From an optimization exercise on the open Yosys and OpenROAD flow, aimed at small area; shortcuts taken in it are not production practice.
In this exercise RTL edits were held to simulation tests only and were not proved equivalent to the original.
Not every run is shown, and edits may drop behaviour that the tests do not exercise.

### flow/config.mk
export PLATFORM = sky130hd
export DESIGN_NAME = Dmac_Top
export DESIGN_NICKNAME = Dmac_Top
export VERILOG_FILES = /design/flow/design.v
export SDC_FILE = /design/flow/constraint.sdc
export NUM_CORES = 4
export LEC_CHECK = 0
export CAP_MARGIN = 20
export CORE_MARGIN = 2
export CORE_UTILIZATION = 40
export PLACE_DENSITY = 0.6
export SLEW_MARGIN = 20
### flow/constraint.sdc
create_clock -name core_clock -period 10.0 [get_ports {clk}]
set_input_delay 2.0000 -clock core_clock [delete_from_list [all_inputs] [get_ports {clk}]]
set_output_delay 2.0000 -clock core_clock [all_outputs]
set_load 0.01 [all_outputs]
### flow/design.v
module Fifo_Datapath (
    input  logic        clk,
    input  logic        rst,
    input  logic        wc_en,       
    input  logic        rc_en,       
    input  logic [31:0] Data_in,
    output logic [31:0] Data_out,
    output logic        full,
    output logic        fifo_empty
);
    logic [3:0] w_addr;
    logic [3:0] r_addr;
    logic [31:0] Memory [15:0];
    logic [4:0] count;  
    always_ff @(posedge clk or posedge rst) begin
        if (rst)
            w_addr <= 0;
        else if (wc_en && !full)
            w_addr <= w_addr + 1;
    end
    always_ff @(posedge clk or posedge rst) begin
        if (rst) 
            r_addr <= 0;
        else if (rc_en && !fifo_empty)
            r_addr <= r_addr + 1;
    end
    always_ff @(posedge clk) begin
        if (wc_en && !full)
            Memory[w_addr] <= Data_in;
    end
    always_comb begin
        Data_out = (rst || fifo_empty)? 0: Memory[r_addr];
    end
    always_ff @(posedge clk or posedge rst) begin
        if (rst)
            count <= 0;
        else begin
            case ({wc_en && !full, rc_en && !fifo_empty})
                2'b10: count <= count + 1;  
                2'b01: count <= count - 1;  
                default: count <= count;    
            endcase
        end
    end
    assign full       = (count == 15);
    assign fifo_empty = (count == 0);
endmodule
module channel_ctrl(
    input  logic       clk,
    input  logic       rst,
    input  logic       channel_en,
    input  logic       readyIn,
    input  logic       fifo_full,
    input  logic       fifo_empty,
    input  logic       bsz,
    input  logic       tslb,
    input  logic       tsz,
    input  logic [1:0] M_HResp,
    output logic       irq,
    output logic [1:0] HTrans,
    output logic       write,
    output logic       b_sel, d_sel, t_sel, s_sel, h_sel,
    output logic       d_en, s_en, ts_en, burst_en, count_en, sz_en,
    output logic       rd_en, wr_en,
    output logic       trigger
);
    typedef enum logic [2:0] {
        DISABLED      = 3'b000,
        ENABLED       = 3'b001,
        READ_WAIT     = 3'b010,
        HOLD_READ     = 3'b011,
        WRITE_WAIT    = 3'b100,
        HOLD_WRITE    = 3'b101
    } state_t;
    localparam IDLE     = 2'b00;
    localparam BUSY     = 2'b01;
    localparam NON_SEQ  = 2'b10;
    localparam SEQ      = 2'b11;
    state_t current_state, next_state;
    always_ff @(posedge clk or posedge rst) begin
        if (rst)
            current_state <= DISABLED;
        else
            current_state <= next_state;
    end
    always_comb begin
        case (current_state)
            DISABLED: begin
                next_state = (channel_en) ? ENABLED : DISABLED;
            end
            ENABLED: begin
                next_state = tsz ? DISABLED : READ_WAIT;
            end
            READ_WAIT: begin
                if (!readyIn)
                    next_state = READ_WAIT;
                else if (!channel_en && readyIn) 
                    next_state = HOLD_READ;
                else if (channel_en && readyIn && !bsz && !M_HResp)
                    next_state = READ_WAIT;
                else if (channel_en && readyIn && bsz && (M_HResp == 0))
                    next_state = WRITE_WAIT;
                else
                    next_state = READ_WAIT;
            end
            HOLD_READ: begin
                if (channel_en && bsz) begin
                    next_state = WRITE_WAIT;
                end else if (channel_en && !bsz) begin
                    next_state = READ_WAIT;
                end else begin
                    next_state = HOLD_READ;
                end
            end
            WRITE_WAIT: begin
                if (!readyIn)
                    next_state = WRITE_WAIT;
                else if (channel_en && tsz && bsz)
                    next_state = DISABLED;
                else if (!channel_en && readyIn)
                    next_state = HOLD_WRITE; 
                else if (channel_en && readyIn && !bsz && (M_HResp == 0))
                    next_state = WRITE_WAIT; 
                else if (channel_en && readyIn && bsz && (M_HResp == 0))
                    next_state = READ_WAIT;
                else
                    next_state = WRITE_WAIT;
            end
            HOLD_WRITE: begin
                if (channel_en && !bsz) begin
                    next_state = WRITE_WAIT;
                end else if (channel_en && bsz) begin
                    if (tsz)
                        next_state = DISABLED;
                    else 
                        next_state = READ_WAIT;
                end else begin
                    next_state = HOLD_WRITE;
                end
            end
            default: next_state = current_state;
        endcase
    end
    always_comb begin
        irq       = 0;
        b_sel     = 0;
        d_sel     = 0;
        t_sel     = 0;
        s_sel     = 0;
        h_sel     = 0;
        d_en      = 0;
        s_en      = 0;
        ts_en     = 0;
        burst_en  = 0;
        count_en  = 0;
        sz_en     = 0;
        rd_en     = 0;
        wr_en     = 0;
        trigger   = 0;
        write     = 0;
        HTrans    = IDLE;
        case (current_state)
            DISABLED: begin
                if (channel_en) begin
                    t_sel     = 1;
                    d_sel     = 1;
                    s_sel     = 1;
                    burst_en  = 1;
                    s_en      = 1;
                    d_en      = 1;
                    sz_en     = 1;
                    ts_en     = 1;
                    HTrans    = IDLE;
                end
            end
            ENABLED: begin
                if (tsz) begin
                    irq = 1;
                end else if (channel_en) begin
                    write = 0;
                    count_en  = 1;
                    s_en = 1;
                    HTrans    = NON_SEQ;
                end
            end
            READ_WAIT: begin
                if (!readyIn && bsz) begin
                    write     = 0;
                    HTrans    = BUSY;
                    h_sel = 1;
                end else if (!readyIn && !bsz) begin
                    write = 0;
                    HTrans = BUSY;
                end else if (!channel_en && readyIn) begin
                    wr_en = 1;
                    HTrans = IDLE;
                end else if (channel_en && readyIn && (M_HResp == 0) && !bsz)  begin
                    write     = 0;
                    wr_en     = 1;
                    count_en  = 1;
                    s_en      = 1;
                    HTrans    = SEQ;
                end else if (channel_en && bsz && (M_HResp == 0) && readyIn)  begin
                    wr_en = 1;
                    ts_en = 1;
                    count_en = 1;
                    write    = 1;
                    h_sel    = 1;
                    d_en     = 1;
                    HTrans    = NON_SEQ;
                end
            end
            HOLD_READ: begin
                if (channel_en && !bsz) begin
                    count_en = 1;
                    s_en     = 1;
                    HTrans   = SEQ;
                end else if (channel_en && bsz) begin
                    ts_en = 1;
                    write = 1;
                    h_sel = 1;
                    d_en = 1;
                    count_en = 1;
                    HTrans = NON_SEQ;
                end else
                    HTrans = IDLE;
            end
            WRITE_WAIT: begin
                if (!readyIn && bsz) begin
                    write     = 1;
                    HTrans    = BUSY;
                    h_sel = 0;
                    trigger = 1;
                end else if (!readyIn && !bsz) begin
                    h_sel = 1;
                    trigger = 1;
                    HTrans = BUSY;
                    write = 1;
                end else if (!channel_en && readyIn) begin
                    rd_en = 1;
                    trigger = 1;
                    HTrans = IDLE;
                end else if (channel_en && tsz && bsz) begin
                    irq = 1;
                    rd_en = 1;
                    trigger = 1;
                    HTrans = IDLE;
                end else if (channel_en && readyIn && (M_HResp == 0) && !bsz) begin
                    h_sel = 1;
                    write = 1;
                    trigger = 1;
                    rd_en = 1;
                    d_en      =  1;
                    count_en  = 1;
                    HTrans    = SEQ;
                end
                else if (channel_en && readyIn && (M_HResp == 0) && !tslb && bsz) begin
                    h_sel = 0;
                    write = 0;
                    count_en  = 1;
                    s_en = 1;
                    trigger = 1;
                    rd_en = 1;
                    HTrans    = NON_SEQ;
                end else if (channel_en && readyIn && (M_HResp == 0) && tslb && bsz) begin
                    burst_en = 1;
                    b_sel = 1;
                    write = 0;
                    count_en  = 1;
                    s_en = 1;
                    h_sel = 0;
                    trigger = 1;
                    rd_en = 1;
                    HTrans    = NON_SEQ;
                end
            end
            HOLD_WRITE: begin
                if (channel_en && !bsz) begin
                    h_sel = 1;
                    write = 1;
                    d_en = 1;
                    count_en = 1;
                    HTrans = SEQ;
                end else if (channel_en && bsz) begin
                    if (tsz) begin
                        irq = 1;
                        HTrans = IDLE;
                    end else if (tslb) begin
                        burst_en = 1;
                        b_sel   = 1;
                        count_en = 1;
                        s_en = 1;
                        HTrans = NON_SEQ;
                    end else if (!tslb) begin
                        count_en = 1;
                        s_en = 1;
                        HTrans = NON_SEQ;
                    end
            end
        end
        endcase
    end
endmodule
module Dmac_Channel_Datapath (
    input  logic        clk,
    input  logic        rst,
    input  logic        s_sel,
    input  logic        d_sel,
    input  logic        b_sel,
    input  logic        t_sel,
    input  logic        s_en,
    input  logic        d_en,
    input  logic        ts_en,
    input  logic        sz_en,
    input  logic        burst_en,
    input  logic        count_en,
    input  logic        h_sel,
    input  logic        wr_en,
    input  logic        rd_en,
    input  logic        trigger,
    input  logic [31:0] S_Address,
    input  logic [31:0] D_Address,
    input  logic [31:0] T_Size,
    input  logic [31:0] B_Size,
    input  logic [31:0] R_Data,
    input  logic [1:0]  HSize,
    output logic        bs0,
    output logic        tslb,
    output logic        ts0,
    output logic        fifo_full,
    output logic        fifo_empty,
    output logic [31:0] MAddress,
    output logic [31:0] MWData,
    output logic [3:0]  MWStrb
);
    logic [31:0] Src_Addr, Dst_Addr, Transfer_Size, Burst_Size;
    logic [31:0] Incr_Src_Addr;
    logic [31:0] Incr_Dst_Addr;
    logic [31:0] Dec_Transfer_Size;
    always_comb begin
        Incr_Src_Addr      = Src_Addr + 32'd4;
        Incr_Dst_Addr      = Dst_Addr + 32'd4;
        Dec_Transfer_Size  = Transfer_Size - Burst_Size;
    end
    always_ff @(posedge clk or posedge rst) begin
        if (rst) begin
            Src_Addr <= 32'b0;
        end
        else if (s_en)
            Src_Addr <= s_sel ? S_Address : Incr_Src_Addr;
    end
    always_ff @(posedge clk or posedge rst) begin
        if (rst) begin
            Dst_Addr <= 32'b0;
        end
        else if (d_en)
            Dst_Addr <= d_sel ? D_Address : Incr_Dst_Addr;
    end
    always_ff @(posedge clk or posedge rst) begin
        if (rst) begin
            Transfer_Size <= 32'b0;
        end
        else if (ts_en)
            Transfer_Size <= t_sel ? T_Size : Dec_Transfer_Size;
    end
    always_ff @(posedge clk or posedge rst) begin
        if (rst) begin
            Burst_Size <= 32'b0;
        end
        else if (burst_en)
            Burst_Size <= (B_Size == 0)? 1: (b_sel ? 1 : B_Size);
    end
    assign tslb = (Transfer_Size < B_Size);
    logic [31:0] Decrement_Counter;
    logic [31:0] Decremented_Value;
    always_comb begin
        Decremented_Value = Decrement_Counter - 1;
    end
    always_ff @(posedge clk or posedge rst) begin
        if (rst)
            Decrement_Counter <= 32'b0;
        else if (count_en)
            Decrement_Counter <= (Decrement_Counter == 0) ? ((tslb) ? 0: Burst_Size-1)  : Decremented_Value;
    end
    assign MAddress = h_sel ? (Dst_Addr) : (Src_Addr);
    logic [31:0] fifo_out;
    Fifo_Datapath fifo_inst (
        .clk        (clk),
        .rst        (rst),
        .wc_en      (wr_en),
        .rc_en      (rd_en),
        .Data_in    (R_Data),
        .Data_out   (fifo_out),
        .full       (fifo_full),
        .fifo_empty (fifo_empty)
    );
    logic [1:0] HSize_Reg;
    always_ff @(posedge clk or posedge rst) begin
        if (rst) begin
            HSize_Reg <= 0;
        end
        else if (sz_en) begin
            HSize_Reg <= HSize;
        end
    end
    always_comb begin
        if (trigger) begin
            MWData = fifo_out;  
            case (HSize)
                2'b00: begin   
                    case (Src_Addr[1:0])
                        2'b00: MWStrb = 4'b0001;
                        2'b01: MWStrb = 4'b0010;
                        2'b10: MWStrb = 4'b0100;
                        2'b11: MWStrb = 4'b1000;
                        default: MWStrb = 4'b0000;
                    endcase
                end
                2'b01: begin   
                    case (Src_Addr[1:0])
                        2'b00: MWStrb = 4'b0011;  
                        2'b10: MWStrb = 4'b1100;
                        default: MWStrb = 4'b0000;
                    endcase
                end
                2'b10: MWStrb = 4'b1111;   
                default: MWStrb = 4'b0000;
            endcase
        end else begin
            MWData  = 32'b0;
            MWStrb  = 4'b0000;
        end
    end
    assign bs0 = (Decrement_Counter == 0);
    assign ts0 = (Transfer_Size == 0);
endmodule
module Dmac_Channel (
    input  logic        clk,
    input  logic        rst,
    input  logic        channel_en,
    input  logic        readyIn,
    input  logic [1:0]  M_HResp,
    input  logic [31:0] S_Address,
    input  logic [31:0] D_Address,
    input  logic [31:0] T_Size,
    input  logic [31:0] B_Size,
    input  logic [31:0] R_Data,
    input  logic [1:0]  HSize,
    output logic        irq,
    output logic        write,
    output logic [1:0]  HTrans,
    output logic [31:0] MAddress,
    output logic [31:0] MWData,
    output logic  [3:0] MWStrb
);
    logic s_sel, d_sel, b_sel, t_sel;
    logic s_en, d_en, ts_en, burst_en, count_en, sz_en;
    logic h_sel, rd_en, wr_en;
    logic fifo_full, fifo_empty;
    logic trigger;
    logic bs0, tslb, ts0;
    Dmac_Channel_Datapath datapath_inst (
        .clk         (clk),
        .rst         (rst),
        .s_sel       (s_sel),
        .d_sel       (d_sel),
        .b_sel       (b_sel),
        .t_sel       (t_sel),
        .s_en        (s_en),
        .d_en        (d_en),
        .ts_en       (ts_en),
        .sz_en       (sz_en),
        .burst_en    (burst_en),
        .count_en    (count_en),
        .h_sel       (h_sel),
        .wr_en       (wr_en),
        .rd_en       (rd_en),
        .trigger     (trigger),
        .S_Address   (S_Address),
        .D_Address   (D_Address),
        .T_Size      (T_Size),
        .B_Size      (B_Size),
        .R_Data      (R_Data),
        .HSize       (HSize),
        .bs0         (bs0),
        .tslb        (tslb),
        .ts0         (ts0),
        .fifo_full   (fifo_full),
        .fifo_empty  (fifo_empty),
        .MAddress    (MAddress),
        .MWData      (MWData),
        .MWStrb      (MWStrb)
    );
    channel_ctrl controller_inst (
        .clk         (clk),
        .rst         (rst),
        .channel_en  (channel_en),
        .readyIn     (readyIn),
        .fifo_full   (fifo_full),
        .fifo_empty  (fifo_empty),
        .bsz         (bs0),
        .tslb        (tslb),
        .tsz         (ts0),
        .M_HResp     (M_HResp),
        .irq         (irq),
        .HTrans      (HTrans),
        .write       (write),
        .b_sel       (b_sel),
        .d_sel       (d_sel),
        .t_sel       (t_sel),
        .s_sel       (s_sel),
        .h_sel       (h_sel),
        .d_en        (d_en),
        .s_en        (s_en),
        .ts_en       (ts_en),
        .sz_en       (sz_en),
        .burst_en    (burst_en),
        .count_en    (count_en),
        .rd_en       (rd_en),
        .wr_en       (wr_en),
        .trigger     (trigger)
    );
endmodule
module Dmac_Main_Ctrl(
    input  logic clk,
    input  logic rst,
    input  logic [1:0] DmacReq,
    input  logic con_new_sel,
    input  logic irq,
    input  logic Bus_Grant,
    input  logic C_config,
    output logic con_sel,
    output logic Bus_Req,
    output logic HReadyOut,
    output logic [1:0] S_HResp,
    output logic Interrupt,
    output logic con_en,
    output logic Channel_en_1, Channel_en_2,
    output logic hold,
    output logic [1:0] ReqAck
);
    typedef enum logic [1:0] {
        IDLE     = 2'b00,
        MSB_REQ  = 2'b01,
        LSB_REQ  = 2'b10,
        WAIT     = 2'b11
    } state_t;
    state_t current_state, next_state;
    always_ff @(posedge clk or posedge rst) begin
        if (rst)
            current_state <= IDLE;
        else
            current_state <= next_state;
    end
    always_comb begin
        hold         = 0;
        Bus_Req      = 0;
        Interrupt    = 0;
        con_en       = 0;
        con_sel      = 0;
        HReadyOut    = 0;
        ReqAck       = 2'b00;
        S_HResp      = 2'b00;
        next_state   = current_state;   
        case (current_state)
            IDLE: begin
                if (DmacReq[1] == 1'b1) begin
                    hold     = 1;
                    Bus_Req  = 1;
                    next_state = MSB_REQ;
                end else if (DmacReq == 2'b01) begin
                    hold     = 1;
                    Bus_Req  = 1;
                    next_state = LSB_REQ;
                end
            end
            MSB_REQ: begin
                if (!irq && ({C_config, Bus_Grant} == 2'b11)) begin
                    con_en       = 0;
                    con_sel      = 0;
                    ReqAck       = 2'b10;
                    next_state   = WAIT;
                end else if (irq && ({C_config, Bus_Grant} == 2'b11)) begin
                    Interrupt  = 1;
                    con_sel = 1;
                    next_state = IDLE;
                end else
                    Bus_Req = 1;
            end
            LSB_REQ: begin
                if (!irq && ({C_config, Bus_Grant} == 2'b11)) begin
                    con_en       = 1;
                    con_sel      = 1;
                    ReqAck       = 2'b01;
                    next_state   = WAIT;
                end else if (irq && ({C_config, Bus_Grant} == 2'b11)) begin
                    Interrupt  = 1;
                    con_sel = 1;
                    next_state = IDLE;
                end else
                    Bus_Req = 1;
            end
            WAIT: begin
                if (({Bus_Grant, con_new_sel} == 2'b00)) begin
                    next_state = MSB_REQ;
                    Bus_Req    = 1;
                end else if (({Bus_Grant, con_new_sel} == 2'b01)) begin
                    next_state = LSB_REQ;
                    Bus_Req    = 1;
                    con_sel    = 1;
                end else
                 if (!irq && !con_new_sel) begin
                    con_sel    = 0;
                    con_en     = 1;
                    next_state = WAIT;
                end else if (!irq && con_new_sel) begin
                    con_sel    = 1;
                    con_en     = 1;
                    next_state = WAIT;
                end else if (irq && ({Bus_Grant, con_new_sel} == 2'b10)) begin
                    Interrupt  = 1;
                    con_sel = con_new_sel;
                    next_state = IDLE;
                end else if (irq && ({Bus_Grant, con_new_sel} == 2'b11)) begin
                    Interrupt  = 1;
                    con_sel = con_new_sel;
                    next_state = IDLE;
                end
            end
        endcase
    end
    always_comb begin
        Channel_en_1 = 0;
        Channel_en_2 = 0;
        case (current_state)
            MSB_REQ: Channel_en_1 = C_config && Bus_Grant;
            LSB_REQ: Channel_en_2 = C_config && Bus_Grant;
            WAIT: begin
                Channel_en_1 = Bus_Grant && !con_new_sel;
                Channel_en_2 = Bus_Grant && con_new_sel;
            end
            default: ;
        endcase
    end
endmodule
module Dmac_Main_Datapath(
    input logic clk,
    input logic rst,
    input logic write,
    input logic HSel,
    input logic [1:0] STrans,  
    input logic channel_en_1,
    input logic channel_en_2,
    input logic [31:0] HWData,
    input logic [31:0] HAddr,
    input logic [31:0] MRData,
    input logic HReady,
    input logic [1:0] M_HResp,
    input logic con_en,
    input logic con_sel,
    output logic C_config,
    output logic irq,
    output logic con_new_sel,
    output logic [31:0] MAddress,
    output logic [31:0] MWData,
    output logic [3:0] MBurst_Size,
    output logic MWrite,
    output logic [3:0] MWStrb,
    output logic [1:0] MTrans
);
logic dmac_selected;
logic [3:0] decoded_address;
logic [31:0] Size_Reg, SAddr_Reg, DAddr_Reg, Ctrl_Reg;
logic [31:0] latched_address;
logic latched_write, latched_sel;
logic [1:0] latched_STrans;
assign  dmac_selected = latched_write && latched_STrans[1] && latched_sel;
assign decoded_address = latched_address[5:2];
assign C_config = Ctrl_Reg[16];
always_ff @( posedge clk ) begin
    if (rst) begin
        latched_address <= 32'b0;
        latched_write <= 0;
        latched_STrans <= 2'b0;
        latched_sel <= 0;
    end else begin
        latched_address <= HAddr;
        latched_STrans <= STrans;
        latched_sel <= HSel;
        latched_write <= write;
    end
end
always_ff @(posedge clk or posedge rst) begin
    if (rst) begin
        Size_Reg <= 32'b0;
        SAddr_Reg <= 32'b0;
        DAddr_Reg <= 32'b0;
        Ctrl_Reg <= 32'b0;
    end
    else if (irq)
        Ctrl_Reg <= 32'b0;
    else if (dmac_selected) begin
        case (decoded_address)
            4'b0000: Size_Reg <=  HWData;
            4'b0001: SAddr_Reg <= HWData;
            4'b0010: DAddr_Reg <= HWData;
            4'b0011: Ctrl_Reg <=  HWData;
            default: ;
        endcase
    end
end
logic irq_1;
logic write_1;
logic [1:0]  MTrans_1;
logic [31:0] MAddress_1;
logic [31:0] MWData_1;
logic [3:0] MWStrb_1;
Dmac_Channel channel_1 (
    .clk(clk),
    .rst(rst),
    .channel_en(channel_en_1),
    .readyIn(HReady),
    .M_HResp(M_HResp),
    .S_Address(SAddr_Reg),
    .D_Address(DAddr_Reg),
    .T_Size(Size_Reg),
    .B_Size({{28{1'b0}}, {Ctrl_Reg[3:0]}}),
    .R_Data(MRData),
    .HSize(Ctrl_Reg[5:4]),
    .irq(irq_1),
    .write(write_1),
    .HTrans(MTrans_1),
    .MAddress(MAddress_1),
    .MWData(MWData_1),
    .MWStrb(MWStrb_1)
);
logic irq_2;
logic write_2;
logic [1:0]  MTrans_2;
logic [31:0] MAddress_2;
logic [31:0] MWData_2;
logic [3:0] MWStrb_2;
Dmac_Channel channel_2 (
    .clk(clk),
    .rst(rst),
    .channel_en(channel_en_2),
    .readyIn(HReady),
    .M_HResp(M_HResp),
    .S_Address(SAddr_Reg),
    .D_Address(DAddr_Reg),
    .T_Size(Size_Reg),
    .B_Size({{28{1'b0}}, {Ctrl_Reg[3:0]}}) ,
    .R_Data(MRData),
    .HSize(Ctrl_Reg[5:4]),
    .irq(irq_2),
    .write(write_2),
    .HTrans(MTrans_2),
    .MAddress(MAddress_2),
    .MWData(MWData_2),
    .MWStrb(MWStrb_2)
);
assign MAddress = con_sel? MAddress_2 : MAddress_1;
assign MWData = con_sel? MWData_2 : MWData_1;
assign MTrans = con_sel? MTrans_2 : MTrans_1;
assign MBurst_Size = Ctrl_Reg[3:0];
assign MWrite = con_sel? write_2 : write_1;
assign irq = irq_1 || irq_2; 
assign MWStrb = con_sel? MWStrb_2 : MWStrb_1;
always_ff @(posedge clk or posedge rst) begin
    if (rst) begin
        con_new_sel <= 0;
    end
    else if (con_en) begin
        con_new_sel <= con_sel;
    end
end
endmodule
module Dmac_Top (
    input  logic        clk,
    input  logic        rst,
    input  logic        write,
    input  logic        HSel,
    input  logic [1:0]  STrans,
    input  logic [31:0] HWData,
    input  logic [31:0] HAddr,
    input  logic [31:0] MRData,
    input  logic        HReady,
    input  logic [1:0]  M_HResp,
    output logic HReadyOut,
    output logic [1:0] S_HResp,
    input  logic [1:0]  DmacReq,      
    input  logic        Bus_Grant,   
    output logic [31:0] MAddress,
    output logic [31:0] MWData,
    output logic [3:0]  MBurst_Size,
    output logic        MWrite,
    output logic [1:0]  MTrans,
    output logic [3:0]  MWStrb,
    output logic        Bus_Req,
    output logic        Interrupt,
    output logic [1:0]  ReqAck
);
    logic con_sel, con_en, irq, con_new_sel, C_config;
    logic hold;
    logic channel_en_1, channel_en_2;
    Dmac_Main_Datapath datapath_inst (
        .clk            (clk),
        .rst            (rst),
        .write          (write),
        .HSel           (HSel),
        .STrans         (STrans),
        .channel_en_1   (channel_en_1),
        .channel_en_2   (channel_en_2),
        .HWData         (HWData),
        .HAddr          (HAddr),
        .MRData         (MRData),
        .HReady         (HReady),
        .M_HResp          (M_HResp),
        .con_en         (con_en),
        .con_sel        (con_sel),
        .C_config       (C_config),
        .irq            (irq),
        .con_new_sel    (con_new_sel),
        .MAddress       (MAddress),
        .MWData         (MWData),
        .MBurst_Size    (MBurst_Size),
        .MWrite         (MWrite),
        .MTrans         (MTrans),
        .MWStrb         (MWStrb)
    );
    Dmac_Main_Ctrl controller_inst (
        .clk            (clk),
        .rst            (rst),
        .DmacReq        (DmacReq),
        .con_new_sel    (con_new_sel),
        .irq            (irq),
        .Bus_Grant      (Bus_Grant),
        .C_config       (C_config),
        .con_sel        (con_sel),
        .HReadyOut      (HReadyOut),
        .S_HResp          (S_HResp),
        .Bus_Req        (Bus_Req),
        .Interrupt      (Interrupt),
        .con_en         (con_en),
        .Channel_en_1   (channel_en_1),
        .Channel_en_2   (channel_en_2),
        .hold           (hold),
        .ReqAck         (ReqAck)
    );
endmodule
### flow/run.sh
#!/bin/bash
# synth_recipe.tcl (not shown) runs the flow's synth.tcl, then flattens the netlist and writes it again
# the make line also repeats each setting of config.mk as NAME=value (left out here)
make -C /OpenROAD-flow-scripts/flow DESIGN_CONFIG=/design/flow/config.mk WORK_HOME=/design/flow/orfs CLKGATE_MAP_FILE= SYNTH_SCRIPT=/design/flow/synth_recipe.tcl finish
==> out/qor.yml, run 1 <==
status:
  outcome: "finished clean"
die:
  num_rows: 144
route:
  drt_iter0_drc: 3322
  drc: 0
  vias: 37852
  firstDrtPassIters: 6
worst_hold_path:
  min_path_type: "reg -> reg"
final_layout:
  area_growth_pct: 14.9
  register_area_mm2: 0.0410
  drive_above_1_share: 0.171
cts:
  clk_latency_ns: 0.81
  cts_resized: 0
  clock_sinks: 1433
  hold_buffers: 0
  clk_transition_reported_paths_ns: 0.06
critical_path:
  path_class: "in -> out"
  critPathLaunchType: "input port"
  cp_max_fo: 49
  crit_family: "compound AO/OA/AOI/OAI gates"
global_route:
  antenna_found_initial: 12
  grt_pass1_wl_um: 244000
synthesis:
  synth_compound_area_frac: 0.0815
  synth_cell_types: 76
  ys_async_sr_fraction: 0.281
sta:
  rsz0062_at_grt: "false"
[run 1: layout make-up]
| class | instances | area share |
|---|---|---|
| clock inverters | 75 | 0.0124 |
| well taps | 2044 | 0.0357 |
| clock buffers | 204 | 0.0592 |
| repair buffers | 248 | 0.0315 |
| inverters | 62 | 0.00330 |
| multi-input cells | 2598 | 0.285 |
| flip-flops and latches | 1433 | 0.572 |
| diodes | 2 | 0.0000699 |
[run 1: through the flow]
| stage | instance area (µm²) |
|---|---|
| 2_1_floorplan | 62300 |
| 3_3_place_gp | 66400 |
| 3_5_place_dp | 66500 |
| 4_1_cts | 71600 |
| 5_1_grt | 71600 |
| 6_report | 71600 |
[run 1: tightest hold or removal path, stage by stage (launching register included)]
cell	delay, ns
dfrtp_1	0.34
nand2_1	0.05
nand2_1	0.06
[run 1: worst max path at each step]
stage	startpoint	end	slack [ns]	cells past startpoint
2_1_floorplan	rst	controller_inst.current_state[0]	2.33	2
3_3_place_gp	HReady	MWData[21]	1.77	9
3_5_place_dp	HReady	MWData[21]	1.74	9
4_1_cts	HReady	MWData[21]	1.71	9
5_1_grt	Bus_Grant	MWData[16]	1.52	10
6_report	HReady	MWData[16]	1.71	10
[run 1: synth_stat cells, types with 48 or more instances]
master | count | area [µm²]
nand3_1 | 75 | 375
mux4_2 | 224 | 5040
nor4_1 | 48 | 300
mux2_2 | 166 | 1870
inv_1 | 62 | 233
dfrtp_1 | 402 | 10100
ha_1 | 48 | 601
nor2_1 | 238 | 893
xor2_1 | 89 | 780
nand2_1 | 334 | 1250
o21ai_0 | 340 | 1700
clkbuf_1 | 162 | 608
a21oi_1 | 242 | 1210
xnor2_1 | 48 | 420
edfxtp_1 | 1024 | 30700
nor3_1 | 84 | 420
mux2i_1 | 140 | 1400
[run 1: per-layer routing]
metal,up-vias,share of wire,GRT usage
li1,16998,-,-
met4,4,0.021,0.0555
met3,227,0.057,0.0326
met2,1179,0.49,0.333
met5,-,0.00020,0
met1,19444,0.44,0.285
**Run 1: final layout**

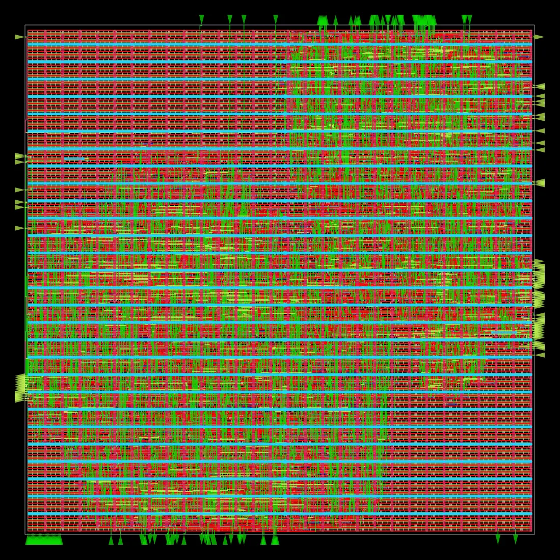
chip height: 399 µm
DIE AREA: 0.159 mm²
Die X: 399 µm

**Run 1: zoomed window**

Region (90, 289) to (110, 309) µm. Cells in gray, sequential cells in the stronger gray; small squares are vias.
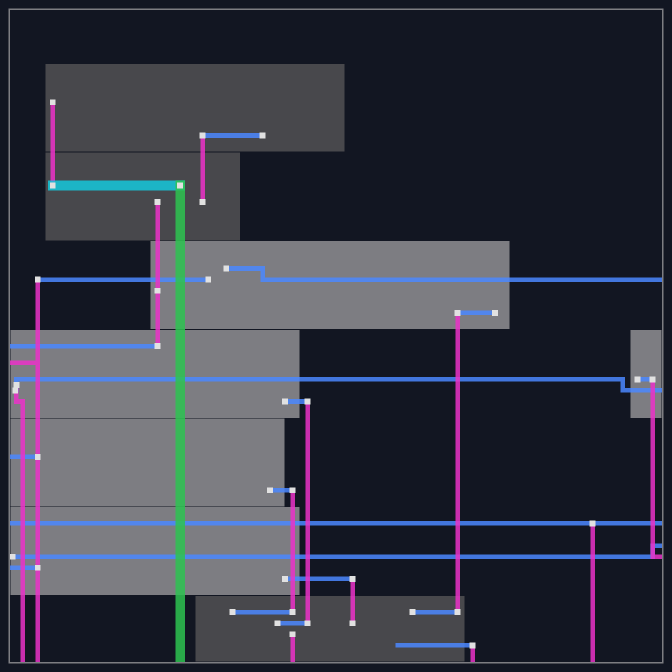
- metal 2: magenta
- metal 4: green
- metal 3: cyan
- metal 1: blue
- cells with their middle in the window: 7
- sequential cells in the window: 4
- most frequent: edfxtp_1 (4)
- netlist names of flops here include: `datapath_inst.channel_1.datapath_inst.fifo_inst.Memory` (4)

**Run 1: clock distribution**

Scale bar: 100 µm.
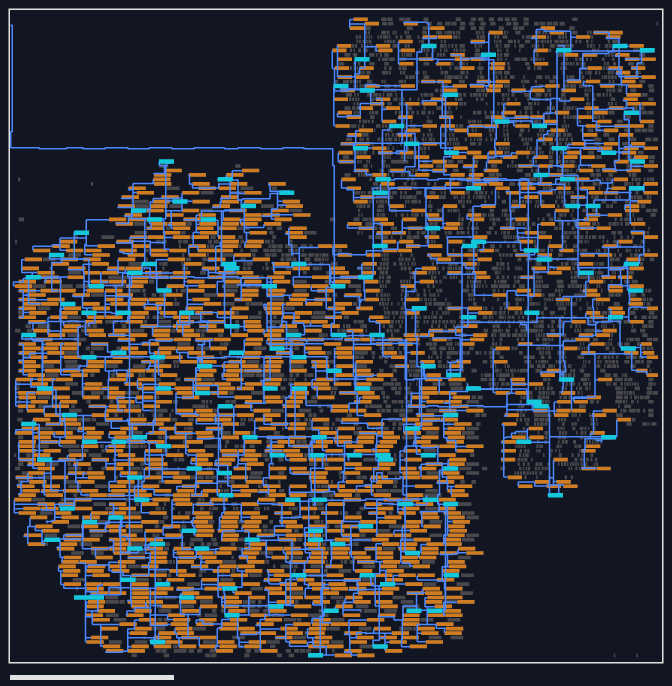
- flip-flops: orange (count 1433)
- clock wires: blue (length 17600 µm)
- clock drivers: cyan (count 155)
- flops lie: widely spread
Final Skew: 0.0679 ns

**Run 1: sequential cells colored by instance or generate block**

Scale bar: 100 µm. Other cells in gray.
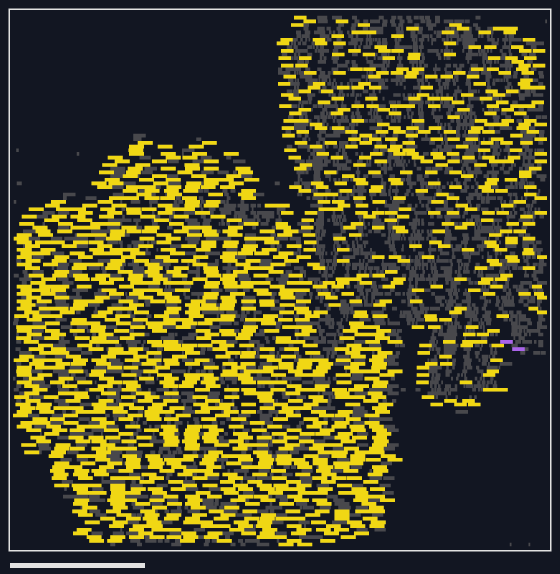

--- run 2 (diff from run 1) ---
--- a/flow/design.v
+++ b/flow/design.v
@@ -1,49 +1,42 @@
 module Fifo_Datapath (
     input  logic        clk,
     input  logic        rst,
-    input  logic        wc_en,       
-    input  logic        rc_en,       
+    input  logic        wc_en,
+    input  logic        rc_en,
+    input  logic        rd_show,
     input  logic [31:0] Data_in,
     output logic [31:0] Data_out,
     output logic        full,
     output logic        fifo_empty
 );
-    logic [3:0] w_addr;
-    logic [3:0] r_addr;
-    logic [31:0] Memory [15:0];
-    logic [4:0] count;  
-    always_ff @(posedge clk or posedge rst) begin
-        if (rst)
-            w_addr <= 0;
-        else if (wc_en && !full)
-            w_addr <= w_addr + 1;
-    end
-    always_ff @(posedge clk or posedge rst) begin
-        if (rst) 
-            r_addr <= 0;
-        else if (rc_en && !fifo_empty)
-            r_addr <= r_addr + 1;
-    end
+    localparam int DEPTH = 15;
+    logic [31:0] Memory [DEPTH-1:0];
+    logic [3:0]  count;
+    logic        wr_ok, rd_ok;
+    assign full       = (count == 4'd15);
+    assign fifo_empty = (count == 4'd0);
+    assign wr_ok      = wc_en && !full;
+    assign rd_ok      = rc_en && !fifo_empty;
     always_ff @(posedge clk) begin
-        if (wc_en && !full)
-            Memory[w_addr] <= Data_in;
-    end
-    always_comb begin
-        Data_out = (rst || fifo_empty)? 0: Memory[r_addr];
+        if (wr_ok) begin
+            Memory[0] <= Data_in;
+            for (int i = 1; i < DEPTH; i++)
+                Memory[i] <= Memory[i-1];
+        end
     end
     always_ff @(posedge clk or posedge rst) begin
         if (rst)
-            count <= 0;
-        else begin
-            case ({wc_en && !full, rc_en && !fifo_empty})
-                2'b10: count <= count + 1;  
-                2'b01: count <= count - 1;  
-                default: count <= count;    
-            endcase
-        end
+            count <= 4'd0;
+        else if (wr_ok != rd_ok)
+            count <= wr_ok ? count + 4'd1 : count - 4'd1;
+    end
+    logic [3:0] sel;
+    assign sel = rd_show ? count : 4'd0;
+    always_comb begin
+        Data_out = 32'b0;
+        for (int i = 0; i < DEPTH; i++)
+            Data_out = Data_out | (Memory[i] & {32{sel == 4'(i + 1)}});
     end
-    assign full       = (count == 15);
-    assign fifo_empty = (count == 0);
 endmodule
 module channel_ctrl(
     input  logic       clk,
@@ -311,17 +304,17 @@
     input  logic        s_en,
     input  logic        d_en,
     input  logic        ts_en,
-    input  logic        sz_en,
     input  logic        burst_en,
     input  logic        count_en,
     input  logic        h_sel,
     input  logic        wr_en,
     input  logic        rd_en,
     input  logic        trigger,
+    input  logic        out_en,
     input  logic [31:0] S_Address,
     input  logic [31:0] D_Address,
     input  logic [31:0] T_Size,
-    input  logic [31:0] B_Size,
+    input  logic [3:0]  B_Size,
     input  logic [31:0] R_Data,
     input  logic [1:0]  HSize,
     output logic        bs0,
@@ -333,117 +326,74 @@
     output logic [31:0] MWData,
     output logic [3:0]  MWStrb
 );
-    logic [31:0] Src_Addr, Dst_Addr, Transfer_Size, Burst_Size;
-    logic [31:0] Incr_Src_Addr;
-    logic [31:0] Incr_Dst_Addr;
-    logic [31:0] Dec_Transfer_Size;
-    always_comb begin
-        Incr_Src_Addr      = Src_Addr + 32'd4;
-        Incr_Dst_Addr      = Dst_Addr + 32'd4;
-        Dec_Transfer_Size  = Transfer_Size - Burst_Size;
-    end
+    logic [31:0] Src_Addr, Dst_Addr, Transfer_Size;
+    logic [3:0]  Burst_Size;
+    logic [31:2] Incr_Addr;
+    assign Incr_Addr = MAddress[31:2] + 30'd1;
     always_ff @(posedge clk or posedge rst) begin
-        if (rst) begin
+        if (rst)
             Src_Addr <= 32'b0;
-        end
         else if (s_en)
-            Src_Addr <= s_sel ? S_Address : Incr_Src_Addr;
+            Src_Addr <= s_sel ? S_Address : {Incr_Addr, Src_Addr[1:0]};
     end
-    always_ff @(posedge clk or posedge rst) begin
-        if (rst) begin
-            Dst_Addr <= 32'b0;
-        end
-        else if (d_en)
-            Dst_Addr <= d_sel ? D_Address : Incr_Dst_Addr;
-    end
-    always_ff @(posedge clk or posedge rst) begin
-        if (rst) begin
-            Transfer_Size <= 32'b0;
-        end
-        else if (ts_en)
-            Transfer_Size <= t_sel ? T_Size : Dec_Transfer_Size;
+    always_ff @(posedge clk) begin
+        if (d_en)
+            Dst_Addr <= d_sel ? D_Address : {Incr_Addr, Dst_Addr[1:0]};
     end
-    always_ff @(posedge clk or posedge rst) begin
-        if (rst) begin
-            Burst_Size <= 32'b0;
-        end
-        else if (burst_en)
-            Burst_Size <= (B_Size == 0)? 1: (b_sel ? 1 : B_Size);
+    always_ff @(posedge clk) begin
+        if (ts_en)
+            Transfer_Size <= t_sel ? T_Size : Transfer_Size - {28'b0, Burst_Size};
     end
-    assign tslb = (Transfer_Size < B_Size);
-    logic [31:0] Decrement_Counter;
-    logic [31:0] Decremented_Value;
-    always_comb begin
-        Decremented_Value = Decrement_Counter - 1;
+    always_ff @(posedge clk) begin
+        if (burst_en)
+            Burst_Size <= (B_Size == 4'd0 || b_sel) ? 4'd1 : B_Size;
     end
+    assign tslb = (Transfer_Size[31:4] == 28'b0) && (Transfer_Size[3:0] < B_Size);
+    assign ts0  = (Transfer_Size == 32'b0);
+    logic [3:0] Decrement_Counter;
     always_ff @(posedge clk or posedge rst) begin
         if (rst)
-            Decrement_Counter <= 32'b0;
+            Decrement_Counter <= 4'b0;
         else if (count_en)
-            Decrement_Counter <= (Decrement_Counter == 0) ? ((tslb) ? 0: Burst_Size-1)  : Decremented_Value;
+            Decrement_Counter <= bs0 ? (tslb ? 4'd0 : Burst_Size - 4'd1) : Decrement_Counter - 4'd1;
     end
-    assign MAddress = h_sel ? (Dst_Addr) : (Src_Addr);
-    logic [31:0] fifo_out;
+    assign bs0 = (Decrement_Counter == 4'd0);
+    assign MAddress = h_sel ? Dst_Addr : Src_Addr;
     Fifo_Datapath fifo_inst (
         .clk        (clk),
         .rst        (rst),
         .wc_en      (wr_en),
         .rc_en      (rd_en),
+        .rd_show    (trigger && out_en),
         .Data_in    (R_Data),
-        .Data_out   (fifo_out),
+        .Data_out   (MWData),
         .full       (fifo_full),
         .fifo_empty (fifo_empty)
     );
-    logic [1:0] HSize_Reg;
-    always_ff @(posedge clk or posedge rst) begin
-        if (rst) begin
-            HSize_Reg <= 0;
-        end
-        else if (sz_en) begin
-            HSize_Reg <= HSize;
-        end
-    end
     always_comb begin
+        MWStrb = 4'b0000;
         if (trigger) begin
-            MWData = fifo_out;  
             case (HSize)
-                2'b00: begin   
-                    case (Src_Addr[1:0])
-                        2'b00: MWStrb = 4'b0001;
-                        2'b01: MWStrb = 4'b0010;
-                        2'b10: MWStrb = 4'b0100;
-                        2'b11: MWStrb = 4'b1000;
-                        default: MWStrb = 4'b0000;
-                    endcase
-                end
-                2'b01: begin   
-                    case (Src_Addr[1:0])
-                        2'b00: MWStrb = 4'b0011;  
-                        2'b10: MWStrb = 4'b1100;
-                        default: MWStrb = 4'b0000;
-                    endcase
-                end
-                2'b10: MWStrb = 4'b1111;   
+                2'b00: MWStrb = 4'b0001 << Src_Addr[1:0];                    
+                2'b01: MWStrb = (Src_Addr[1:0] == 2'b00) ? 4'b0011 :         
+                                (Src_Addr[1:0] == 2'b10) ? 4'b1100 : 4'b0000;
+                2'b10: MWStrb = 4'b1111;                                     
                 default: MWStrb = 4'b0000;
             endcase
-        end else begin
-            MWData  = 32'b0;
-            MWStrb  = 4'b0000;
         end
     end
-    assign bs0 = (Decrement_Counter == 0);
-    assign ts0 = (Transfer_Size == 0);
 endmodule
 module Dmac_Channel (
     input  logic        clk,
     input  logic        rst,
     input  logic        channel_en,
+    input  logic        out_en,
     input  logic        readyIn,
     input  logic [1:0]  M_HResp,
     input  logic [31:0] S_Address,
     input  logic [31:0] D_Address,
     input  logic [31:0] T_Size,
-    input  logic [31:0] B_Size,
+    input  logic [3:0]  B_Size,
     input  logic [31:0] R_Data,
     input  logic [1:0]  HSize,
     output logic        irq,
@@ -469,13 +419,13 @@
         .s_en        (s_en),
         .d_en        (d_en),
         .ts_en       (ts_en),
-        .sz_en       (sz_en),
         .burst_en    (burst_en),
         .count_en    (count_en),
         .h_sel       (h_sel),
         .wr_en       (wr_en),
         .rd_en       (rd_en),
         .trigger     (trigger),
+        .out_en      (out_en),
         .S_Address   (S_Address),
         .D_Address   (D_Address),
         .T_Size      (T_Size),
@@ -513,7 +463,6 @@
         .d_en        (d_en),
         .s_en        (s_en),
         .ts_en       (ts_en),
-        .sz_en       (sz_en),
         .burst_en    (burst_en),
         .count_en    (count_en),
         .rd_en       (rd_en),
@@ -670,22 +619,23 @@
 );
 logic dmac_selected;
 logic [3:0] decoded_address;
-logic [31:0] Size_Reg, SAddr_Reg, DAddr_Reg, Ctrl_Reg;
-logic [31:0] latched_address;
+logic [31:0] Size_Reg, SAddr_Reg, DAddr_Reg;
+logic [31:0] Ctrl_Reg;  
+logic [5:2] latched_address;
 logic latched_write, latched_sel;
-logic [1:0] latched_STrans;
-assign  dmac_selected = latched_write && latched_STrans[1] && latched_sel;
+logic latched_STrans;
+assign  dmac_selected = latched_write && latched_STrans && latched_sel;
 assign decoded_address = latched_address[5:2];
 assign C_config = Ctrl_Reg[16];
 always_ff @( posedge clk ) begin
     if (rst) begin
-        latched_address <= 32'b0;
+        latched_address <= 4'b0;
         latched_write <= 0;
-        latched_STrans <= 2'b0;
+        latched_STrans <= 1'b0;
         latched_sel <= 0;
     end else begin
-        latched_address <= HAddr;
-        latched_STrans <= STrans;
+        latched_address <= HAddr[5:2];
+        latched_STrans <= STrans[1];
         latched_sel <= HSel;
         latched_write <= write;
     end
@@ -719,12 +669,13 @@
     .clk(clk),
     .rst(rst),
     .channel_en(channel_en_1),
+    .out_en(!con_sel),
     .readyIn(HReady),
     .M_HResp(M_HResp),
     .S_Address(SAddr_Reg),
     .D_Address(DAddr_Reg),
     .T_Size(Size_Reg),
-    .B_Size({{28{1'b0}}, {Ctrl_Reg[3:0]}}),
+    .B_Size(Ctrl_Reg[3:0]),
     .R_Data(MRData),
     .HSize(Ctrl_Reg[5:4]),
     .irq(irq_1),
@@ -744,12 +695,13 @@
     .clk(clk),
     .rst(rst),
     .channel_en(channel_en_2),
+    .out_en(con_sel),
     .readyIn(HReady),
     .M_HResp(M_HResp),
     .S_Address(SAddr_Reg),
     .D_Address(DAddr_Reg),
     .T_Size(Size_Reg),
-    .B_Size({{28{1'b0}}, {Ctrl_Reg[3:0]}}) ,
+    .B_Size(Ctrl_Reg[3:0]) ,
     .R_Data(MRData),
     .HSize(Ctrl_Reg[5:4]),
     .irq(irq_2),
@@ -760,7 +712,7 @@
     .MWStrb(MWStrb_2)
 );
 assign MAddress = con_sel? MAddress_2 : MAddress_1;
-assign MWData = con_sel? MWData_2 : MWData_1;
+assign MWData = MWData_1 | MWData_2;  
 assign MTrans = con_sel? MTrans_2 : MTrans_1;
 assign MBurst_Size = Ctrl_Reg[3:0];
 assign MWrite = con_sel? write_2 : write_1;
--- a/flow/config.mk
+++ b/flow/config.mk
@@ -7,6 +7,7 @@
 export LEC_CHECK = 0
 export CAP_MARGIN = 20
 export CORE_MARGIN = 2
-export CORE_UTILIZATION = 40
-export PLACE_DENSITY = 0.6
+export CORE_UTILIZATION = 60
+export CTS_BUF_LIST = sky130_fd_sc_hd__clkbuf_4 sky130_fd_sc_hd__clkbuf_8
+export PLACE_DENSITY = 0.75
 export SLEW_MARGIN = 20
**Run 2: sequential cells colored by instance or generate block**

Scale bar: 100 µm. Other cells in gray.
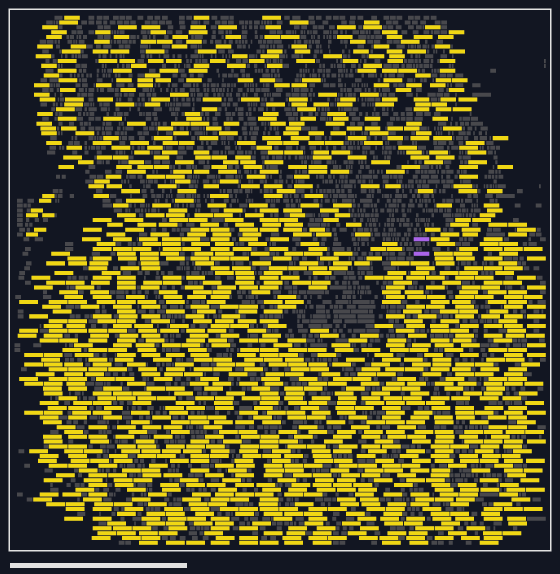
- `controller_inst`: purple (placed flops 2)
- `datapath_inst`: yellow (placed flops 1293; where widely spread)
final std cells w/o fill: 5423
Core Util, Final: 0.687
DIE AREA: 0.0930 mm²

==> run 2 against run 1 <==
  * Still clean on timing, DRC and antenna
  * Synthesized area fell by 13%
  * Count of clock-buffer cells in the layout up 79
  * Final cell count decreased by 19%
  * Register-to-register slack worse by 0.43 ns
  * Global-route usage up 14 points
  * Critical path depth rose by 1
  * Sequential share of layout area up 4.1 points
  * Wire length is 2.5% lower
  * Hold slack worse by 0.055 ns
  * Largest cell class unchanged
==> out/qor.yml, run 2 <==
status:
  outcome: "finished clean"
cts:
  htree_levels: 4
  hold_buffers: 0  # unchanged
  clk_path_buf_depth: 3
  clk_transition_reported_paths_ns: 0.06  # about the same
  cts_resized: 0  # unchanged
  root_buffer: "clkbuf_8"
  clock_sinks: 1295  # -9.6%
  clk_latency_ns: 0.89  # +0.08 ns
route:
  viasPerCell: 6.89
  firstDrtPassIters: 8  # +2
  drc: 0  # unchanged
  drt_iter0_drc: 6206  # +87%
  vias: 37366  # -1.3%
synthesis:
  syn_avg_cell_area_um2: 14.2
  syn_area_mm2: 0.0543
  yosys-top-cells-count: "1096 x edfxtp_1, 313 x nand2_1, 243 x a22oi_1"
  post-synth-top-count-cell: "edfxtp_1"
  syn_inst: 3824
  ys_async_sr_fraction: 0.148  # -0.132
  synth_top_area_frac: 0.606  # +0.112
  synthTopCellsByArea: "edfxtp_1 61%, dfrtp_1 8.8%, a22oi_1 3.4%"
  synth_top_flop_cell: "edfxtp_1"
  synth_top_area_cell: "edfxtp_1"
  synth_cell_types: 94  # +24%
final_layout:
  postLayoutCellArea_mm2: 0.0618  # -14%
  area_growth_pct: 13.7
  fillers: 5999
  drive_above_1_share: 0.150  # -0.0208
critical_path:
  reg2regPathDepth: 15
  critPathLaunchType: "input port"
  path_class: "in -> out"
  cp_max_fo: 16  # -67%
sta:
  tightest_slew_ns: 1.28
  finalHoldViolCount: 0
  rsz0062_at_grt: "false"
  fin_ws_ns: 0.735
  max_freq_mhz: 108
  skew_ns: 0.0640  # -0.00390 ns
die:
  die_width_um: 305  # -24%
  die_h_um: 305  # -24%
  num_rows: 110  # -24%
global_route:
  track_usage: 0.341
  grt_pass1_wl_um: 233000  # -4.3%
  antenna_found_initial: 1  # -11
worst_hold_path:
  min_path_type: "reg -> reg"
placement:
  gp_congestion: 0.919
  dpl_cell_area_mm2: 0.0577  # -13%
run:
  drv_cap: 0
**Run 2: sequential cells grouped by signal name**

Scale bar: 100 µm. Other sequential cells in the stronger gray, the rest of the logic in the fainter gray.
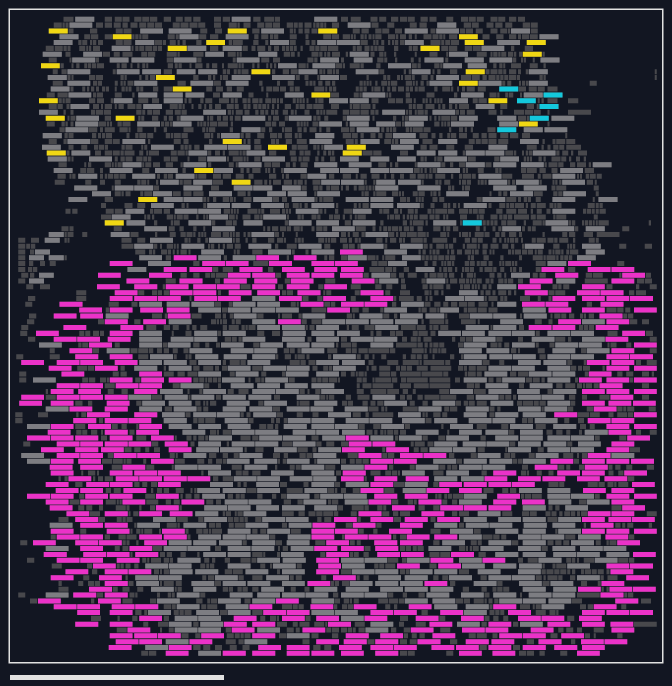
- `datapath_inst.Ctrl_Reg`: cyan (placed flops 7; where top right)
- `datapath_inst.DAddr_Reg`: yellow (placed flops 32; where a horizontal strip, top)
- `datapath_inst.channel_1.datapath_inst.fifo_inst.Memory`: magenta (placed flops 480)
fraction of area in registers: 0.613
storage element area: 0.0379 mm²

==> run 2: logic make-up after synthesis <==
family                   share of synthesized area
adder cells (fa/ha/maj)                    0.00834
AO/OA/AOI/OAI                                0.127
multiplexers                                0.0412
buffers and inverters                       0.0204
other                                    0.0000690
flip-flops                                   0.697
AND/OR/NAND/NOR                             0.0853
XOR/XNOR                                    0.0211
==> run 2: per-stage QoR <==
stage / hold slack (ns) / setup TNS (ns) / instances
final: 0.420 / 0 / 5423
after global routing: 0.431 / 0 / 5423
after CTS: 0.427 / 0 / 5421
after detailed placement: 0.428 / 0 / 5059
after global placement: 0.427 / 0 / 5057
after floorplan: 0.417 / -337.86 / 3826
==> run 2: critical path, stage by stage <==
cell             delay (ns)
clkdlybuf4s50_1        0.82
a31oi_1                0.14
or4_1                  0.55
o31a_2                 0.57
o211a_2                0.55
and2_0                 0.71
buf_4                  0.45
a222oi_1               0.39
nand3_1                0.11
or3_1                  0.43
clkdlybuf4s50_1        0.52
==> run 2: routing by layer <==
| metal | vias up | share of wire | track usage |
|---|---|---|---|
| met3 | 363 | 0.15 | 0.0955 |
| met1 | 18469 | 0.39 | 0.504 |
| met5 | - | 0 | 0 |
| met4 | 0 | 0.036 | 0.132 |
| li1 | 15601 | - | - |
| met2 | 2933 | 0.43 | 0.482 |
==> run 2: worst max-delay path by stage <==
stage	start	end	slack, ns	cells after the start
after floorplan	HReady	flip-flop	-0.49	5
after global placement	Bus_Grant	MWData[8]	0.94	11
after detailed placement	Bus_Grant	MWData[8]	0.93	11
after CTS	Bus_Grant	MWData[8]	0.88	11
after global routing	Bus_Grant	MWData[8]	0.77	11
final	Bus_Grant	MWData[8]	0.73	11
==> run 2: final cells by class <==
class | instances | area (µm²) | area share
Timing Repair Buffer | 272 | 2530 | 0.0410
Multi-Input combinational cell | 2269 | 15700 | 0.254
Sequential cell | 1295 | 37900 | 0.613
Tap cell | 1176 | 1470 | 0.0238
Inverter | 48 | 200 | 0.00324
Clock buffer | 283 | 3480 | 0.0563
Clock inverter | 79 | 531 | 0.00859
Antenna cell | 1 | 2.50 | 0.0000405
--- run 3 (diff from run 2) ---
--- a/flow/config.mk
+++ b/flow/config.mk
@@ -7,7 +7,6 @@
 export LEC_CHECK = 0
 export CAP_MARGIN = 20
 export CORE_MARGIN = 2
-export CORE_UTILIZATION = 60
-export CTS_BUF_LIST = sky130_fd_sc_hd__clkbuf_4 sky130_fd_sc_hd__clkbuf_8
-export PLACE_DENSITY = 0.75
+export CORE_UTILIZATION = 40
+export PLACE_DENSITY = 0.6
 export SLEW_MARGIN = 20
**Run 3: clock distribution**

Scale bar: 100 µm.
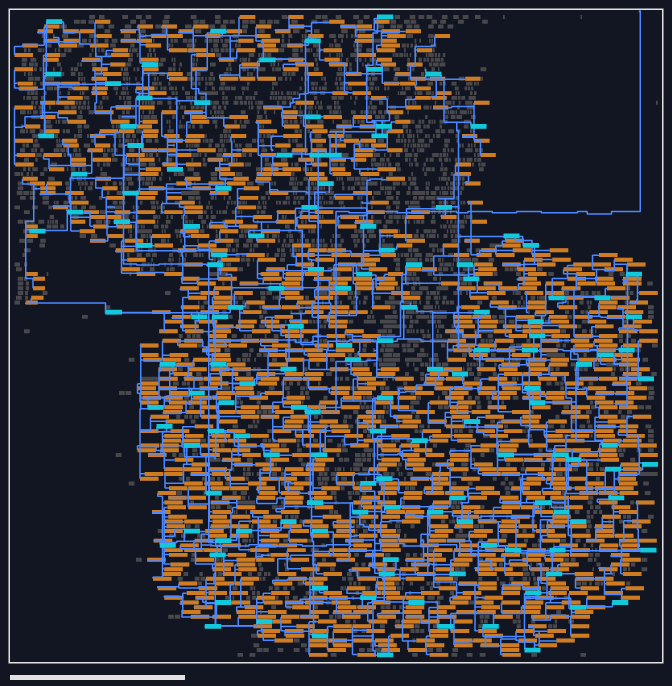

==> run 3 against run 2 <==
  * Count of clock-buffer cells in the layout fell by 102
  * Synthesized cell count unchanged
  * Utilization fell by 22 points
  * Clock skew shrank 0.027 ns
  * Hold slack worse by 0.0038 ns
  * Sequential share of layout area shrank 1.4 points
  * Synthesized area stayed put
  * First-iteration DRC count shrank 19%
  * Highest routed layer is now met5
  * Fmax increased by 3.7%
  * Critical endpoint is now MWData[5]
  * Largest cell class unchanged
==> out/qor.yml, run 3 <==
sta:
  whs_ns: 0.416  # -0.00384 ns
  fin_tns_setup_ns: 0  # unchanged
  rsz0062_at_grt: "false"
  max_freq_mhz: 112  # +3.7%
  finalHoldViolCount: 0  # unchanged
route:
  drt_iter0_drc: 5045  # -19%
  firstDrtPassIters: 6  # -2
  drc: 0  # unchanged
synthesis:
  ys_async_sr_fraction: 0.148  # unchanged
  synth_top_area_cell: "edfxtp_1"
  syn_area_mm2: 0.0543  # unchanged
  syn_avg_cell_area_um2: 14.2  # unchanged
  yosys-top-cells-count: "1096 x edfxtp_1, 313 x nand2_1, 243 x a22oi_1"
  synthTopCellsByArea: "edfxtp_1 61%, dfrtp_1 8.8%, a22oi_1 3.4%"
  synth_cell_types: 94  # unchanged
  synth_top_area_frac: 0.606  # unchanged
  synth_top_flop_cell: "edfxtp_1"
die:
  die_width_um: 373  # +22%
  num_rows: 135  # +23%
cts:
  clk_path_buf_depth: 3  # unchanged
  htree_levels: 4  # unchanged
  clk_transition_reported_paths_ns: 0.06  # about the same
  root_buffer: "clkbuf_16"
  clock_sinks: 1295  # unchanged
  clk_latency_ns: 0.78  # -0.11 ns
global_route:
  antenna_found_initial: 6  # +5
  track_usage: 0.239  # -0.101
final_layout:
  postLayoutCellArea_mm2: 0.0632  # +2.3%
  fin_util: 0.467  # -0.220
  drive_above_1_share: 0.128  # -0.0218
  fin_cells: 5931  # +9.4%
critical_path:
  path_cells: "clkdlybuf4s50_1 > a31oi_1 > or4_1 > o31a_2 > o211ai_4 > buf_4 > buf_4 > a21oi_1 > a21oi_1 > nand4_1 > or3_1 > clkdlybuf4s50_1"
  cp_max_fo: 24  # +8
  slowest_stage: "clkdlybuf4s50_1"
  path_buf_inv: 4  # +1
  critPathLaunchType: "input port"
placement:
  gp_congestion: 0.882  # -4.1%
  dpl.cell_count: 5687  # +12%
  dpl_cell_area_mm2: 0.0587  # +1.6%
run:
  drv_cap: 0  # unchanged
status:
  outcome: "finished clean"
**Run 3: zoomed window**

Region (83, 269) to (103, 289) µm. Cells in gray, sequential cells in the stronger gray; small squares are vias.
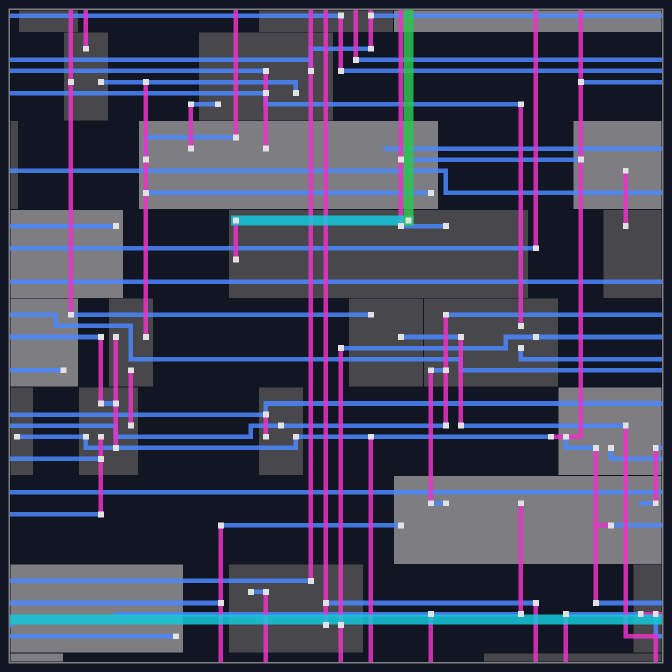
- metal 2: magenta
- metal 3: cyan
- metal 4: green
- metal 1: blue
- sequential cells in the window: 3
- cells with their middle in the window: 12
- most frequent: mux2_2 (3), dfrtp_1 (3), nand2_1 (2)

[run 3: cells by family after synthesis]
logic type	synth area share
compound gates	0.127
xor+xnor	0.0211
fa+ha+maj	0.00834
buf+inv	0.0204
flops	0.697
mux	0.0412
other cells	0.0000690
simple gates	0.0853
[run 3: per-layer routing]
| layer | wire length (µm) | vias up | part of all wire | track usage |
|---|---|---|---|---|
| li1 | - | 15497 | - | - |
| met1 | 69900 | 18496 | 0.41 | 0.345 |
| met2 | 75700 | 2006 | 0.45 | 0.359 |
| met3 | 17300 | 316 | 0.10 | 0.0490 |
| met4 | 5830 | 2 | 0.035 | 0.0845 |
| met5 | 12 | - | 0.000071 | 0 |
[run 3: layout make-up]
type                    instances  area [µm²]
diodes                          1        2.50
clock buffers                 181        3820
clock inverters                62         671
fillers                     11843       72000
inverters                      48         200
multi-input cells            2269       15700
flip-flops and latches       1295       37900
well taps                    1781        2230
repair buffers                294        2710
[run 3: worst reg2reg max path, stage by stage (launching register included)]
cell and delay (ns):
dfrtp_1 0.40, inv_1 0.07, ha_1 0.18, or3b_1 0.51
mux2i_1 0.40, a21o_2 0.66, buf_4 0.48, mux2_2 0.27
ha_1 0.38, nand3_1 0.26, or4_1 0.55, mux2i_1 0.43
nand2_1 0.25, nor2b_1 0.33, nor2b_1 0.22, xor2_1 0.19
o21ai_0 0.10
[run 3: worst max-delay path by stage]
stage              start         end  slack (ns)  cells after the start
2_1_floorplan     HReady   flip-flop       -0.49                      5
3_3_place_gp   Bus_Grant   MWData[4]        1.11                     10
3_5_place_dp   Bus_Grant  MWData[27]        1.13                     12
4_1_cts        Bus_Grant   MWData[2]        1.11                     12
5_1_grt        Bus_Grant   MWData[2]        0.85                     12
6_report       Bus_Grant   MWData[5]        1.06                     12
**Run 3: final layout**

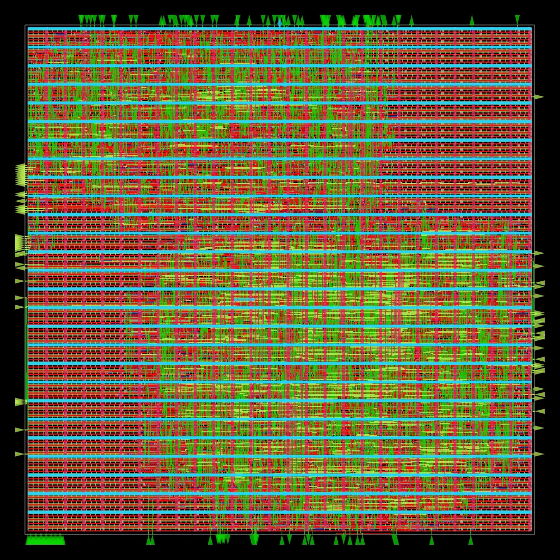

--- run 4 (diff from run 3) ---
==> flow/config.mk (replaced) <==
export PLATFORM = sky130hd
export DESIGN_NAME = Dmac_Top
export DESIGN_NICKNAME = Dmac_Top
export VERILOG_FILES = /design/flow/design.v
export SDC_FILE = /design/flow/constraint.sdc
export NUM_CORES = 4
export LEC_CHECK = 0
export CAP_MARGIN = 10
export CORE_MARGIN = 2
export CORE_UTILIZATION = 55
export CTS_BUF_LIST = sky130_fd_sc_hd__clkbuf_8 sky130_fd_sc_hd__clkbuf_16
export CTS_CLUSTER_DIAMETER = 80
export CTS_CLUSTER_SIZE = 30
export PLACE_DENSITY = 0.7
export SLEW_MARGIN = 10
**Run 4: final layout**

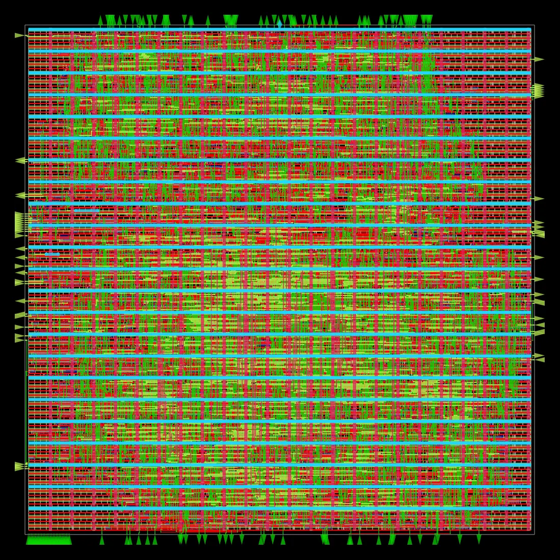
Die X: 318 µm
chip height: 318 µm
FP Rows: 115
Core Util, Final: 0.608
final std cells w/o fill: 5265

**Run 4: zoomed window**

Region (70, 229) to (90, 249) µm. Cells in gray, sequential cells in the stronger gray; small squares are vias.
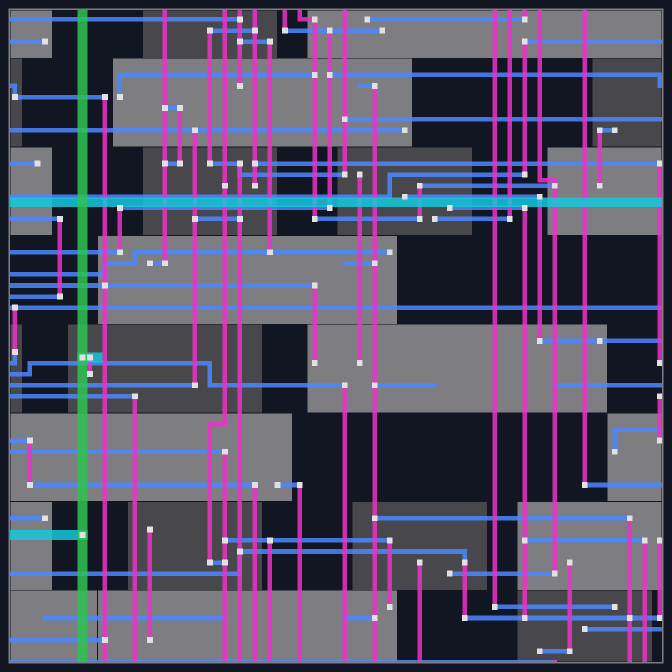
- metal 3: cyan
- metal 1: blue
- metal 4: green
- metal 2: magenta
- netlist names of flops here include: `datapath_inst.Size_Reg` (2)
- sequential cells in the window: 6
- cells with their middle in the window: 14
- most frequent: mux2_2 (7), dfrtp_1 (4), edfxtp_1 (2)

==> run 4 against run 3 <==
  * Still clean on timing, DRC and antenna
  * Synthesized area stayed put
  * Sequential cell count stayed put
  * Die area is 27% lower
  * Wire length is 6.6% lower
  * Global-route usage is 6.5 points higher
  * Utilization is 14 points higher
  * First-iteration DRC count is 11% higher
  * Final cell count is 11% lower
  * Via count is 1.7% lower
  * Highest routed layer unchanged
==> out/qor.yml, run 4 <==
synthesis:
  synthTopCellsByArea: "edfxtp_1 61%, dfrtp_1 8.8%, a22oi_1 3.4%"
  synth_compound_area_frac: 0.127  # unchanged
  synth_top_family_by_area: "compound AO/OA/AOI/OAI gates"
  synth_top_flop_cell: "edfxtp_1"
  synthAdderAreaFrac: 0.00834  # unchanged
  synth_cell_types: 94  # unchanged
  ys_async_sr_fraction: 0.148  # unchanged
  synth_top_area_cell: "edfxtp_1"
  syn_avg_cell_area_um2: 14.2  # unchanged
  yosys-top-cells-count: "1096 x edfxtp_1, 313 x nand2_1, 243 x a22oi_1"
  yosys.area_share.simple: 0.0853  # unchanged
  synth_xor_area_frac: 0.0211  # unchanged
  syn_area_mm2: 0.0543  # unchanged
route:
  drt_iter0_drc: 5605  # +11%
  firstDrtPassIters: 8  # +2
sta:
  finalHoldViolCount: 0  # unchanged
  max_freq_mhz: 115  # +2.5%
run:
  drv_cap: 0  # unchanged
cts:
  root_buffer: "clkbuf_16"
  clock_sinks: 1295  # unchanged
  htree_levels: 2  # -2
critical_path:
  path_cells: "clkdlybuf4s50_1 > buf_4 > a31oi_1 > or4_1 > o31a_2 > buf_4 > o211a_2 > and2_0 > buf_4 > a222oi_1 > nand3_1 > or3_1 > clkdlybuf4s50_1"
  slowest_stage: "or4_1"
  path_buf_inv: 5  # +1
status:
  outcome: "finished clean"
global_route:
  antenna_found_initial: 6  # unchanged
final_layout:
  fillers: 7418  # -37%
## run 4: cell counts after synthesis
No cell type changed its count.
## run 4: metal layers
metal	wire length (µm)	vias up	GRT usage
met5	21	-	0
met4	5960	4	0.103
met3	19800	305	0.0694
met2	67900	2273	0.439
met1	64000	17913	0.457
li1	-	15214	-
## run 4: logic make-up (layout without fill, tap and decap cells)
logic type,after synthesis,count (layout)
AO/OA/AOI/OAI,954,954
XOR/XNOR,131,131
adder cells (fa/ha/maj),34,34
buffers and inverters,262,410
flip-flops,1295,1295
multiplexers,209,209
other,1,7
AND/OR/NAND/NOR,938,938
## run 4: worst paths after layout
kind	depth (start not counted)	start	endpoint	slack (ns)
max	13	Bus_Grant	MWData[8]	1.28
min	0	flip-flop	flip-flop	0.42
max reg2reg	15	flip-flop	datapath_inst.channel_1.datapath_inst.Dst_Addr[24]	4.25
min reg2reg	0	flip-flop	flip-flop	0.42
max in group asynchronous	4	rst	async pin	6.09
min in group asynchronous	2	rst	datapath_inst.DAddr_Reg[26]	1.94
## run 4: layout make-up
cell class              instances  area [µm²]  area share
flip-flops and latches       1295       37900       0.634
clock buffers                  56        1400      0.0235
well taps                    1287        1610      0.0270
multi-input cells            2269       15700       0.263
clock inverters                29         400     0.00671
diodes                          4        10.0    0.000168
repair buffers                277        2530      0.0425
inverters                      48         200     0.00335
## run 4: worst reg2reg max path: cells and delay by family, from the launching register on
family                   cells  cell delay [ns]
AND/OR/NAND/NOR              6             2.20
XOR/XNOR                     1             0.17
AO/OA/AOI/OAI                2             0.88
adder cells (fa/ha/maj)      2             0.56
multiplexers                 3             1.17
flip-flops                   1             0.42
buffers and inverters        1             0.07
## run 4: per-stage QoR
step | area, µm² | util | std cells
after floorplan | 54400 | - | 3826
after global placement | 57900 | 0.590 | 5176
after detailed placement | 57900 | 0.590 | 5176
after CTS | 59700 | 0.608 | 5261
after global routing | 59700 | 0.608 | 5263
final | 59700 | 0.608 | 5265
--- run 5 (diff from run 4) ---
==> flow/flow/run.sh (new file) <==
#!/bin/bash
# Layout: the standard flow (standard synthesis unchanged), with the clock tree
# built from larger sink clusters and without dummy loads. Logs: standard.log here,
# and ORFS's per-step logs under orfs/logs.
set -euo pipefail
CTS="-sink_clustering_enable -repair_clock_nets -dont_use_dummy_load"
CTS="$CTS -buf_list {sky130_fd_sc_hd__clkbuf_8 sky130_fd_sc_hd__clkbuf_16}"
CTS="$CTS -sink_clustering_size 30 -sink_clustering_max_diameter 80"
bash standard.sh "CTS_ARGS=$CTS" finish > standard.log 2>&1
==> flow/standard.sh (new file) <==
#!/bin/bash
# synth_recipe.tcl (not shown) runs the flow's synth.tcl, then flattens the netlist and writes it again
# the make line also repeats each setting of config.mk as NAME=value (left out here)
make -C /OpenROAD-flow-scripts/flow DESIGN_CONFIG=/design/flow/config.mk WORK_HOME=/design/flow/orfs CLKGATE_MAP_FILE= SYNTH_SCRIPT=/design/flow/synth_recipe.tcl "${@:-finish}"
==> flow/config.mk (replaced) <==
export PLATFORM = sky130hd
export DESIGN_NAME = Dmac_Top
export DESIGN_NICKNAME = Dmac_Top
export VERILOG_FILES = /design/flow/design.v
export SDC_FILE = /design/flow/constraint.sdc
export NUM_CORES = 4
export LEC_CHECK = 0
export CAP_MARGIN = 10
export CORE_MARGIN = 2
export CORE_UTILIZATION = 60
export PLACE_DENSITY = 0.75
export SLEW_MARGIN = 10
removed: flow/run.sh
**Run 5: final layout**

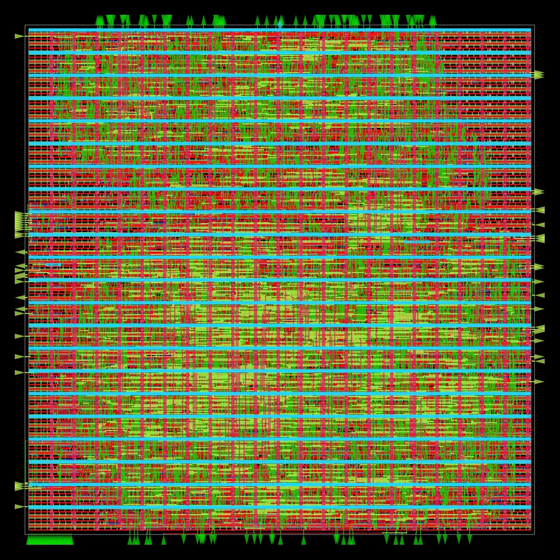
Final Cell Area: 0.0591 mm²
# IOs: 190
Die X: 305 µm
final std cells w/o fill: 5113

==> run 5 against run 4 <==
  * Register-to-register slack improved by 0.22 ns
  * Worst setup slack worse by 0.47 ns
  * Sequential share of layout area rose by 0.66 points
  * Critical path type unchanged
==> out/qor.yml, run 5 <==
global_route:
  grt_overflow: 0
  antenna_found_initial: 4  # -2
placement:
  dpl.cell_count: 5057  # -2.3%
  dpl_cell_area_mm2: 0.0577  # -0.35%
sta:
  period_share: 0.919
  finalHoldViolCount: 0  # unchanged
  rsz0062_at_grt: "false"
  finalCriticalPeriod_ns: 9.19
  max_freq_mhz: 109  # -5.2%
synthesis:
  synth_top_flop_cell: "edfxtp_1"
  syn_area_mm2: 0.0543  # unchanged
  synth_top_area_frac: 0.606
  synth_cell_types: 94  # unchanged
  synth_top_family_by_area: "compound AO/OA/AOI/OAI gates"
  synthTopCellsByArea: "edfxtp_1 61%, dfrtp_1 8.8%, a22oi_1 3.4%"
  ys_async_sr_fraction: 0.148  # unchanged
  yosys.area_share.simple: 0.0853  # unchanged
  synth_compound_area_frac: 0.127  # unchanged
  synth_xor_area_frac: 0.0211  # unchanged
  synth_top_area_cell: "edfxtp_1"
  synthAdderAreaFrac: 0.00834  # unchanged
  yosys-top-cells-count: "1096 x edfxtp_1, 313 x nand2_1, 243 x a22oi_1"
  syn_avg_cell_area_um2: 14.2  # unchanged
critical_path:
  reg2regPathDepth: 15  # unchanged
  endpoint_kind: "output pin"
  path_cells: "clkdlybuf4s50_1 > a31oi_1 > or4_1 > o31a_2 > o211a_2 > and2_0 > buf_4 > a222oi_1 > nand3_1 > or3_1 > clkdlybuf4s50_1"
  r2r_end: "datapath_inst.channel_1.datapath_inst.Dst_Addr[24]"
  slowest_stage: "clkdlybuf4s50_1"
  rrSetupSlack_ns: 4.47  # +0.22 ns
worst_hold_path:
  whs_path_depth: 0  # unchanged
cts:
  htree_levels: 2  # unchanged
  clock_sinks: 1295  # unchanged
  root_buffer: "clkbuf_16"
route:
  drt_iter0_drc: 6413  # +14%
  firstDrtPassIters: 8  # unchanged
final_layout:
  fillers: 6285  # -15%
  drive_above_1_share: 0.0940
run:
  drv_cap: 0  # unchanged
status:
  outcome: "finished clean"
**Run 5: sequential cells colored by instance or generate block**

Scale bar: 100 µm. Other cells in gray.
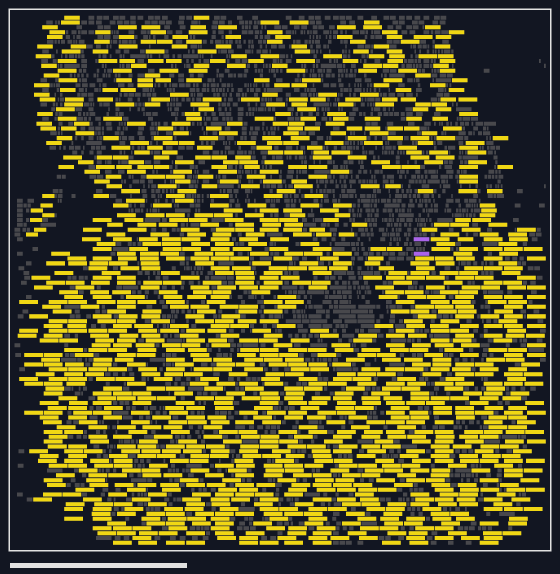
- `controller_inst`: purple (placed flops 2)
- `datapath_inst`: yellow (placed flops 1293; where widely spread)
Core Util, Final: 0.657

==> run 5: cell count changes in the layout (fill, tap and decap cells not counted), moves of 2 or more <==
cell        before  now
clkinv_16        2    0
buf_4          115  107
bufinv_16        3    0
diode_2          4    0
inv_12           4    0
clkinv_4         2    0
clkinv_8         3    0
clkinvlp_4       4    2
inv_16           2    0
inv_1           48   42
inv_6            4    0
==> run 5: cell type report <==
type | count | area (µm²) | area share
Inverter | 48 | 200 | 0.00339
Tap cell | 1176 | 1470 | 0.0249
Sequential cell | 1295 | 37900 | 0.641
Multi-Input combinational cell | 2269 | 15700 | 0.265
Clock buffer | 56 | 1400 | 0.0237
Timing Repair Buffer | 269 | 2470 | 0.0419
==> run 5: kinds of logic (layout without fill, tap and decap cells) <==
| family | count (synthesis) | after routing |
|---|---|---|
| DFF | 1295 | 1295 |
| AOI/OAI and AO/OA | 954 | 954 |
| and+or+nand+nor | 938 | 938 |
| buffers and inverters | 262 | 373 |
| muxes | 209 | 209 |
| xor gates and xnor gates | 131 | 131 |
| adders and majority gates | 34 | 34 |
| other | 1 | 3 |
==> run 5: worst max-delay path: cells and delay by family <==
family	cells	cell delay (ns)
buffers and inverters	3	1.77
AND/OR/NAND/NOR	4	1.76
AO/OA/AOI/OAI	4	1.62
==> run 5: worst max path at each step <==
stage          startpoint   endpoint  depth (start not counted)  slack [ns]
6_report        Bus_Grant  MWData[8]                         11        0.81
5_1_grt         Bus_Grant  MWData[8]                         11        0.77
3_5_place_dp    Bus_Grant  MWData[8]                         11        0.93
3_3_place_gp    Bus_Grant  MWData[8]                         11        0.94
4_1_cts         Bus_Grant  MWData[8]                         11        0.92
2_1_floorplan      HReady  flip-flop                          5       -0.49
==> run 5: routing by layer <==
| layer | GRT usage | share of wire | vias to the layer above |
|---|---|---|---|
| met5 | 0 | 0.00014 | - |
| met2 | 0.472 | 0.43 | 2766 |
| met4 | 0.104 | 0.037 | 4 |
| met1 | 0.504 | 0.39 | 17919 |
| met3 | 0.0755 | 0.14 | 302 |
| li1 | - | - | 15156 |
==> run 5: metrics by stage <==
step | setup TNS [ns] | hold WS [ns] | setup slack, ns | util
finish | 0 | 0.380 | 0.810 | 0.657
detailed placement | 0 | 0.432 | 0.935 | 0.642
floorplan | -337.86 | 0.417 | -0.486 | -
global route | 0 | 0.407 | 0.768 | 0.657
CTS | 0 | 0.389 | 0.917 | 0.657
global placement | 0 | 0.427 | 0.938 | 0.642
--- run 6 (diff from run 5) ---
==> flow/flow/run.sh (replaced) <==
#!/bin/bash
# Layout: the standard flow (standard synthesis unchanged) with three changes:
#  - the port buffers are buf_1 cells (every input and output port still gets one);
#  - the clock tree is built from clkbuf_8/clkbuf_16 over larger sink clusters;
#  - the clock tree gets no dummy loads.
# Logs: standard.log here, and ORFS's per-step logs under orfs/logs.
set -euo pipefail
CTS="-sink_clustering_enable -repair_clock_nets -dont_use_dummy_load"
CTS="$CTS -buf_list {sky130_fd_sc_hd__clkbuf_8 sky130_fd_sc_hd__clkbuf_16}"
CTS="$CTS -sink_clustering_size 24 -sink_clustering_max_diameter 60"
bash standard.sh "CTS_ARGS=$CTS" "BUFFER_PORTS_ARGS=-buffer_cell sky130_fd_sc_hd__buf_1" finish > standard.log 2>&1
**Run 6: zoomed window**

Region (66, 219) to (86, 239) µm. Cells in gray, sequential cells in the stronger gray; small squares are vias.
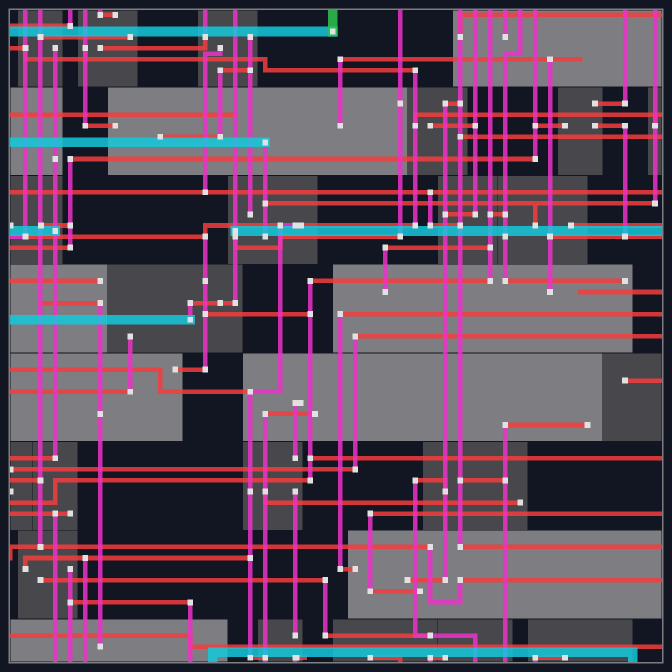
- metal 4: green
- metal 3: cyan
- metal 1: red
- metal 2: magenta
- most frequent: o21ai_0 (6), dfrtp_1 (4), a22oi_1 (3)
- sequential cells in the window: 6
- cells with their middle in the window: 20
- netlist names of flops here include: `datapath_inst.channel_1.datapath_inst.Src_Addr` (2)

==> run 6 against run 5 <==
  * Hold slack gained 0.026 ns
  * Via count grew 0.71%
  * Sequential cell count is the same
  * Clock skew shrank 0.038 ns
  * Critical path depth is the same
  * Global-route usage grew 0.15 points
  * Worst setup slack gained 0.56 ns
  * Non-clock buffer count shrank 9
  * Highest routed layer is now met4
  * Fmax grew 6.5%
  * Wire length grew 0.61%
==> out/qor.yml, run 6 <==
sta:
  whs_ns: 0.406  # +0.0261 ns
  period_share: 0.863  # -0.0563
  finalHoldViolCount: 0  # unchanged
  max_freq_mhz: 116  # +6.5%
  fin_tns_setup_ns: 0  # unchanged
  finalCriticalPeriod_ns: 8.63  # -0.563 ns
global_route:
  antenna_found_initial: 3  # -1
  grt_overflow: 0  # unchanged
critical_path:
  rrSetupSlack_ns: 4.91  # +0.44 ns
  endpoint_kind: "output pin"
cts:
  root_buffer: "clkbuf_16"
  htree_levels: 3  # +1
route:
  firstDrtPassIters: 8  # unchanged
  drt_iter0_drc: 6278  # -2.1%
  met1_length_um: 60400  # -0.63%
  met2_wirelength_um: 66000  # -0.63%
  dr_wl_met3_um: 22800  # +1.7%
final_layout:
  postLayoutCellArea_mm2: 0.0589  # -0.23%
  drive_above_1_share: 0.100  # +0.00642
synthesis:
  synth_top_flop_cell: "edfxtp_1"
  syn_avg_cell_area_um2: 14.2  # unchanged
  syn_area_mm2: 0.0543  # unchanged
  ys_async_sr_fraction: 0.148  # unchanged
  yosys-top-cells-count: "1096 x edfxtp_1, 313 x nand2_1, 243 x a22oi_1"
  synthTopCellsByArea: "edfxtp_1 61%, dfrtp_1 8.8%, a22oi_1 3.4%"
die:
  io_pins: 190  # unchanged
status:
  outcome: "finished clean"
**Run 6: clock distribution**

Scale bar: 100 µm.
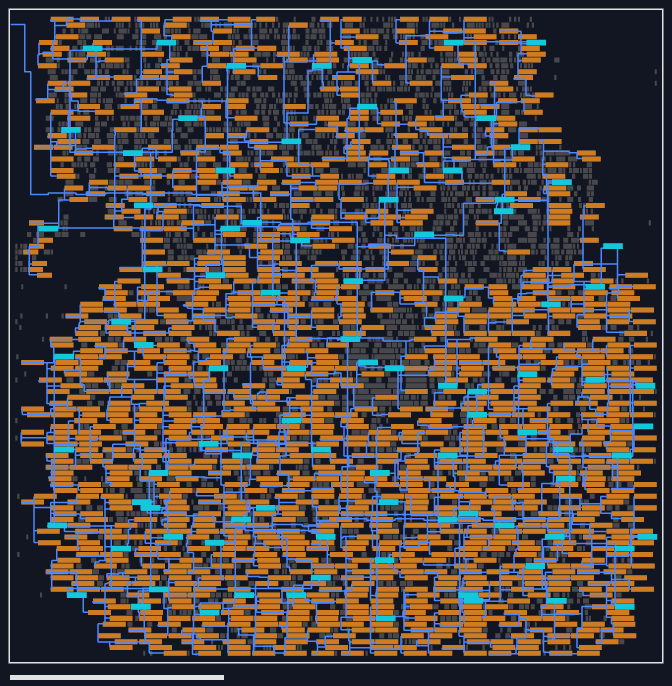
- clock drivers: cyan (count 92)
- clock wires: blue (length 13500 µm)
- flip-flops: orange (count 1295)
- flops lie: widely spread
Final Skew: 0.0749 ns

run 6: per-stage QoR:
step	utilization	std cells	setup slack [ns]
floorplan	-	3826	-0.486
global placement	0.630	5048	1.66
detailed placement	0.630	5048	1.59
CTS	0.656	5140	1.58
global route	0.656	5142	1.28
finish	0.656	5144	1.37
run 6: cells by family after synthesis:
logic type      synth area share
fa+ha+maj                0.00834
compound gates             0.127
flops                      0.697
simple gates              0.0853
buf+inv                   0.0204
other cells            0.0000690
xor+xnor                  0.0211
mux                       0.0412
run 6: layer usage:
| layer | GRT usage | up-vias |
|---|---|---|
| li1 | - | 15215 |
| met1 | 0.495 | 18041 |
| met2 | 0.464 | 2723 |
| met3 | 0.0882 | 424 |
| met4 | 0.133 | 0 |
| met5 | 0 | - |
run 6: cell type report:
class / instances / area [µm²] / share of cell area
antenna: 4 / 10.0 / 0.000170
timing repair buffer: 260 / 1410 / 0.0240
inverter: 48 / 200 / 0.00340
tap: 1176 / 1470 / 0.0250
clock buffer: 92 / 2300 / 0.0391
multi-input combinational: 2269 / 15700 / 0.266
sequential: 1295 / 37900 / 0.642
run 6: worst paths after layout:
check	from	to	cells past startpoint
setup / recovery	Bus_Grant	MWData[24]	11
hold / removal	flip-flop	flip-flop	0
setup reg to reg	controller_inst.current_state[0]	datapath_inst.channel_2.datapath_inst.Dst_Addr[26]	15
hold reg to reg	flip-flop	flip-flop	0
max in group asynchronous	rst	datapath_inst.Size_Reg[13]	4
min in group asynchronous	rst	datapath_inst.SAddr_Reg[24]	2
run 6: worst max-delay path: stages:
cell and delay, ns:
buf_1 0.43, a31oi_1 0.14, or4_1 0.55, o31a_2 0.69, o211a_2 0.60, buf_4 0.39
and2_1 0.65, a22oi_1 0.36, nand4_1 0.17, or3_1 0.43, buf_1 0.17
--- run 7 (diff from run 6) ---
==> flow/flow/run.sh (replaced) <==
#!/bin/bash
# Layout: the standard flow with four changes:
#  - synthesis is the standard synthesis, except that ABC maps the logic with the
#    area-oriented script flow/abc_map.script (registers are mapped before ABC runs, so
#    they are the same as the standard synthesis's);
#  - the port buffers are buf_1 cells (every input and output port still gets one);
#  - the clock tree is built from clkbuf_8/clkbuf_16 over larger sink clusters;
#  - the clock tree gets no dummy loads.
# Logs: synth.log and standard.log here, and ORFS's per-step logs under orfs/logs.
set -euo pipefail
rm -rf scripts_abc
cp -r "$FLOW_HOME/scripts" scripts_abc
cp flow/abc_map.script scripts_abc/abc_speed.script
bash standard.sh "SCRIPTS_DIR=$PWD/scripts_abc" synth > synth.log 2>&1
CTS="-sink_clustering_enable -repair_clock_nets -dont_use_dummy_load"
CTS="$CTS -buf_list {sky130_fd_sc_hd__clkbuf_8 sky130_fd_sc_hd__clkbuf_16}"
CTS="$CTS -sink_clustering_size 24 -sink_clustering_max_diameter 60"
bash standard.sh "CTS_ARGS=$CTS" "BUFFER_PORTS_ARGS=-buffer_cell sky130_fd_sc_hd__buf_1" finish > standard.log 2>&1
==> flow/flow/abc_map.script (new file) <==
strash
dc2
dch -f
amap
strash
dc2
dch -f
amap
topo
**Run 7: sequential cells grouped by signal name**

Scale bar: 100 µm. Other sequential cells in the stronger gray, the rest of the logic in the fainter gray.
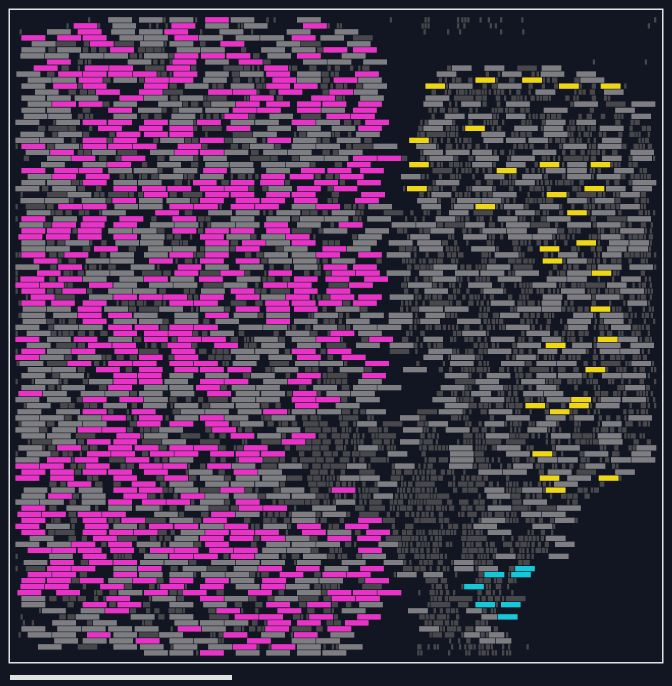
- `datapath_inst.DAddr_Reg`: yellow (placed flops 32)
- `datapath_inst.Ctrl_Reg`: cyan (placed flops 7; where bottom right)
- `datapath_inst.channel_1.datapath_inst.fifo_inst.Memory`: magenta (placed flops 480)
- not colored: 776
fraction of area in registers: 0.678

==> run 7 against run 6 <==
  * Still clean
  * Synthesized area decreased by 7.1%
  * Hold slack got worse by 0.012 ns
  * Non-clock buffer count decreased by 1
  * Critical endpoint unchanged
==> out/qor.yml, run 7 <==
critical_path:
  reg2regPathDepth: 41  # +26
  path_cells: "buf_1 > clkinv_16 > nor2b_4 > nand2_2 > o21ai_2 > clkinv_2 > nor2_1 > clkinv_1 > o21ai_0 > a31oi_1 > nor2_1 > o21ai_4 > buf_4 > clkinv_1 > nor3_1 > nand3_1 > nor2_4 > buf_4 > a22o_1 > a21oi_1 > nand4_1 > nor3_1 > nand4_1 > buf_1"
  critical_path.max_stage_delay_ns: 0.81  # +0.12 ns
  required_ns: 8.00
final_layout:
  layout_commonest_cell: "edfxtp_1"
  drive_above_1_share: 0.0657  # -0.0347
  diodes: 0  # -4
  multiInputGateArea_mm2: 0.0118  # -25%
  fin_util: 0.669  # +0.0130
synthesis:
  synthTopCellsByArea: "edfxtp_1 65%, dfrtp_1 9.5%, a222oi_1 3.4%"
  synth_seq_cells: 1295
  syn_area_mm2: 0.0505  # -7.1%
  ys_async_sr_fraction: 0.148  # unchanged
  syn_avg_cell_area_um2: 14.7  # +3.3%
  synth_top_area_frac: 0.652
die:
  io_pins: 190  # unchanged
cts:
  root_buffer: "clkbuf_16"
  numCtsBuffers: 83
  cts_resized: 0
  htree_levels: 3  # unchanged
status:
  outcome: "finished clean"
placement:
  dpl.cell_count: 4773  # -5.4%
route:
  firstDrtPassIters: 10  # +2
  antenna_left: 0
worst_hold_path:
  whs_path_depth: 0  # unchanged
sta:
  skew_ns: 0.0748  # -0.0000689 ns
  fin_tns_setup_ns: 0  # unchanged
  period_share: 0.939  # +0.0767
  max_freq_mhz: 106  # -8.2%
  finalCriticalPeriod_ns: 9.39  # +0.767 ns
global_route:
  antenna_found_initial: 3  # unchanged
  grt_overflow: 0  # unchanged
**Run 7: final layout**

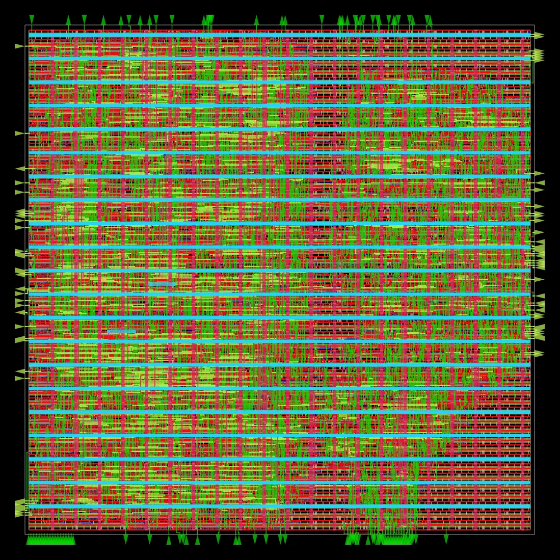
wirelength, routed: 135000 µm
final std cells w/o fill: 4856
DIE AREA: 0.0865 mm²
chip height: 294 µm
Final Cell Area: 0.0558 mm²

==> run 7: worst paths after layout <==
path / from / slack (ns) / end
min in group asynchronous: rst / 1.69 / controller_inst.current_state[0]
hold / removal: flip-flop / 0.39 / flip-flop
hold reg to reg: flip-flop / 0.39 / flip-flop
setup / recovery: Bus_Grant / 0.61 / MWData[24]
max in group asynchronous: rst / 6.61 / async pin
setup reg to reg: flip-flop / 2.61 / flip-flop
==> run 7: cells by family after synthesis <==
group	count (synthesis)	share of synthesized area
AOI/OAI and AO/OA	1038	0.150
xor gates and xnor gates	1	0.000173
adders and majority gates	33	0.00877
buffers and inverters	321	0.0244
DFF	1295	0.750
other	1	0.0000743
and+or+nand+nor	750	0.0670
==> run 7: final cells by class <==
| class | count | area share |
|---|---|---|
| Sequential cell | 1295 | 0.678 |
| Multi-Input combinational cell | 1825 | 0.211 |
| Clock buffer | 83 | 0.0372 |
| Timing Repair Buffer | 259 | 0.0274 |
| Tap cell | 1080 | 0.0242 |
| Inverter | 314 | 0.0218 |
==> run 7: layer usage <==
metal / track usage / routed length (µm) / vias up
li1: - / - / 14521
met1: 0.427 / 49800 / 16290
met2: 0.496 / 63500 / 2249
met3: 0.0597 / 16000 / 354
met4: 0.120 / 5550 / 4
met5: 0 / 28 / -
==> run 7: through the flow <==
step / worst slack [ns] / hold WS (ns) / cell area [µm²]
after floorplan: -7.59 / 0.418 / 50600
after global placement: 0.775 / 0.421 / 53700
after detailed placement: 0.737 / 0.426 / 53700
after CTS: 0.726 / 0.382 / 55800
after global routing: 0.343 / 0.384 / 55800
final: 0.606 / 0.394 / 55800
==> run 7: critical path: cells and delay by family <==
kind | cells | cell delay (ns)
buf+inv | 8 | 1.88
simple gates | 10 | 2.68
compound gates | 6 | 0.80
--- run 8 (diff from run 7) ---
==> flow/flow/run.sh (replaced) <==
#!/bin/bash
# Layout: the standard flow with four changes:
#  - synthesis is the standard synthesis, except that ABC maps the logic with the
#    area-oriented script flow/abc_map.script (registers are mapped before ABC runs, so
#    they are the same as the standard synthesis's);
#  - the port buffers are buf_1 cells (every input and output port still gets one);
#  - the clock tree is built from clkbuf_8 over sink clusters of at most 16;
#  - the clock tree gets no dummy loads.
# Logs: synth.log and standard.log here, and ORFS's per-step logs under orfs/logs.
set -euo pipefail
rm -rf scripts_abc
cp -r "$FLOW_HOME/scripts" scripts_abc
cp flow/abc_map.script scripts_abc/abc_speed.script
bash standard.sh "SCRIPTS_DIR=$PWD/scripts_abc" synth > synth.log 2>&1
CTS="-sink_clustering_enable -repair_clock_nets -dont_use_dummy_load"
CTS="$CTS -buf_list {sky130_fd_sc_hd__clkbuf_8}"
CTS="$CTS -sink_clustering_size 16 -sink_clustering_max_diameter 50"
bash standard.sh "CTS_ARGS=$CTS" "BUFFER_PORTS_ARGS=-buffer_cell sky130_fd_sc_hd__buf_1" finish > standard.log 2>&1
==> flow/flow/abc_map.script (replaced) <==
strash
dc2
dch -f
amap -F 3 -A 8
strash
dc2
dch -f
amap -F 3 -A 8
topo
--- a/flow/config.mk
+++ b/flow/config.mk
@@ -5,8 +5,8 @@
 export SDC_FILE = /design/flow/constraint.sdc
 export NUM_CORES = 4
 export LEC_CHECK = 0
-export CAP_MARGIN = 10
+export CAP_MARGIN = 0
 export CORE_MARGIN = 2
 export CORE_UTILIZATION = 60
 export PLACE_DENSITY = 0.75
-export SLEW_MARGIN = 10
+export SLEW_MARGIN = 0
**Run 8: clock distribution**

Scale bar: 100 µm.
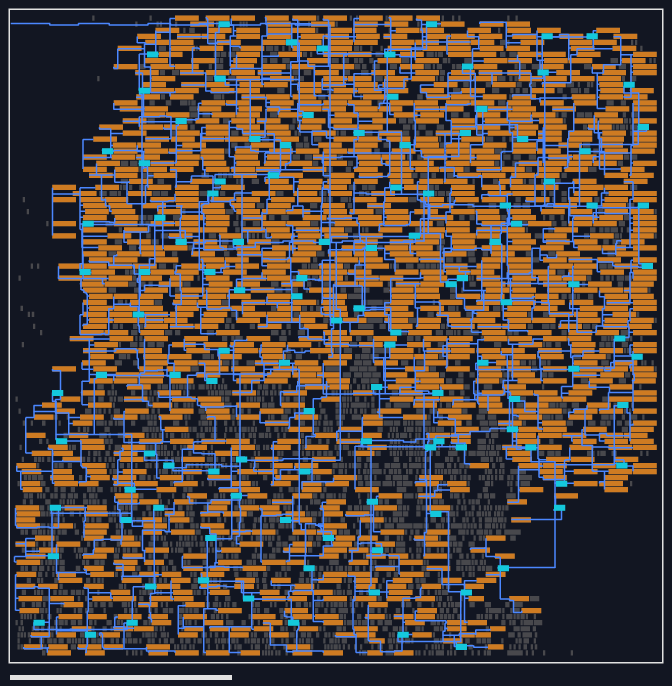
- clock drivers: cyan (count 116)
- flip-flops: orange (count 1295)
- clock wires: blue (length 13200 µm)
- routed clock nets: 117
- flops lie: widely spread
Final Skew: 0.137 ns

**Run 8: sequential cells colored by instance or generate block**

Scale bar: 100 µm. Other cells in gray.
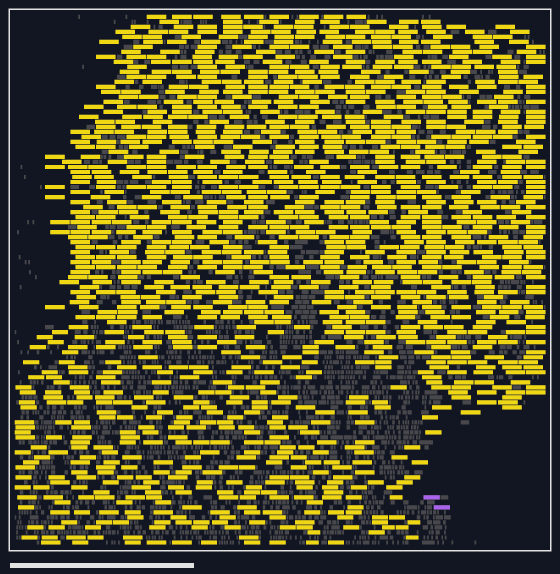
- `controller_inst`: purple (placed flops 2)
- `datapath_inst`: yellow (placed flops 1293; where widely spread)
Core Util, Final: 0.659
DIE AREA: 0.0861 mm²
final std cells w/o fill: 4834

==> run 8 against run 7 <==
  * Final cell count is 0.45% lower
  * Global-route usage is 0.16 points higher
  * Count of clock-buffer cells in the layout is 33 higher
  * Register-to-register slack got worse by 0.37 ns
  * Critical endpoint is now MWData[30]
  * Highest routed layer unchanged
==> out/qor.yml, run 8 <==
status:
  outcome: "finished clean"
final_layout:
  drive_above_1_share: 0.0682  # +0.00257
route:
  wirelength_um: 135000  # +0.14%
  firstDrtPassIters: 9  # -1
critical_path:
  critical_path.max_stage_delay_ns: 0.94  # +0.13 ns
  r2r_end: "datapath_inst.channel_1.datapath_inst.Dst_Addr[30]"
  crit_family: "simple AND/OR/NAND/NOR gates"
  rrSetupSlack_ns: 2.24  # -0.37 ns
  path_buf_inv: 9  # +1
  r2r-start: "controller_inst.current_state[1]"
  path_cells: "buf_1 > clkinv_1 > nor2_2 > clkinv_2 > o21ai_0 > clkinv_2 > nor2_1 > clkinv_1 > o21ai_0 > o311a_1 > nor2_1 > nor2_1 > o21ai_4 > clkinv_1 > o211ai_1 > clkinv_1 > nand3_1 > nor2_4 > buf_4 > a221oi_1 > nand4_1 > nor3_1 > nand2_1 > buf_1"
sta:
  fin_tns_setup_ns: 0  # unchanged
  fin_ws_ns: 0.581  # -0.0253 ns
  whs_ns: 0.369  # -0.0248 ns
  finalCriticalPeriod_ns: 9.42  # +0.0253 ns
  period_share: 0.942  # +0.00253
synthesis:
  synthTopCellsByArea: "edfxtp_1 66%, dfrtp_1 9.6%, a222oi_1 4.0%"
  ys_async_sr_fraction: 0.148  # unchanged
  synth_seq_cells: 1295  # unchanged
global_route:
  grt_overflow: 0  # unchanged
cts:
  numCtsBuffers: 116  # +40%
die:
  die_h_um: 293  # -0.25%
  io_pins: 190  # unchanged
==> run 8: worst reg2reg max path, delay by kind of cell, from the launching register on <==
kind / cells / cell delay [ns]
AOI/OAI and AO/OA: 5 / 1.61
adders and majority gates: 2 / 0.44
buffers and inverters: 7 / 1.29
DFF: 1 / 0.40
and+or+nand+nor: 27 / 3.74
==> run 8: routing by layer <==
| metal | global-route usage | up-vias | share of wire | wire length, µm |
|---|---|---|---|---|
| met5 | 0 | - | 0.000096 | 13 |
| met4 | 0.109 | 2 | 0.040 | 5410 |
| met3 | 0.0720 | 367 | 0.14 | 18700 |
| met2 | 0.472 | 2517 | 0.45 | 60700 |
| met1 | 0.452 | 16271 | 0.37 | 50200 |
| li1 | - | 14454 | - | - |
==> run 8: layout make-up <==
type                            instances  area [µm²]  share of cell area
Antenna cell                            3        7.51            0.000137
Clock buffer                          116        1600              0.0291
Inverter                              298        1150              0.0210
Multi-Input combinational cell       1800       11600               0.211
Sequential cell                      1295       37900               0.690
Tap cell                             1080        1350              0.0246
Timing Repair Buffer                  242        1330              0.0242
==> run 8: how the worst max path moves through the flow <==
stage                            end  slack [ns]  cells after the start
after detailed placement  MWData[25]        0.63                     23
final                     MWData[30]        0.58                     24
after floorplan            flip-flop      -12.28                     15
after global placement     MWData[8]        0.83                     22
after global routing      MWData[10]        0.21                     24
after CTS                 MWData[25]        0.62                     23
==> run 8: metrics by stage <==
step	area, µm²
floorplan	50300
global placement	53300
detailed placement	53300
CTS	54900
global route	54900
finish	54900
==> run 8: kinds of logic (layout without fill, tap and decap cells) <==
family / Yosys count / in the layout / synth area share
adders and majority gates: 33 / 33 / 0.00882
buffers and inverters: 305 / 656 / 0.0233
DFF: 1295 / 1295 / 0.754
and+or+nand+nor: 719 / 719 / 0.0642
AOI/OAI and AO/OA: 1045 / 1045 / 0.150
other: 1 / 6 / 0.0000746
--- run 9 (diff from run 8) ---
--- a/flow/config.mk
+++ b/flow/config.mk
@@ -5,8 +5,8 @@
 export SDC_FILE = /design/flow/constraint.sdc
 export NUM_CORES = 4
 export LEC_CHECK = 0
-export CAP_MARGIN = 0
+export CAP_MARGIN = 10
 export CORE_MARGIN = 2
 export CORE_UTILIZATION = 60
 export PLACE_DENSITY = 0.75
-export SLEW_MARGIN = 0
+export SLEW_MARGIN = 10
**Run 9: final layout**

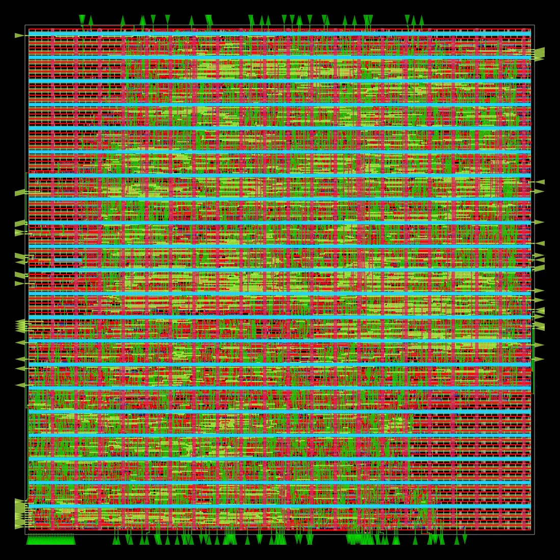
FP Rows: 106
chip height: 293 µm

**Run 9: sequential cells grouped by signal name**

Scale bar: 100 µm. Other sequential cells in the stronger gray, the rest of the logic in the fainter gray.
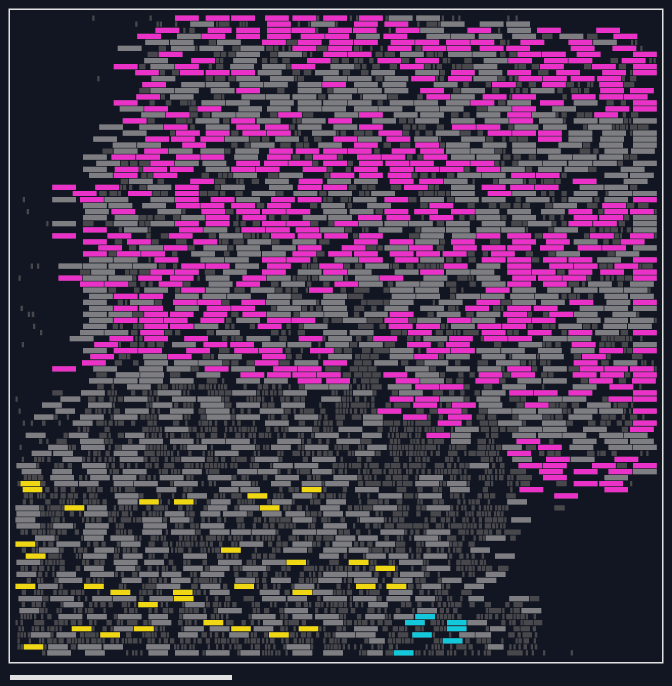
- `datapath_inst.Ctrl_Reg`: cyan (placed flops 7)
- `datapath_inst.DAddr_Reg`: yellow (placed flops 32)
- `datapath_inst.channel_1.datapath_inst.fifo_inst.Memory`: magenta (placed flops 480)
fraction of area in registers: 0.690

==> run 9 against run 8 <==
  * Synthesized area is the same
  * Largest cell class unchanged
  * Wire length is the same
  * Critical path depth is the same
  * Hold slack is the same
  * Critical path type unchanged
  * Still clean on timing, DRC and antenna
  * First-iteration DRC count is the same
  * Highest routed layer unchanged
  * Global-route usage is the same
  * Synthesized cell count is the same
==> out/qor.yml, run 9 <==
critical_path:
  path_class: "in -> out"
  critPathLaunchType: "input port"
  cpMostUsedCell: "clkinv_1"
  path_cells: "buf_1 > clkinv_1 > nor2_2 > clkinv_2 > o21ai_0 > clkinv_2 > nor2_1 > clkinv_1 > o21ai_0 > o311a_1 > nor2_1 > nor2_1 > o21ai_4 > clkinv_1 > o211ai_1 > clkinv_1 > nand3_1 > nor2_4 > buf_4 > a221oi_1 > nand4_1 > nor3_1 > nand2_1 > buf_1"
  slowest_stage: "nor2_4"
  critical_path.max_stage_delay_ns: 0.94  # about the same
cts:
  clk_path_buf_depth: 3
  numCtsBuffers: 116  # unchanged
  cts_resized: 0
  clock_sinks: 1295
  root_buffer: "clkbuf_8"
  clk_transition_reported_paths_ns: 0.10
  hold_buffers: 0
  cts_tree: "built"
die:
  core_mm2: 0.0833
  io_pins: 190  # unchanged
  die-area_mm2: 0.0861  # unchanged
global_route:
  grt_pass1_vias: 32500
  grt_start_max_net_pins: 190
  antenna_found_initial: 3
  grt_overflow: 0  # unchanged
sta:
  finalCriticalPeriod_ns: 9.42  # unchanged
  finalHoldViolCount: 0
  period_share: 0.942  # unchanged
  fin_tns_setup_ns: 0  # unchanged
  fin_ws_ns: 0.581  # unchanged
  skew_ns: 0.137  # unchanged
  maxSlewViolCount: 0
  setup_viol: 0
route:
  wirelength_um: 135000  # unchanged
  antenna_left: 0
  drc: 0
  drt_iter0_drc: 6100
  firstDrtPassIters: 9  # unchanged
synthesis:
  synth_warnings: 6
  yosys-top-cells-count: "1096 x edfxtp_1, 298 x clkinv_1, 231 x nand2_1"
  ys_seq_area_frac: 0.754
  synthTopCellsByArea: "edfxtp_1 66%, dfrtp_1 9.6%, a222oi_1 4.0%"
  syn_area_mm2: 0.0502
  synth_seq_cells: 1295  # unchanged
  ys_async_sr_fraction: 0.148  # unchanged
final_layout:
  layout.nets: 3894
  drive_above_1_share: 0.0682  # unchanged
  layout_commonest_cell: "edfxtp_1"
  fin_util: 0.659  # unchanged
status:
  outcome: "finished clean"
placement:
  dp_slack_ns: 0.630
worst_hold_path:
  min_path_type: "reg -> reg"
run:
  drv_cap: 0
run 9: kinds of logic (layout without fill, tap and decap cells):
kind of cell | count (synthesis) | after routing | share of synthesized area
DFF | 1295 | 1295 | 0.754
AOI/OAI and AO/OA | 1045 | 1045 | 0.150
and+or+nand+nor | 719 | 719 | 0.0642
buffers and inverters | 305 | 656 | 0.0233
adders and majority gates | 33 | 33 | 0.00882
other | 1 | 6 | 0.0000746
run 9: through the flow:
stage | hold WS, ns | cells | instance area, µm²
6_report | 0.369 | 4834 | 54900
5_1_grt | 0.382 | 4832 | 54900
4_1_cts | 0.347 | 4831 | 54900
3_5_place_dp | 0.432 | 4715 | 53300
3_3_place_gp | 0.427 | 4715 | 53300
2_1_floorplan | 0.421 | 3400 | 50300
run 9: metal layers:
metal  vias up  share of wire  track usage
met3       367           0.14       0.0720
li1      14454              -            -
met2      2517           0.45        0.472
met1     16271           0.37        0.452
met4         2          0.040        0.109
met5         -       0.000096            0
run 9: cell type report:
class | instances | area [µm²]
clock buffers | 116 | 1600
multi-input cells | 1800 | 11600
well taps | 1080 | 1350
flip-flops and latches | 1295 | 37900
diodes | 3 | 7.51
repair buffers | 242 | 1330
fillers | 5857 | 28400
inverters | 298 | 1150
run 9: path summary, 6_finish.rpt:
path | startpoint | end | slack [ns] | cells after the start
min in group asynchronous | rst | datapath_inst.Ctrl_Reg[3] | 1.66 | 2
worst min register to register | flip-flop | flip-flop | 0.37 | 0
worst min-delay path | flip-flop | flip-flop | 0.37 | 0
worst max register to register | controller_inst.current_state[1] | datapath_inst.channel_1.datapath_inst.Dst_Addr[30] | 2.24 | 41
max in group asynchronous | rst | datapath_inst.Size_Reg[22] | 6.82 | 3
worst max-delay path | Bus_Grant | MWData[30] | 0.58 | 24
run 9: critical path: cells and delay by family:
family	cells	cell delay, ns
simple gates	9	2.35
compound gates	6	1.18
buf+inv	9	1.86
**Run 9: zoomed window**

Region (63, 210) to (83, 230) µm. Cells in gray, sequential cells in the stronger gray; small squares are vias.
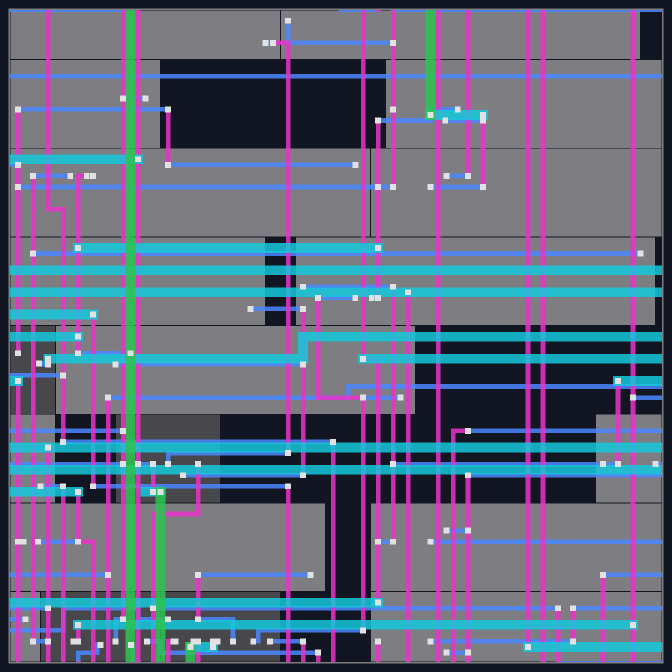

--- run 10 (diff from run 9) ---
==> flow/config.mk (replaced) <==
export PLATFORM = sky130hd
export DESIGN_NAME = Dmac_Top
export DESIGN_NICKNAME = Dmac_Top
export VERILOG_FILES = /design/flow/design.v
export SDC_FILE = /design/flow/constraint.sdc
export NUM_CORES = 4
export LEC_CHECK = 0
export CAP_MARGIN = 20
export CORE_MARGIN = 2
export CORE_UTILIZATION = 65
export GPL_TIMING_DRIVEN = 0
export PLACE_DENSITY = 0.8
export SLEW_MARGIN = 20
**Run 10: zoomed window**

Region (61, 202) to (81, 222) µm. Cells in gray, sequential cells in the stronger gray; small squares are vias.
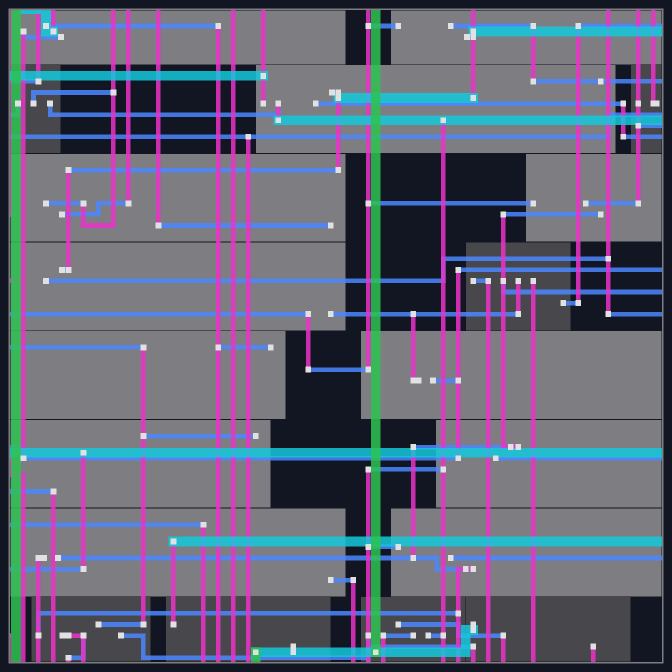
- metal 1: blue
- metal 4: green
- metal 3: cyan
- metal 2: magenta
- sequential cells in the window: 11
- netlist names of flops here include: `datapath_inst.channel_2.datapath_inst.fifo_inst.Memory` (7), `datapath_inst.channel_1.datapath_inst.fifo_inst.Memory` (4)
- cells with their middle in the window: 16
- most frequent: edfxtp_1 (11), a22o_1 (2), clkbuf_8 (2)

**Run 10: clock distribution**

Scale bar: 100 µm.
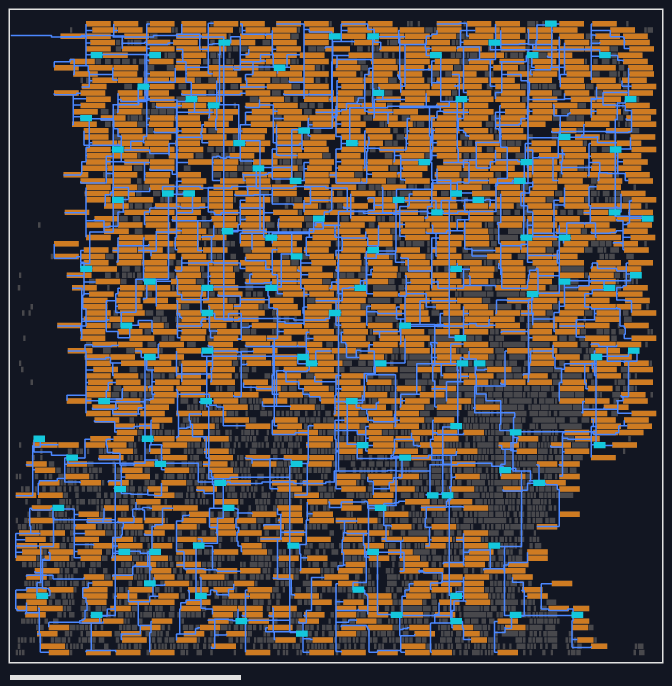
- clock wires: blue (length 12800 µm)
- flip-flops: orange (count 1295)
- clock drivers: cyan (count 109)
- flops lie: widely spread
Worst-Skew Late Latency: 0.81 ns

==> run 10 against run 9 <==
  * Worst setup slack lost 0.39 ns
  * Critical path depth increased by 3
  * Register-to-register slack got worse by 0.64 ns
  * Hold slack improved by 0.040 ns
  * Utilization grew 8.4 points
  * Via count is 4.8% higher
  * Fmax decreased by 4.0%
  * Cell area increased by 3.2%
  * Synthesized area is the same
  * Global-route usage grew 4.1 points
  * Largest cell class unchanged
==> out/qor.yml, run 10 <==
route:
  drt_iter0_drc: 6297  # +3.2%
  antenna_left: 0  # unchanged
  drc: 0  # unchanged
  firstDrtPassIters: 7  # -2
die:
  die-area_mm2: 0.0795  # -7.6%
  core_mm2: 0.0762  # -8.5%
  die_h_um: 282  # -3.9%
sta:
  setup_viol: 0  # unchanged
  maxSlewViolCount: 0  # unchanged
  finalHoldViolCount: 0  # unchanged
  finalCriticalPeriod_ns: 9.81  # +0.388 ns
final_layout:
  postLayoutCellArea_mm2: 0.0566  # +3.2%
  drive_above_1_share: 0.0956  # +0.0274
  layout.nets: 3992  # +2.5%
  layout_commonest_cell: "edfxtp_1"
critical_path:
  cpMostUsedCell: "nor2_1"
  path_class: "in -> out"
  slowest_stage: "o21ai_4"
synthesis:
  synth_top_family_by_area: "compound AO/OA/AOI/OAI gates"
  synth_warnings: 6  # unchanged
  synthAdderAreaFrac: 0.00882  # unchanged
  synth_seq_cells: 1295  # unchanged
  synthTopCellsByArea: "edfxtp_1 66%, dfrtp_1 9.6%, a222oi_1 4.0%"
cts:
  clock_sinks: 1295  # unchanged
  clk_transition_reported_paths_ns: 0.09  # about the same
  root_buffer: "clkbuf_8"
  clk_path_buf_depth: 3  # unchanged
global_route:
  antenna_found_initial: 4  # +1
  grt_overflow: 0  # unchanged
  grt_pass1_vias: 33925  # +4.4%
status:
  outcome: "finished clean"
run 10: cell counts after synthesis:
No cell type changed its count.
run 10: worst paths after layout:
path,from,end,cells after the start,slack [ns]
setup / recovery,Bus_Grant,MWData[23],27,0.19
hold / removal,flip-flop,flip-flop,0,0.41
setup reg to reg,flip-flop,datapath_inst.channel_2.datapath_inst.Dst_Addr[31],41,1.60
hold reg to reg,flip-flop,flip-flop,0,0.41
max in group asynchronous,rst,datapath_inst.DAddr_Reg[18],3,7.63
min in group asynchronous,rst,datapath_inst.DAddr_Reg[2],2,1.50
run 10: cells by family after synthesis:
family	Yosys count
DFF	1295
AOI/OAI and AO/OA	1045
and+or+nand+nor	719
buffers and inverters	305
adders and majority gates	33
other	1
run 10: area by class of cell:
| type | instances | area, µm² | share of cell area |
|---|---|---|---|
| Sequential cell | 1295 | 37900 | 0.668 |
| Multi-Input combinational cell | 1800 | 11600 | 0.205 |
| Timing Repair Buffer | 340 | 3150 | 0.0557 |
| Clock buffer | 109 | 1500 | 0.0265 |
| Tap cell | 1030 | 1290 | 0.0228 |
| Inverter | 298 | 1170 | 0.0207 |
| Buffer | 7 | 52.6 | 0.000928 |
| Antenna cell | 5 | 12.5 | 0.000221 |
run 10: metrics by stage:
stage	worst slack [ns]	TNS (ns)	cells	util
floorplan	-12.28	-4111.46	3400	-
detailed placement	-0.113	-0.215	4767	0.723
global placement	-20.37	-	4587	0.685
finish	0.193	0	4884	0.743
CTS	0.00636	0	4876	0.742
global route	0.00552	0	4882	0.743
run 10: critical path: cells and delay by family:
kind / cells / cell delay, ns
AND/OR/NAND/NOR: 11 / 2.06
buffers and inverters: 9 / 1.88
AO/OA/AOI/OAI: 7 / 1.81
run 10: what timing repair did:
item / in CTS / in global routing
gates resized for setup: 2 / 5
setup endpoints to repair: 2 / 30
pin swaps: 0 / 1
cloned: 0 / 0
buffers inserted: 0 / 3
run 10: routing by layer:
layer  track usage  vias to the layer above  wire length (µm)  part of all wire
met5             0                        -                30           0.00021
met4         0.155                        4              7140             0.051
met3        0.0859                      565             21300              0.15
met2         0.534                     3092             63100              0.45
met1         0.498                    16924             49700              0.35
li1              -                    14638                 -                 -
--- run 11 (diff from run 10) ---
==> flow/flow/run.sh (replaced) <==
#!/bin/bash
# Layout: the standard flow with four changes:
#  - synthesis is the standard synthesis, except that ABC maps the logic with the
#    area-oriented script flow/abc_map.script (registers are mapped before ABC runs, so
#    they are the same as the standard synthesis's);
#  - the port buffers are buf_1 cells (every input and output port still gets one);
#  - the clock tree is built from clkbuf_4 over sink clusters of at most 10;
#  - the clock tree gets no dummy loads.
# Logs: synth.log and standard.log here, and ORFS's per-step logs under orfs/logs.
set -euo pipefail
rm -rf scripts_abc
cp -r "$FLOW_HOME/scripts" scripts_abc
cp flow/abc_map.script scripts_abc/abc_speed.script
bash standard.sh "SCRIPTS_DIR=$PWD/scripts_abc" synth > synth.log 2>&1
CTS="-sink_clustering_enable -repair_clock_nets -dont_use_dummy_load"
CTS="$CTS -buf_list {sky130_fd_sc_hd__clkbuf_4}"
CTS="$CTS -sink_clustering_size 10 -sink_clustering_max_diameter 40"
bash standard.sh "CTS_ARGS=$CTS" "BUFFER_PORTS_ARGS=-buffer_cell sky130_fd_sc_hd__buf_1" finish > standard.log 2>&1
--- a/flow/config.mk
+++ b/flow/config.mk
@@ -7,7 +7,6 @@
 export LEC_CHECK = 0
 export CAP_MARGIN = 20
 export CORE_MARGIN = 2
-export CORE_UTILIZATION = 65
-export GPL_TIMING_DRIVEN = 0
-export PLACE_DENSITY = 0.8
+export CORE_UTILIZATION = 70
+export PLACE_DENSITY = 0.85
 export SLEW_MARGIN = 20
**Run 11: sequential cells colored by instance or generate block**

Scale bar: 100 µm. Other cells in gray.
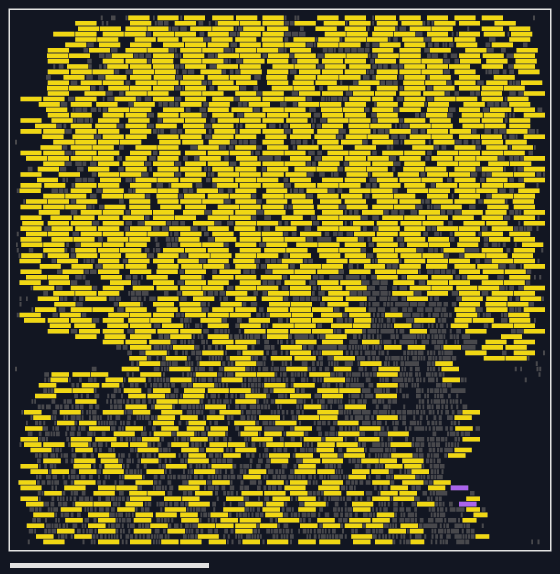
- `datapath_inst`: yellow (placed flops 1293; where widely spread)
- `controller_inst`: purple (placed flops 2)
Core Util, Final: 0.762
final std cells w/o fill: 4744
DIE AREA: 0.0739 mm²

**Run 11: clock distribution**

Scale bar: 100 µm.
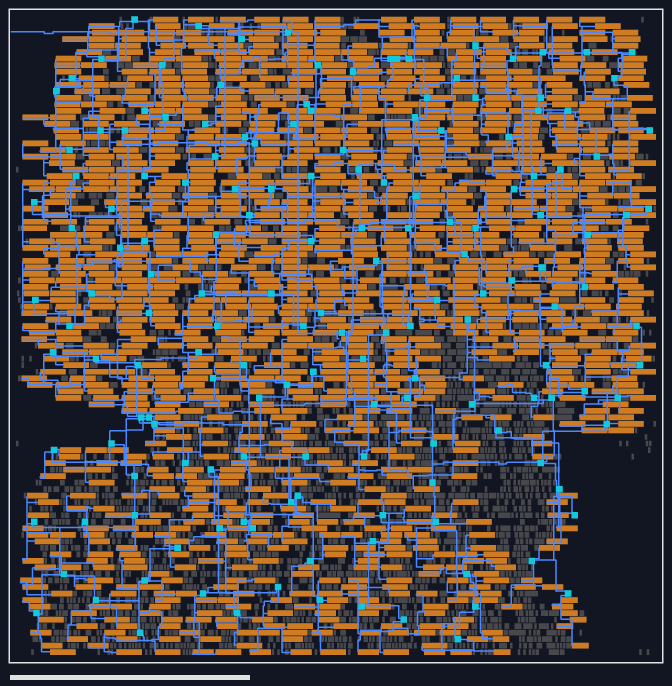
Worst-Skew Late Latency: 1.07 ns
Final Skew: 0.160 ns

==> run 11 against run 10 <==
  * Non-clock buffer count decreased by 111
  * Highest routed layer unchanged
  * Critical path type unchanged
  * Still clean on timing, DRC and antenna
  * Utilization rose by 1.9 points
  * Sequential cell count is the same
  * Wire length down 2.7%
==> out/qor.yml, run 11 <==
status:
  outcome: "finished clean"
synthesis:
  synth_top_family_by_area: "compound AO/OA/AOI/OAI gates"
  synth_seq_cells: 1295  # unchanged
  synthTopCellsByArea: "edfxtp_1 66%, dfrtp_1 9.6%, a222oi_1 4.0%"
placement:
  dpl.cell_count: 4578  # -4.0%
sta:
  finalHoldViolCount: 0  # unchanged
  fin_ws_ns: 0.490  # +0.297 ns
  setup_viol: 0  # unchanged
  maxSlewViolCount: 0  # unchanged
cts:
  postCtsSetupBuffers: 0  # unchanged
  clk_path_buf_depth: 3  # unchanged
  clk_transition_reported_paths_ns: 0.10  # about the same
final_layout:
  layout_commonest_cell: "edfxtp_1"
critical_path:
  path_buf_inv: 7  # -2
  r2r-start: "controller_inst.current_state[1]"
  reg2regPathDepth: 41  # unchanged
die:
  core_mm2: 0.0712  # -6.5%
route:
  drt_iter0_drc: 6967  # +11%
  drc: 0  # unchanged
  firstDrtPassIters: 27  # +20
-- run 11: cell counts after synthesis --
No cell type changed its count.
-- run 11: how the worst max path moves through the flow --
stage,start,end,slack [ns],depth (start not counted)
3_3_place_gp,Bus_Grant,MWData[8],0.92,22
3_5_place_dp,Bus_Grant,MWData[31],0.68,22
4_1_cts,Bus_Grant,MWData[31],0.62,22
2_1_floorplan,Bus_Grant,flip-flop,-12.28,15
6_report,Bus_Grant,MWData[31],0.49,22
5_1_grt,Bus_Grant,MWData[31],0.17,22
-- run 11: worst register-to-register path, delay by kind of cell (launching register included) --
| kind | cells | cell delay, ns |
|---|---|---|
| simple gates | 27 | 3.85 |
| compound gates | 5 | 1.57 |
| buf+inv | 7 | 1.16 |
| fa+ha+maj | 2 | 0.41 |
| flops | 1 | 0.41 |
-- run 11: final cells by class --
class                      count  area (µm²)
antenna                        3        7.51
fill                        4049       16900
multi-input combinational   1800       11600
clock buffer                 162        1220
inverter                     298        1150
sequential                  1295       37900
tap                          950        1190
timing repair buffer         236        1320
-- run 11: logic make-up after synthesis --
logic type	after synthesis
other	1
buffers and inverters	305
AND/OR/NAND/NOR	719
AO/OA/AOI/OAI	1045
adder cells (fa/ha/maj)	33
flip-flops	1295
-- run 11: layer usage --
metal	global-route usage	routed length, µm	vias up
li1	-	-	14576
met1	0.522	47100	16508
met2	0.548	61700	3101
met3	0.103	22100	581
met4	0.175	6520	8
met5	0	45	-
-- run 11: through the flow --
stage / utilization / area [µm²]
global route: 0.762 / 54300
detailed placement: 0.745 / 53100
floorplan: - / 50300
finish: 0.762 / 54300
CTS: 0.762 / 54300
global placement: 0.744 / 53000

==> separate check: timing with driven ports <==
The results above use ideal ports. As a check the final layouts listed here were re-extracted and re-timed, cells and wires unchanged.
Step 1: set_driving_cell puts a clkbuf_16 on clk and a buf_2 on each other input, an assumption about the parent block.
Step 2, shift: input delay + t, output delay - t, t = (earliest + latest rising clock arrival at the registers) / 2. This alone moves slack from input paths to output paths.
Slacks: ideal / step 1 / step 2; pairs: ideal / step 1.
| run | shift t [ns] | setup slack, ns | latest minus earliest clock arrival (ns) | cell pins on the clock port's net |
|---|---|---|---|---|
| run 1 | 0.846 | 1.713 / 1.629 / 1.629 | 0.068 / 0.068 | 1 |
| run 2 | 0.925 | 0.735 / 0.702 / 0.702 | 0.064 / 0.064 | 1 |
| run 3 | 0.837 | 1.065 / 1.020 / 1.020 | 0.039 / 0.040 | 1 |
| run 4 | 0.795 | 1.285 / 1.258 / 1.258 | 0.063 / 0.064 | 1 |
| run 5 | 0.724 | 0.810 / 0.778 / 0.778 | 0.114 / 0.114 | 1 |
| run 6 | 0.739 | 1.374 / 1.296 / 1.296 | 0.076 / 0.076 | 1 |
| run 7 | 0.704 | 0.606 / 0.585 / 0.585 | 0.090 / 0.090 | 1 |
| run 8 | 0.793 | 0.581 / 0.558 / 0.460 | 0.137 / 0.137 | 1 |
| run 9 | 0.793 | 0.581 / 0.558 / 0.460 | 0.137 / 0.137 | 1 |
| run 10 | 0.813 | 0.193 / 0.172 / -0.032 | 0.119 / 0.118 | 1 |
| run 11 | 1.053 | 0.490 / 0.468 / 0.468 | 0.160 / 0.160 | 1 |
With both steps, setup timing fails in run 10, where it was met with ideal ports. For run 10, which loses most, drivers alone change the setup slack by -0.021 ns; drivers and shift together by -0.225 ns.
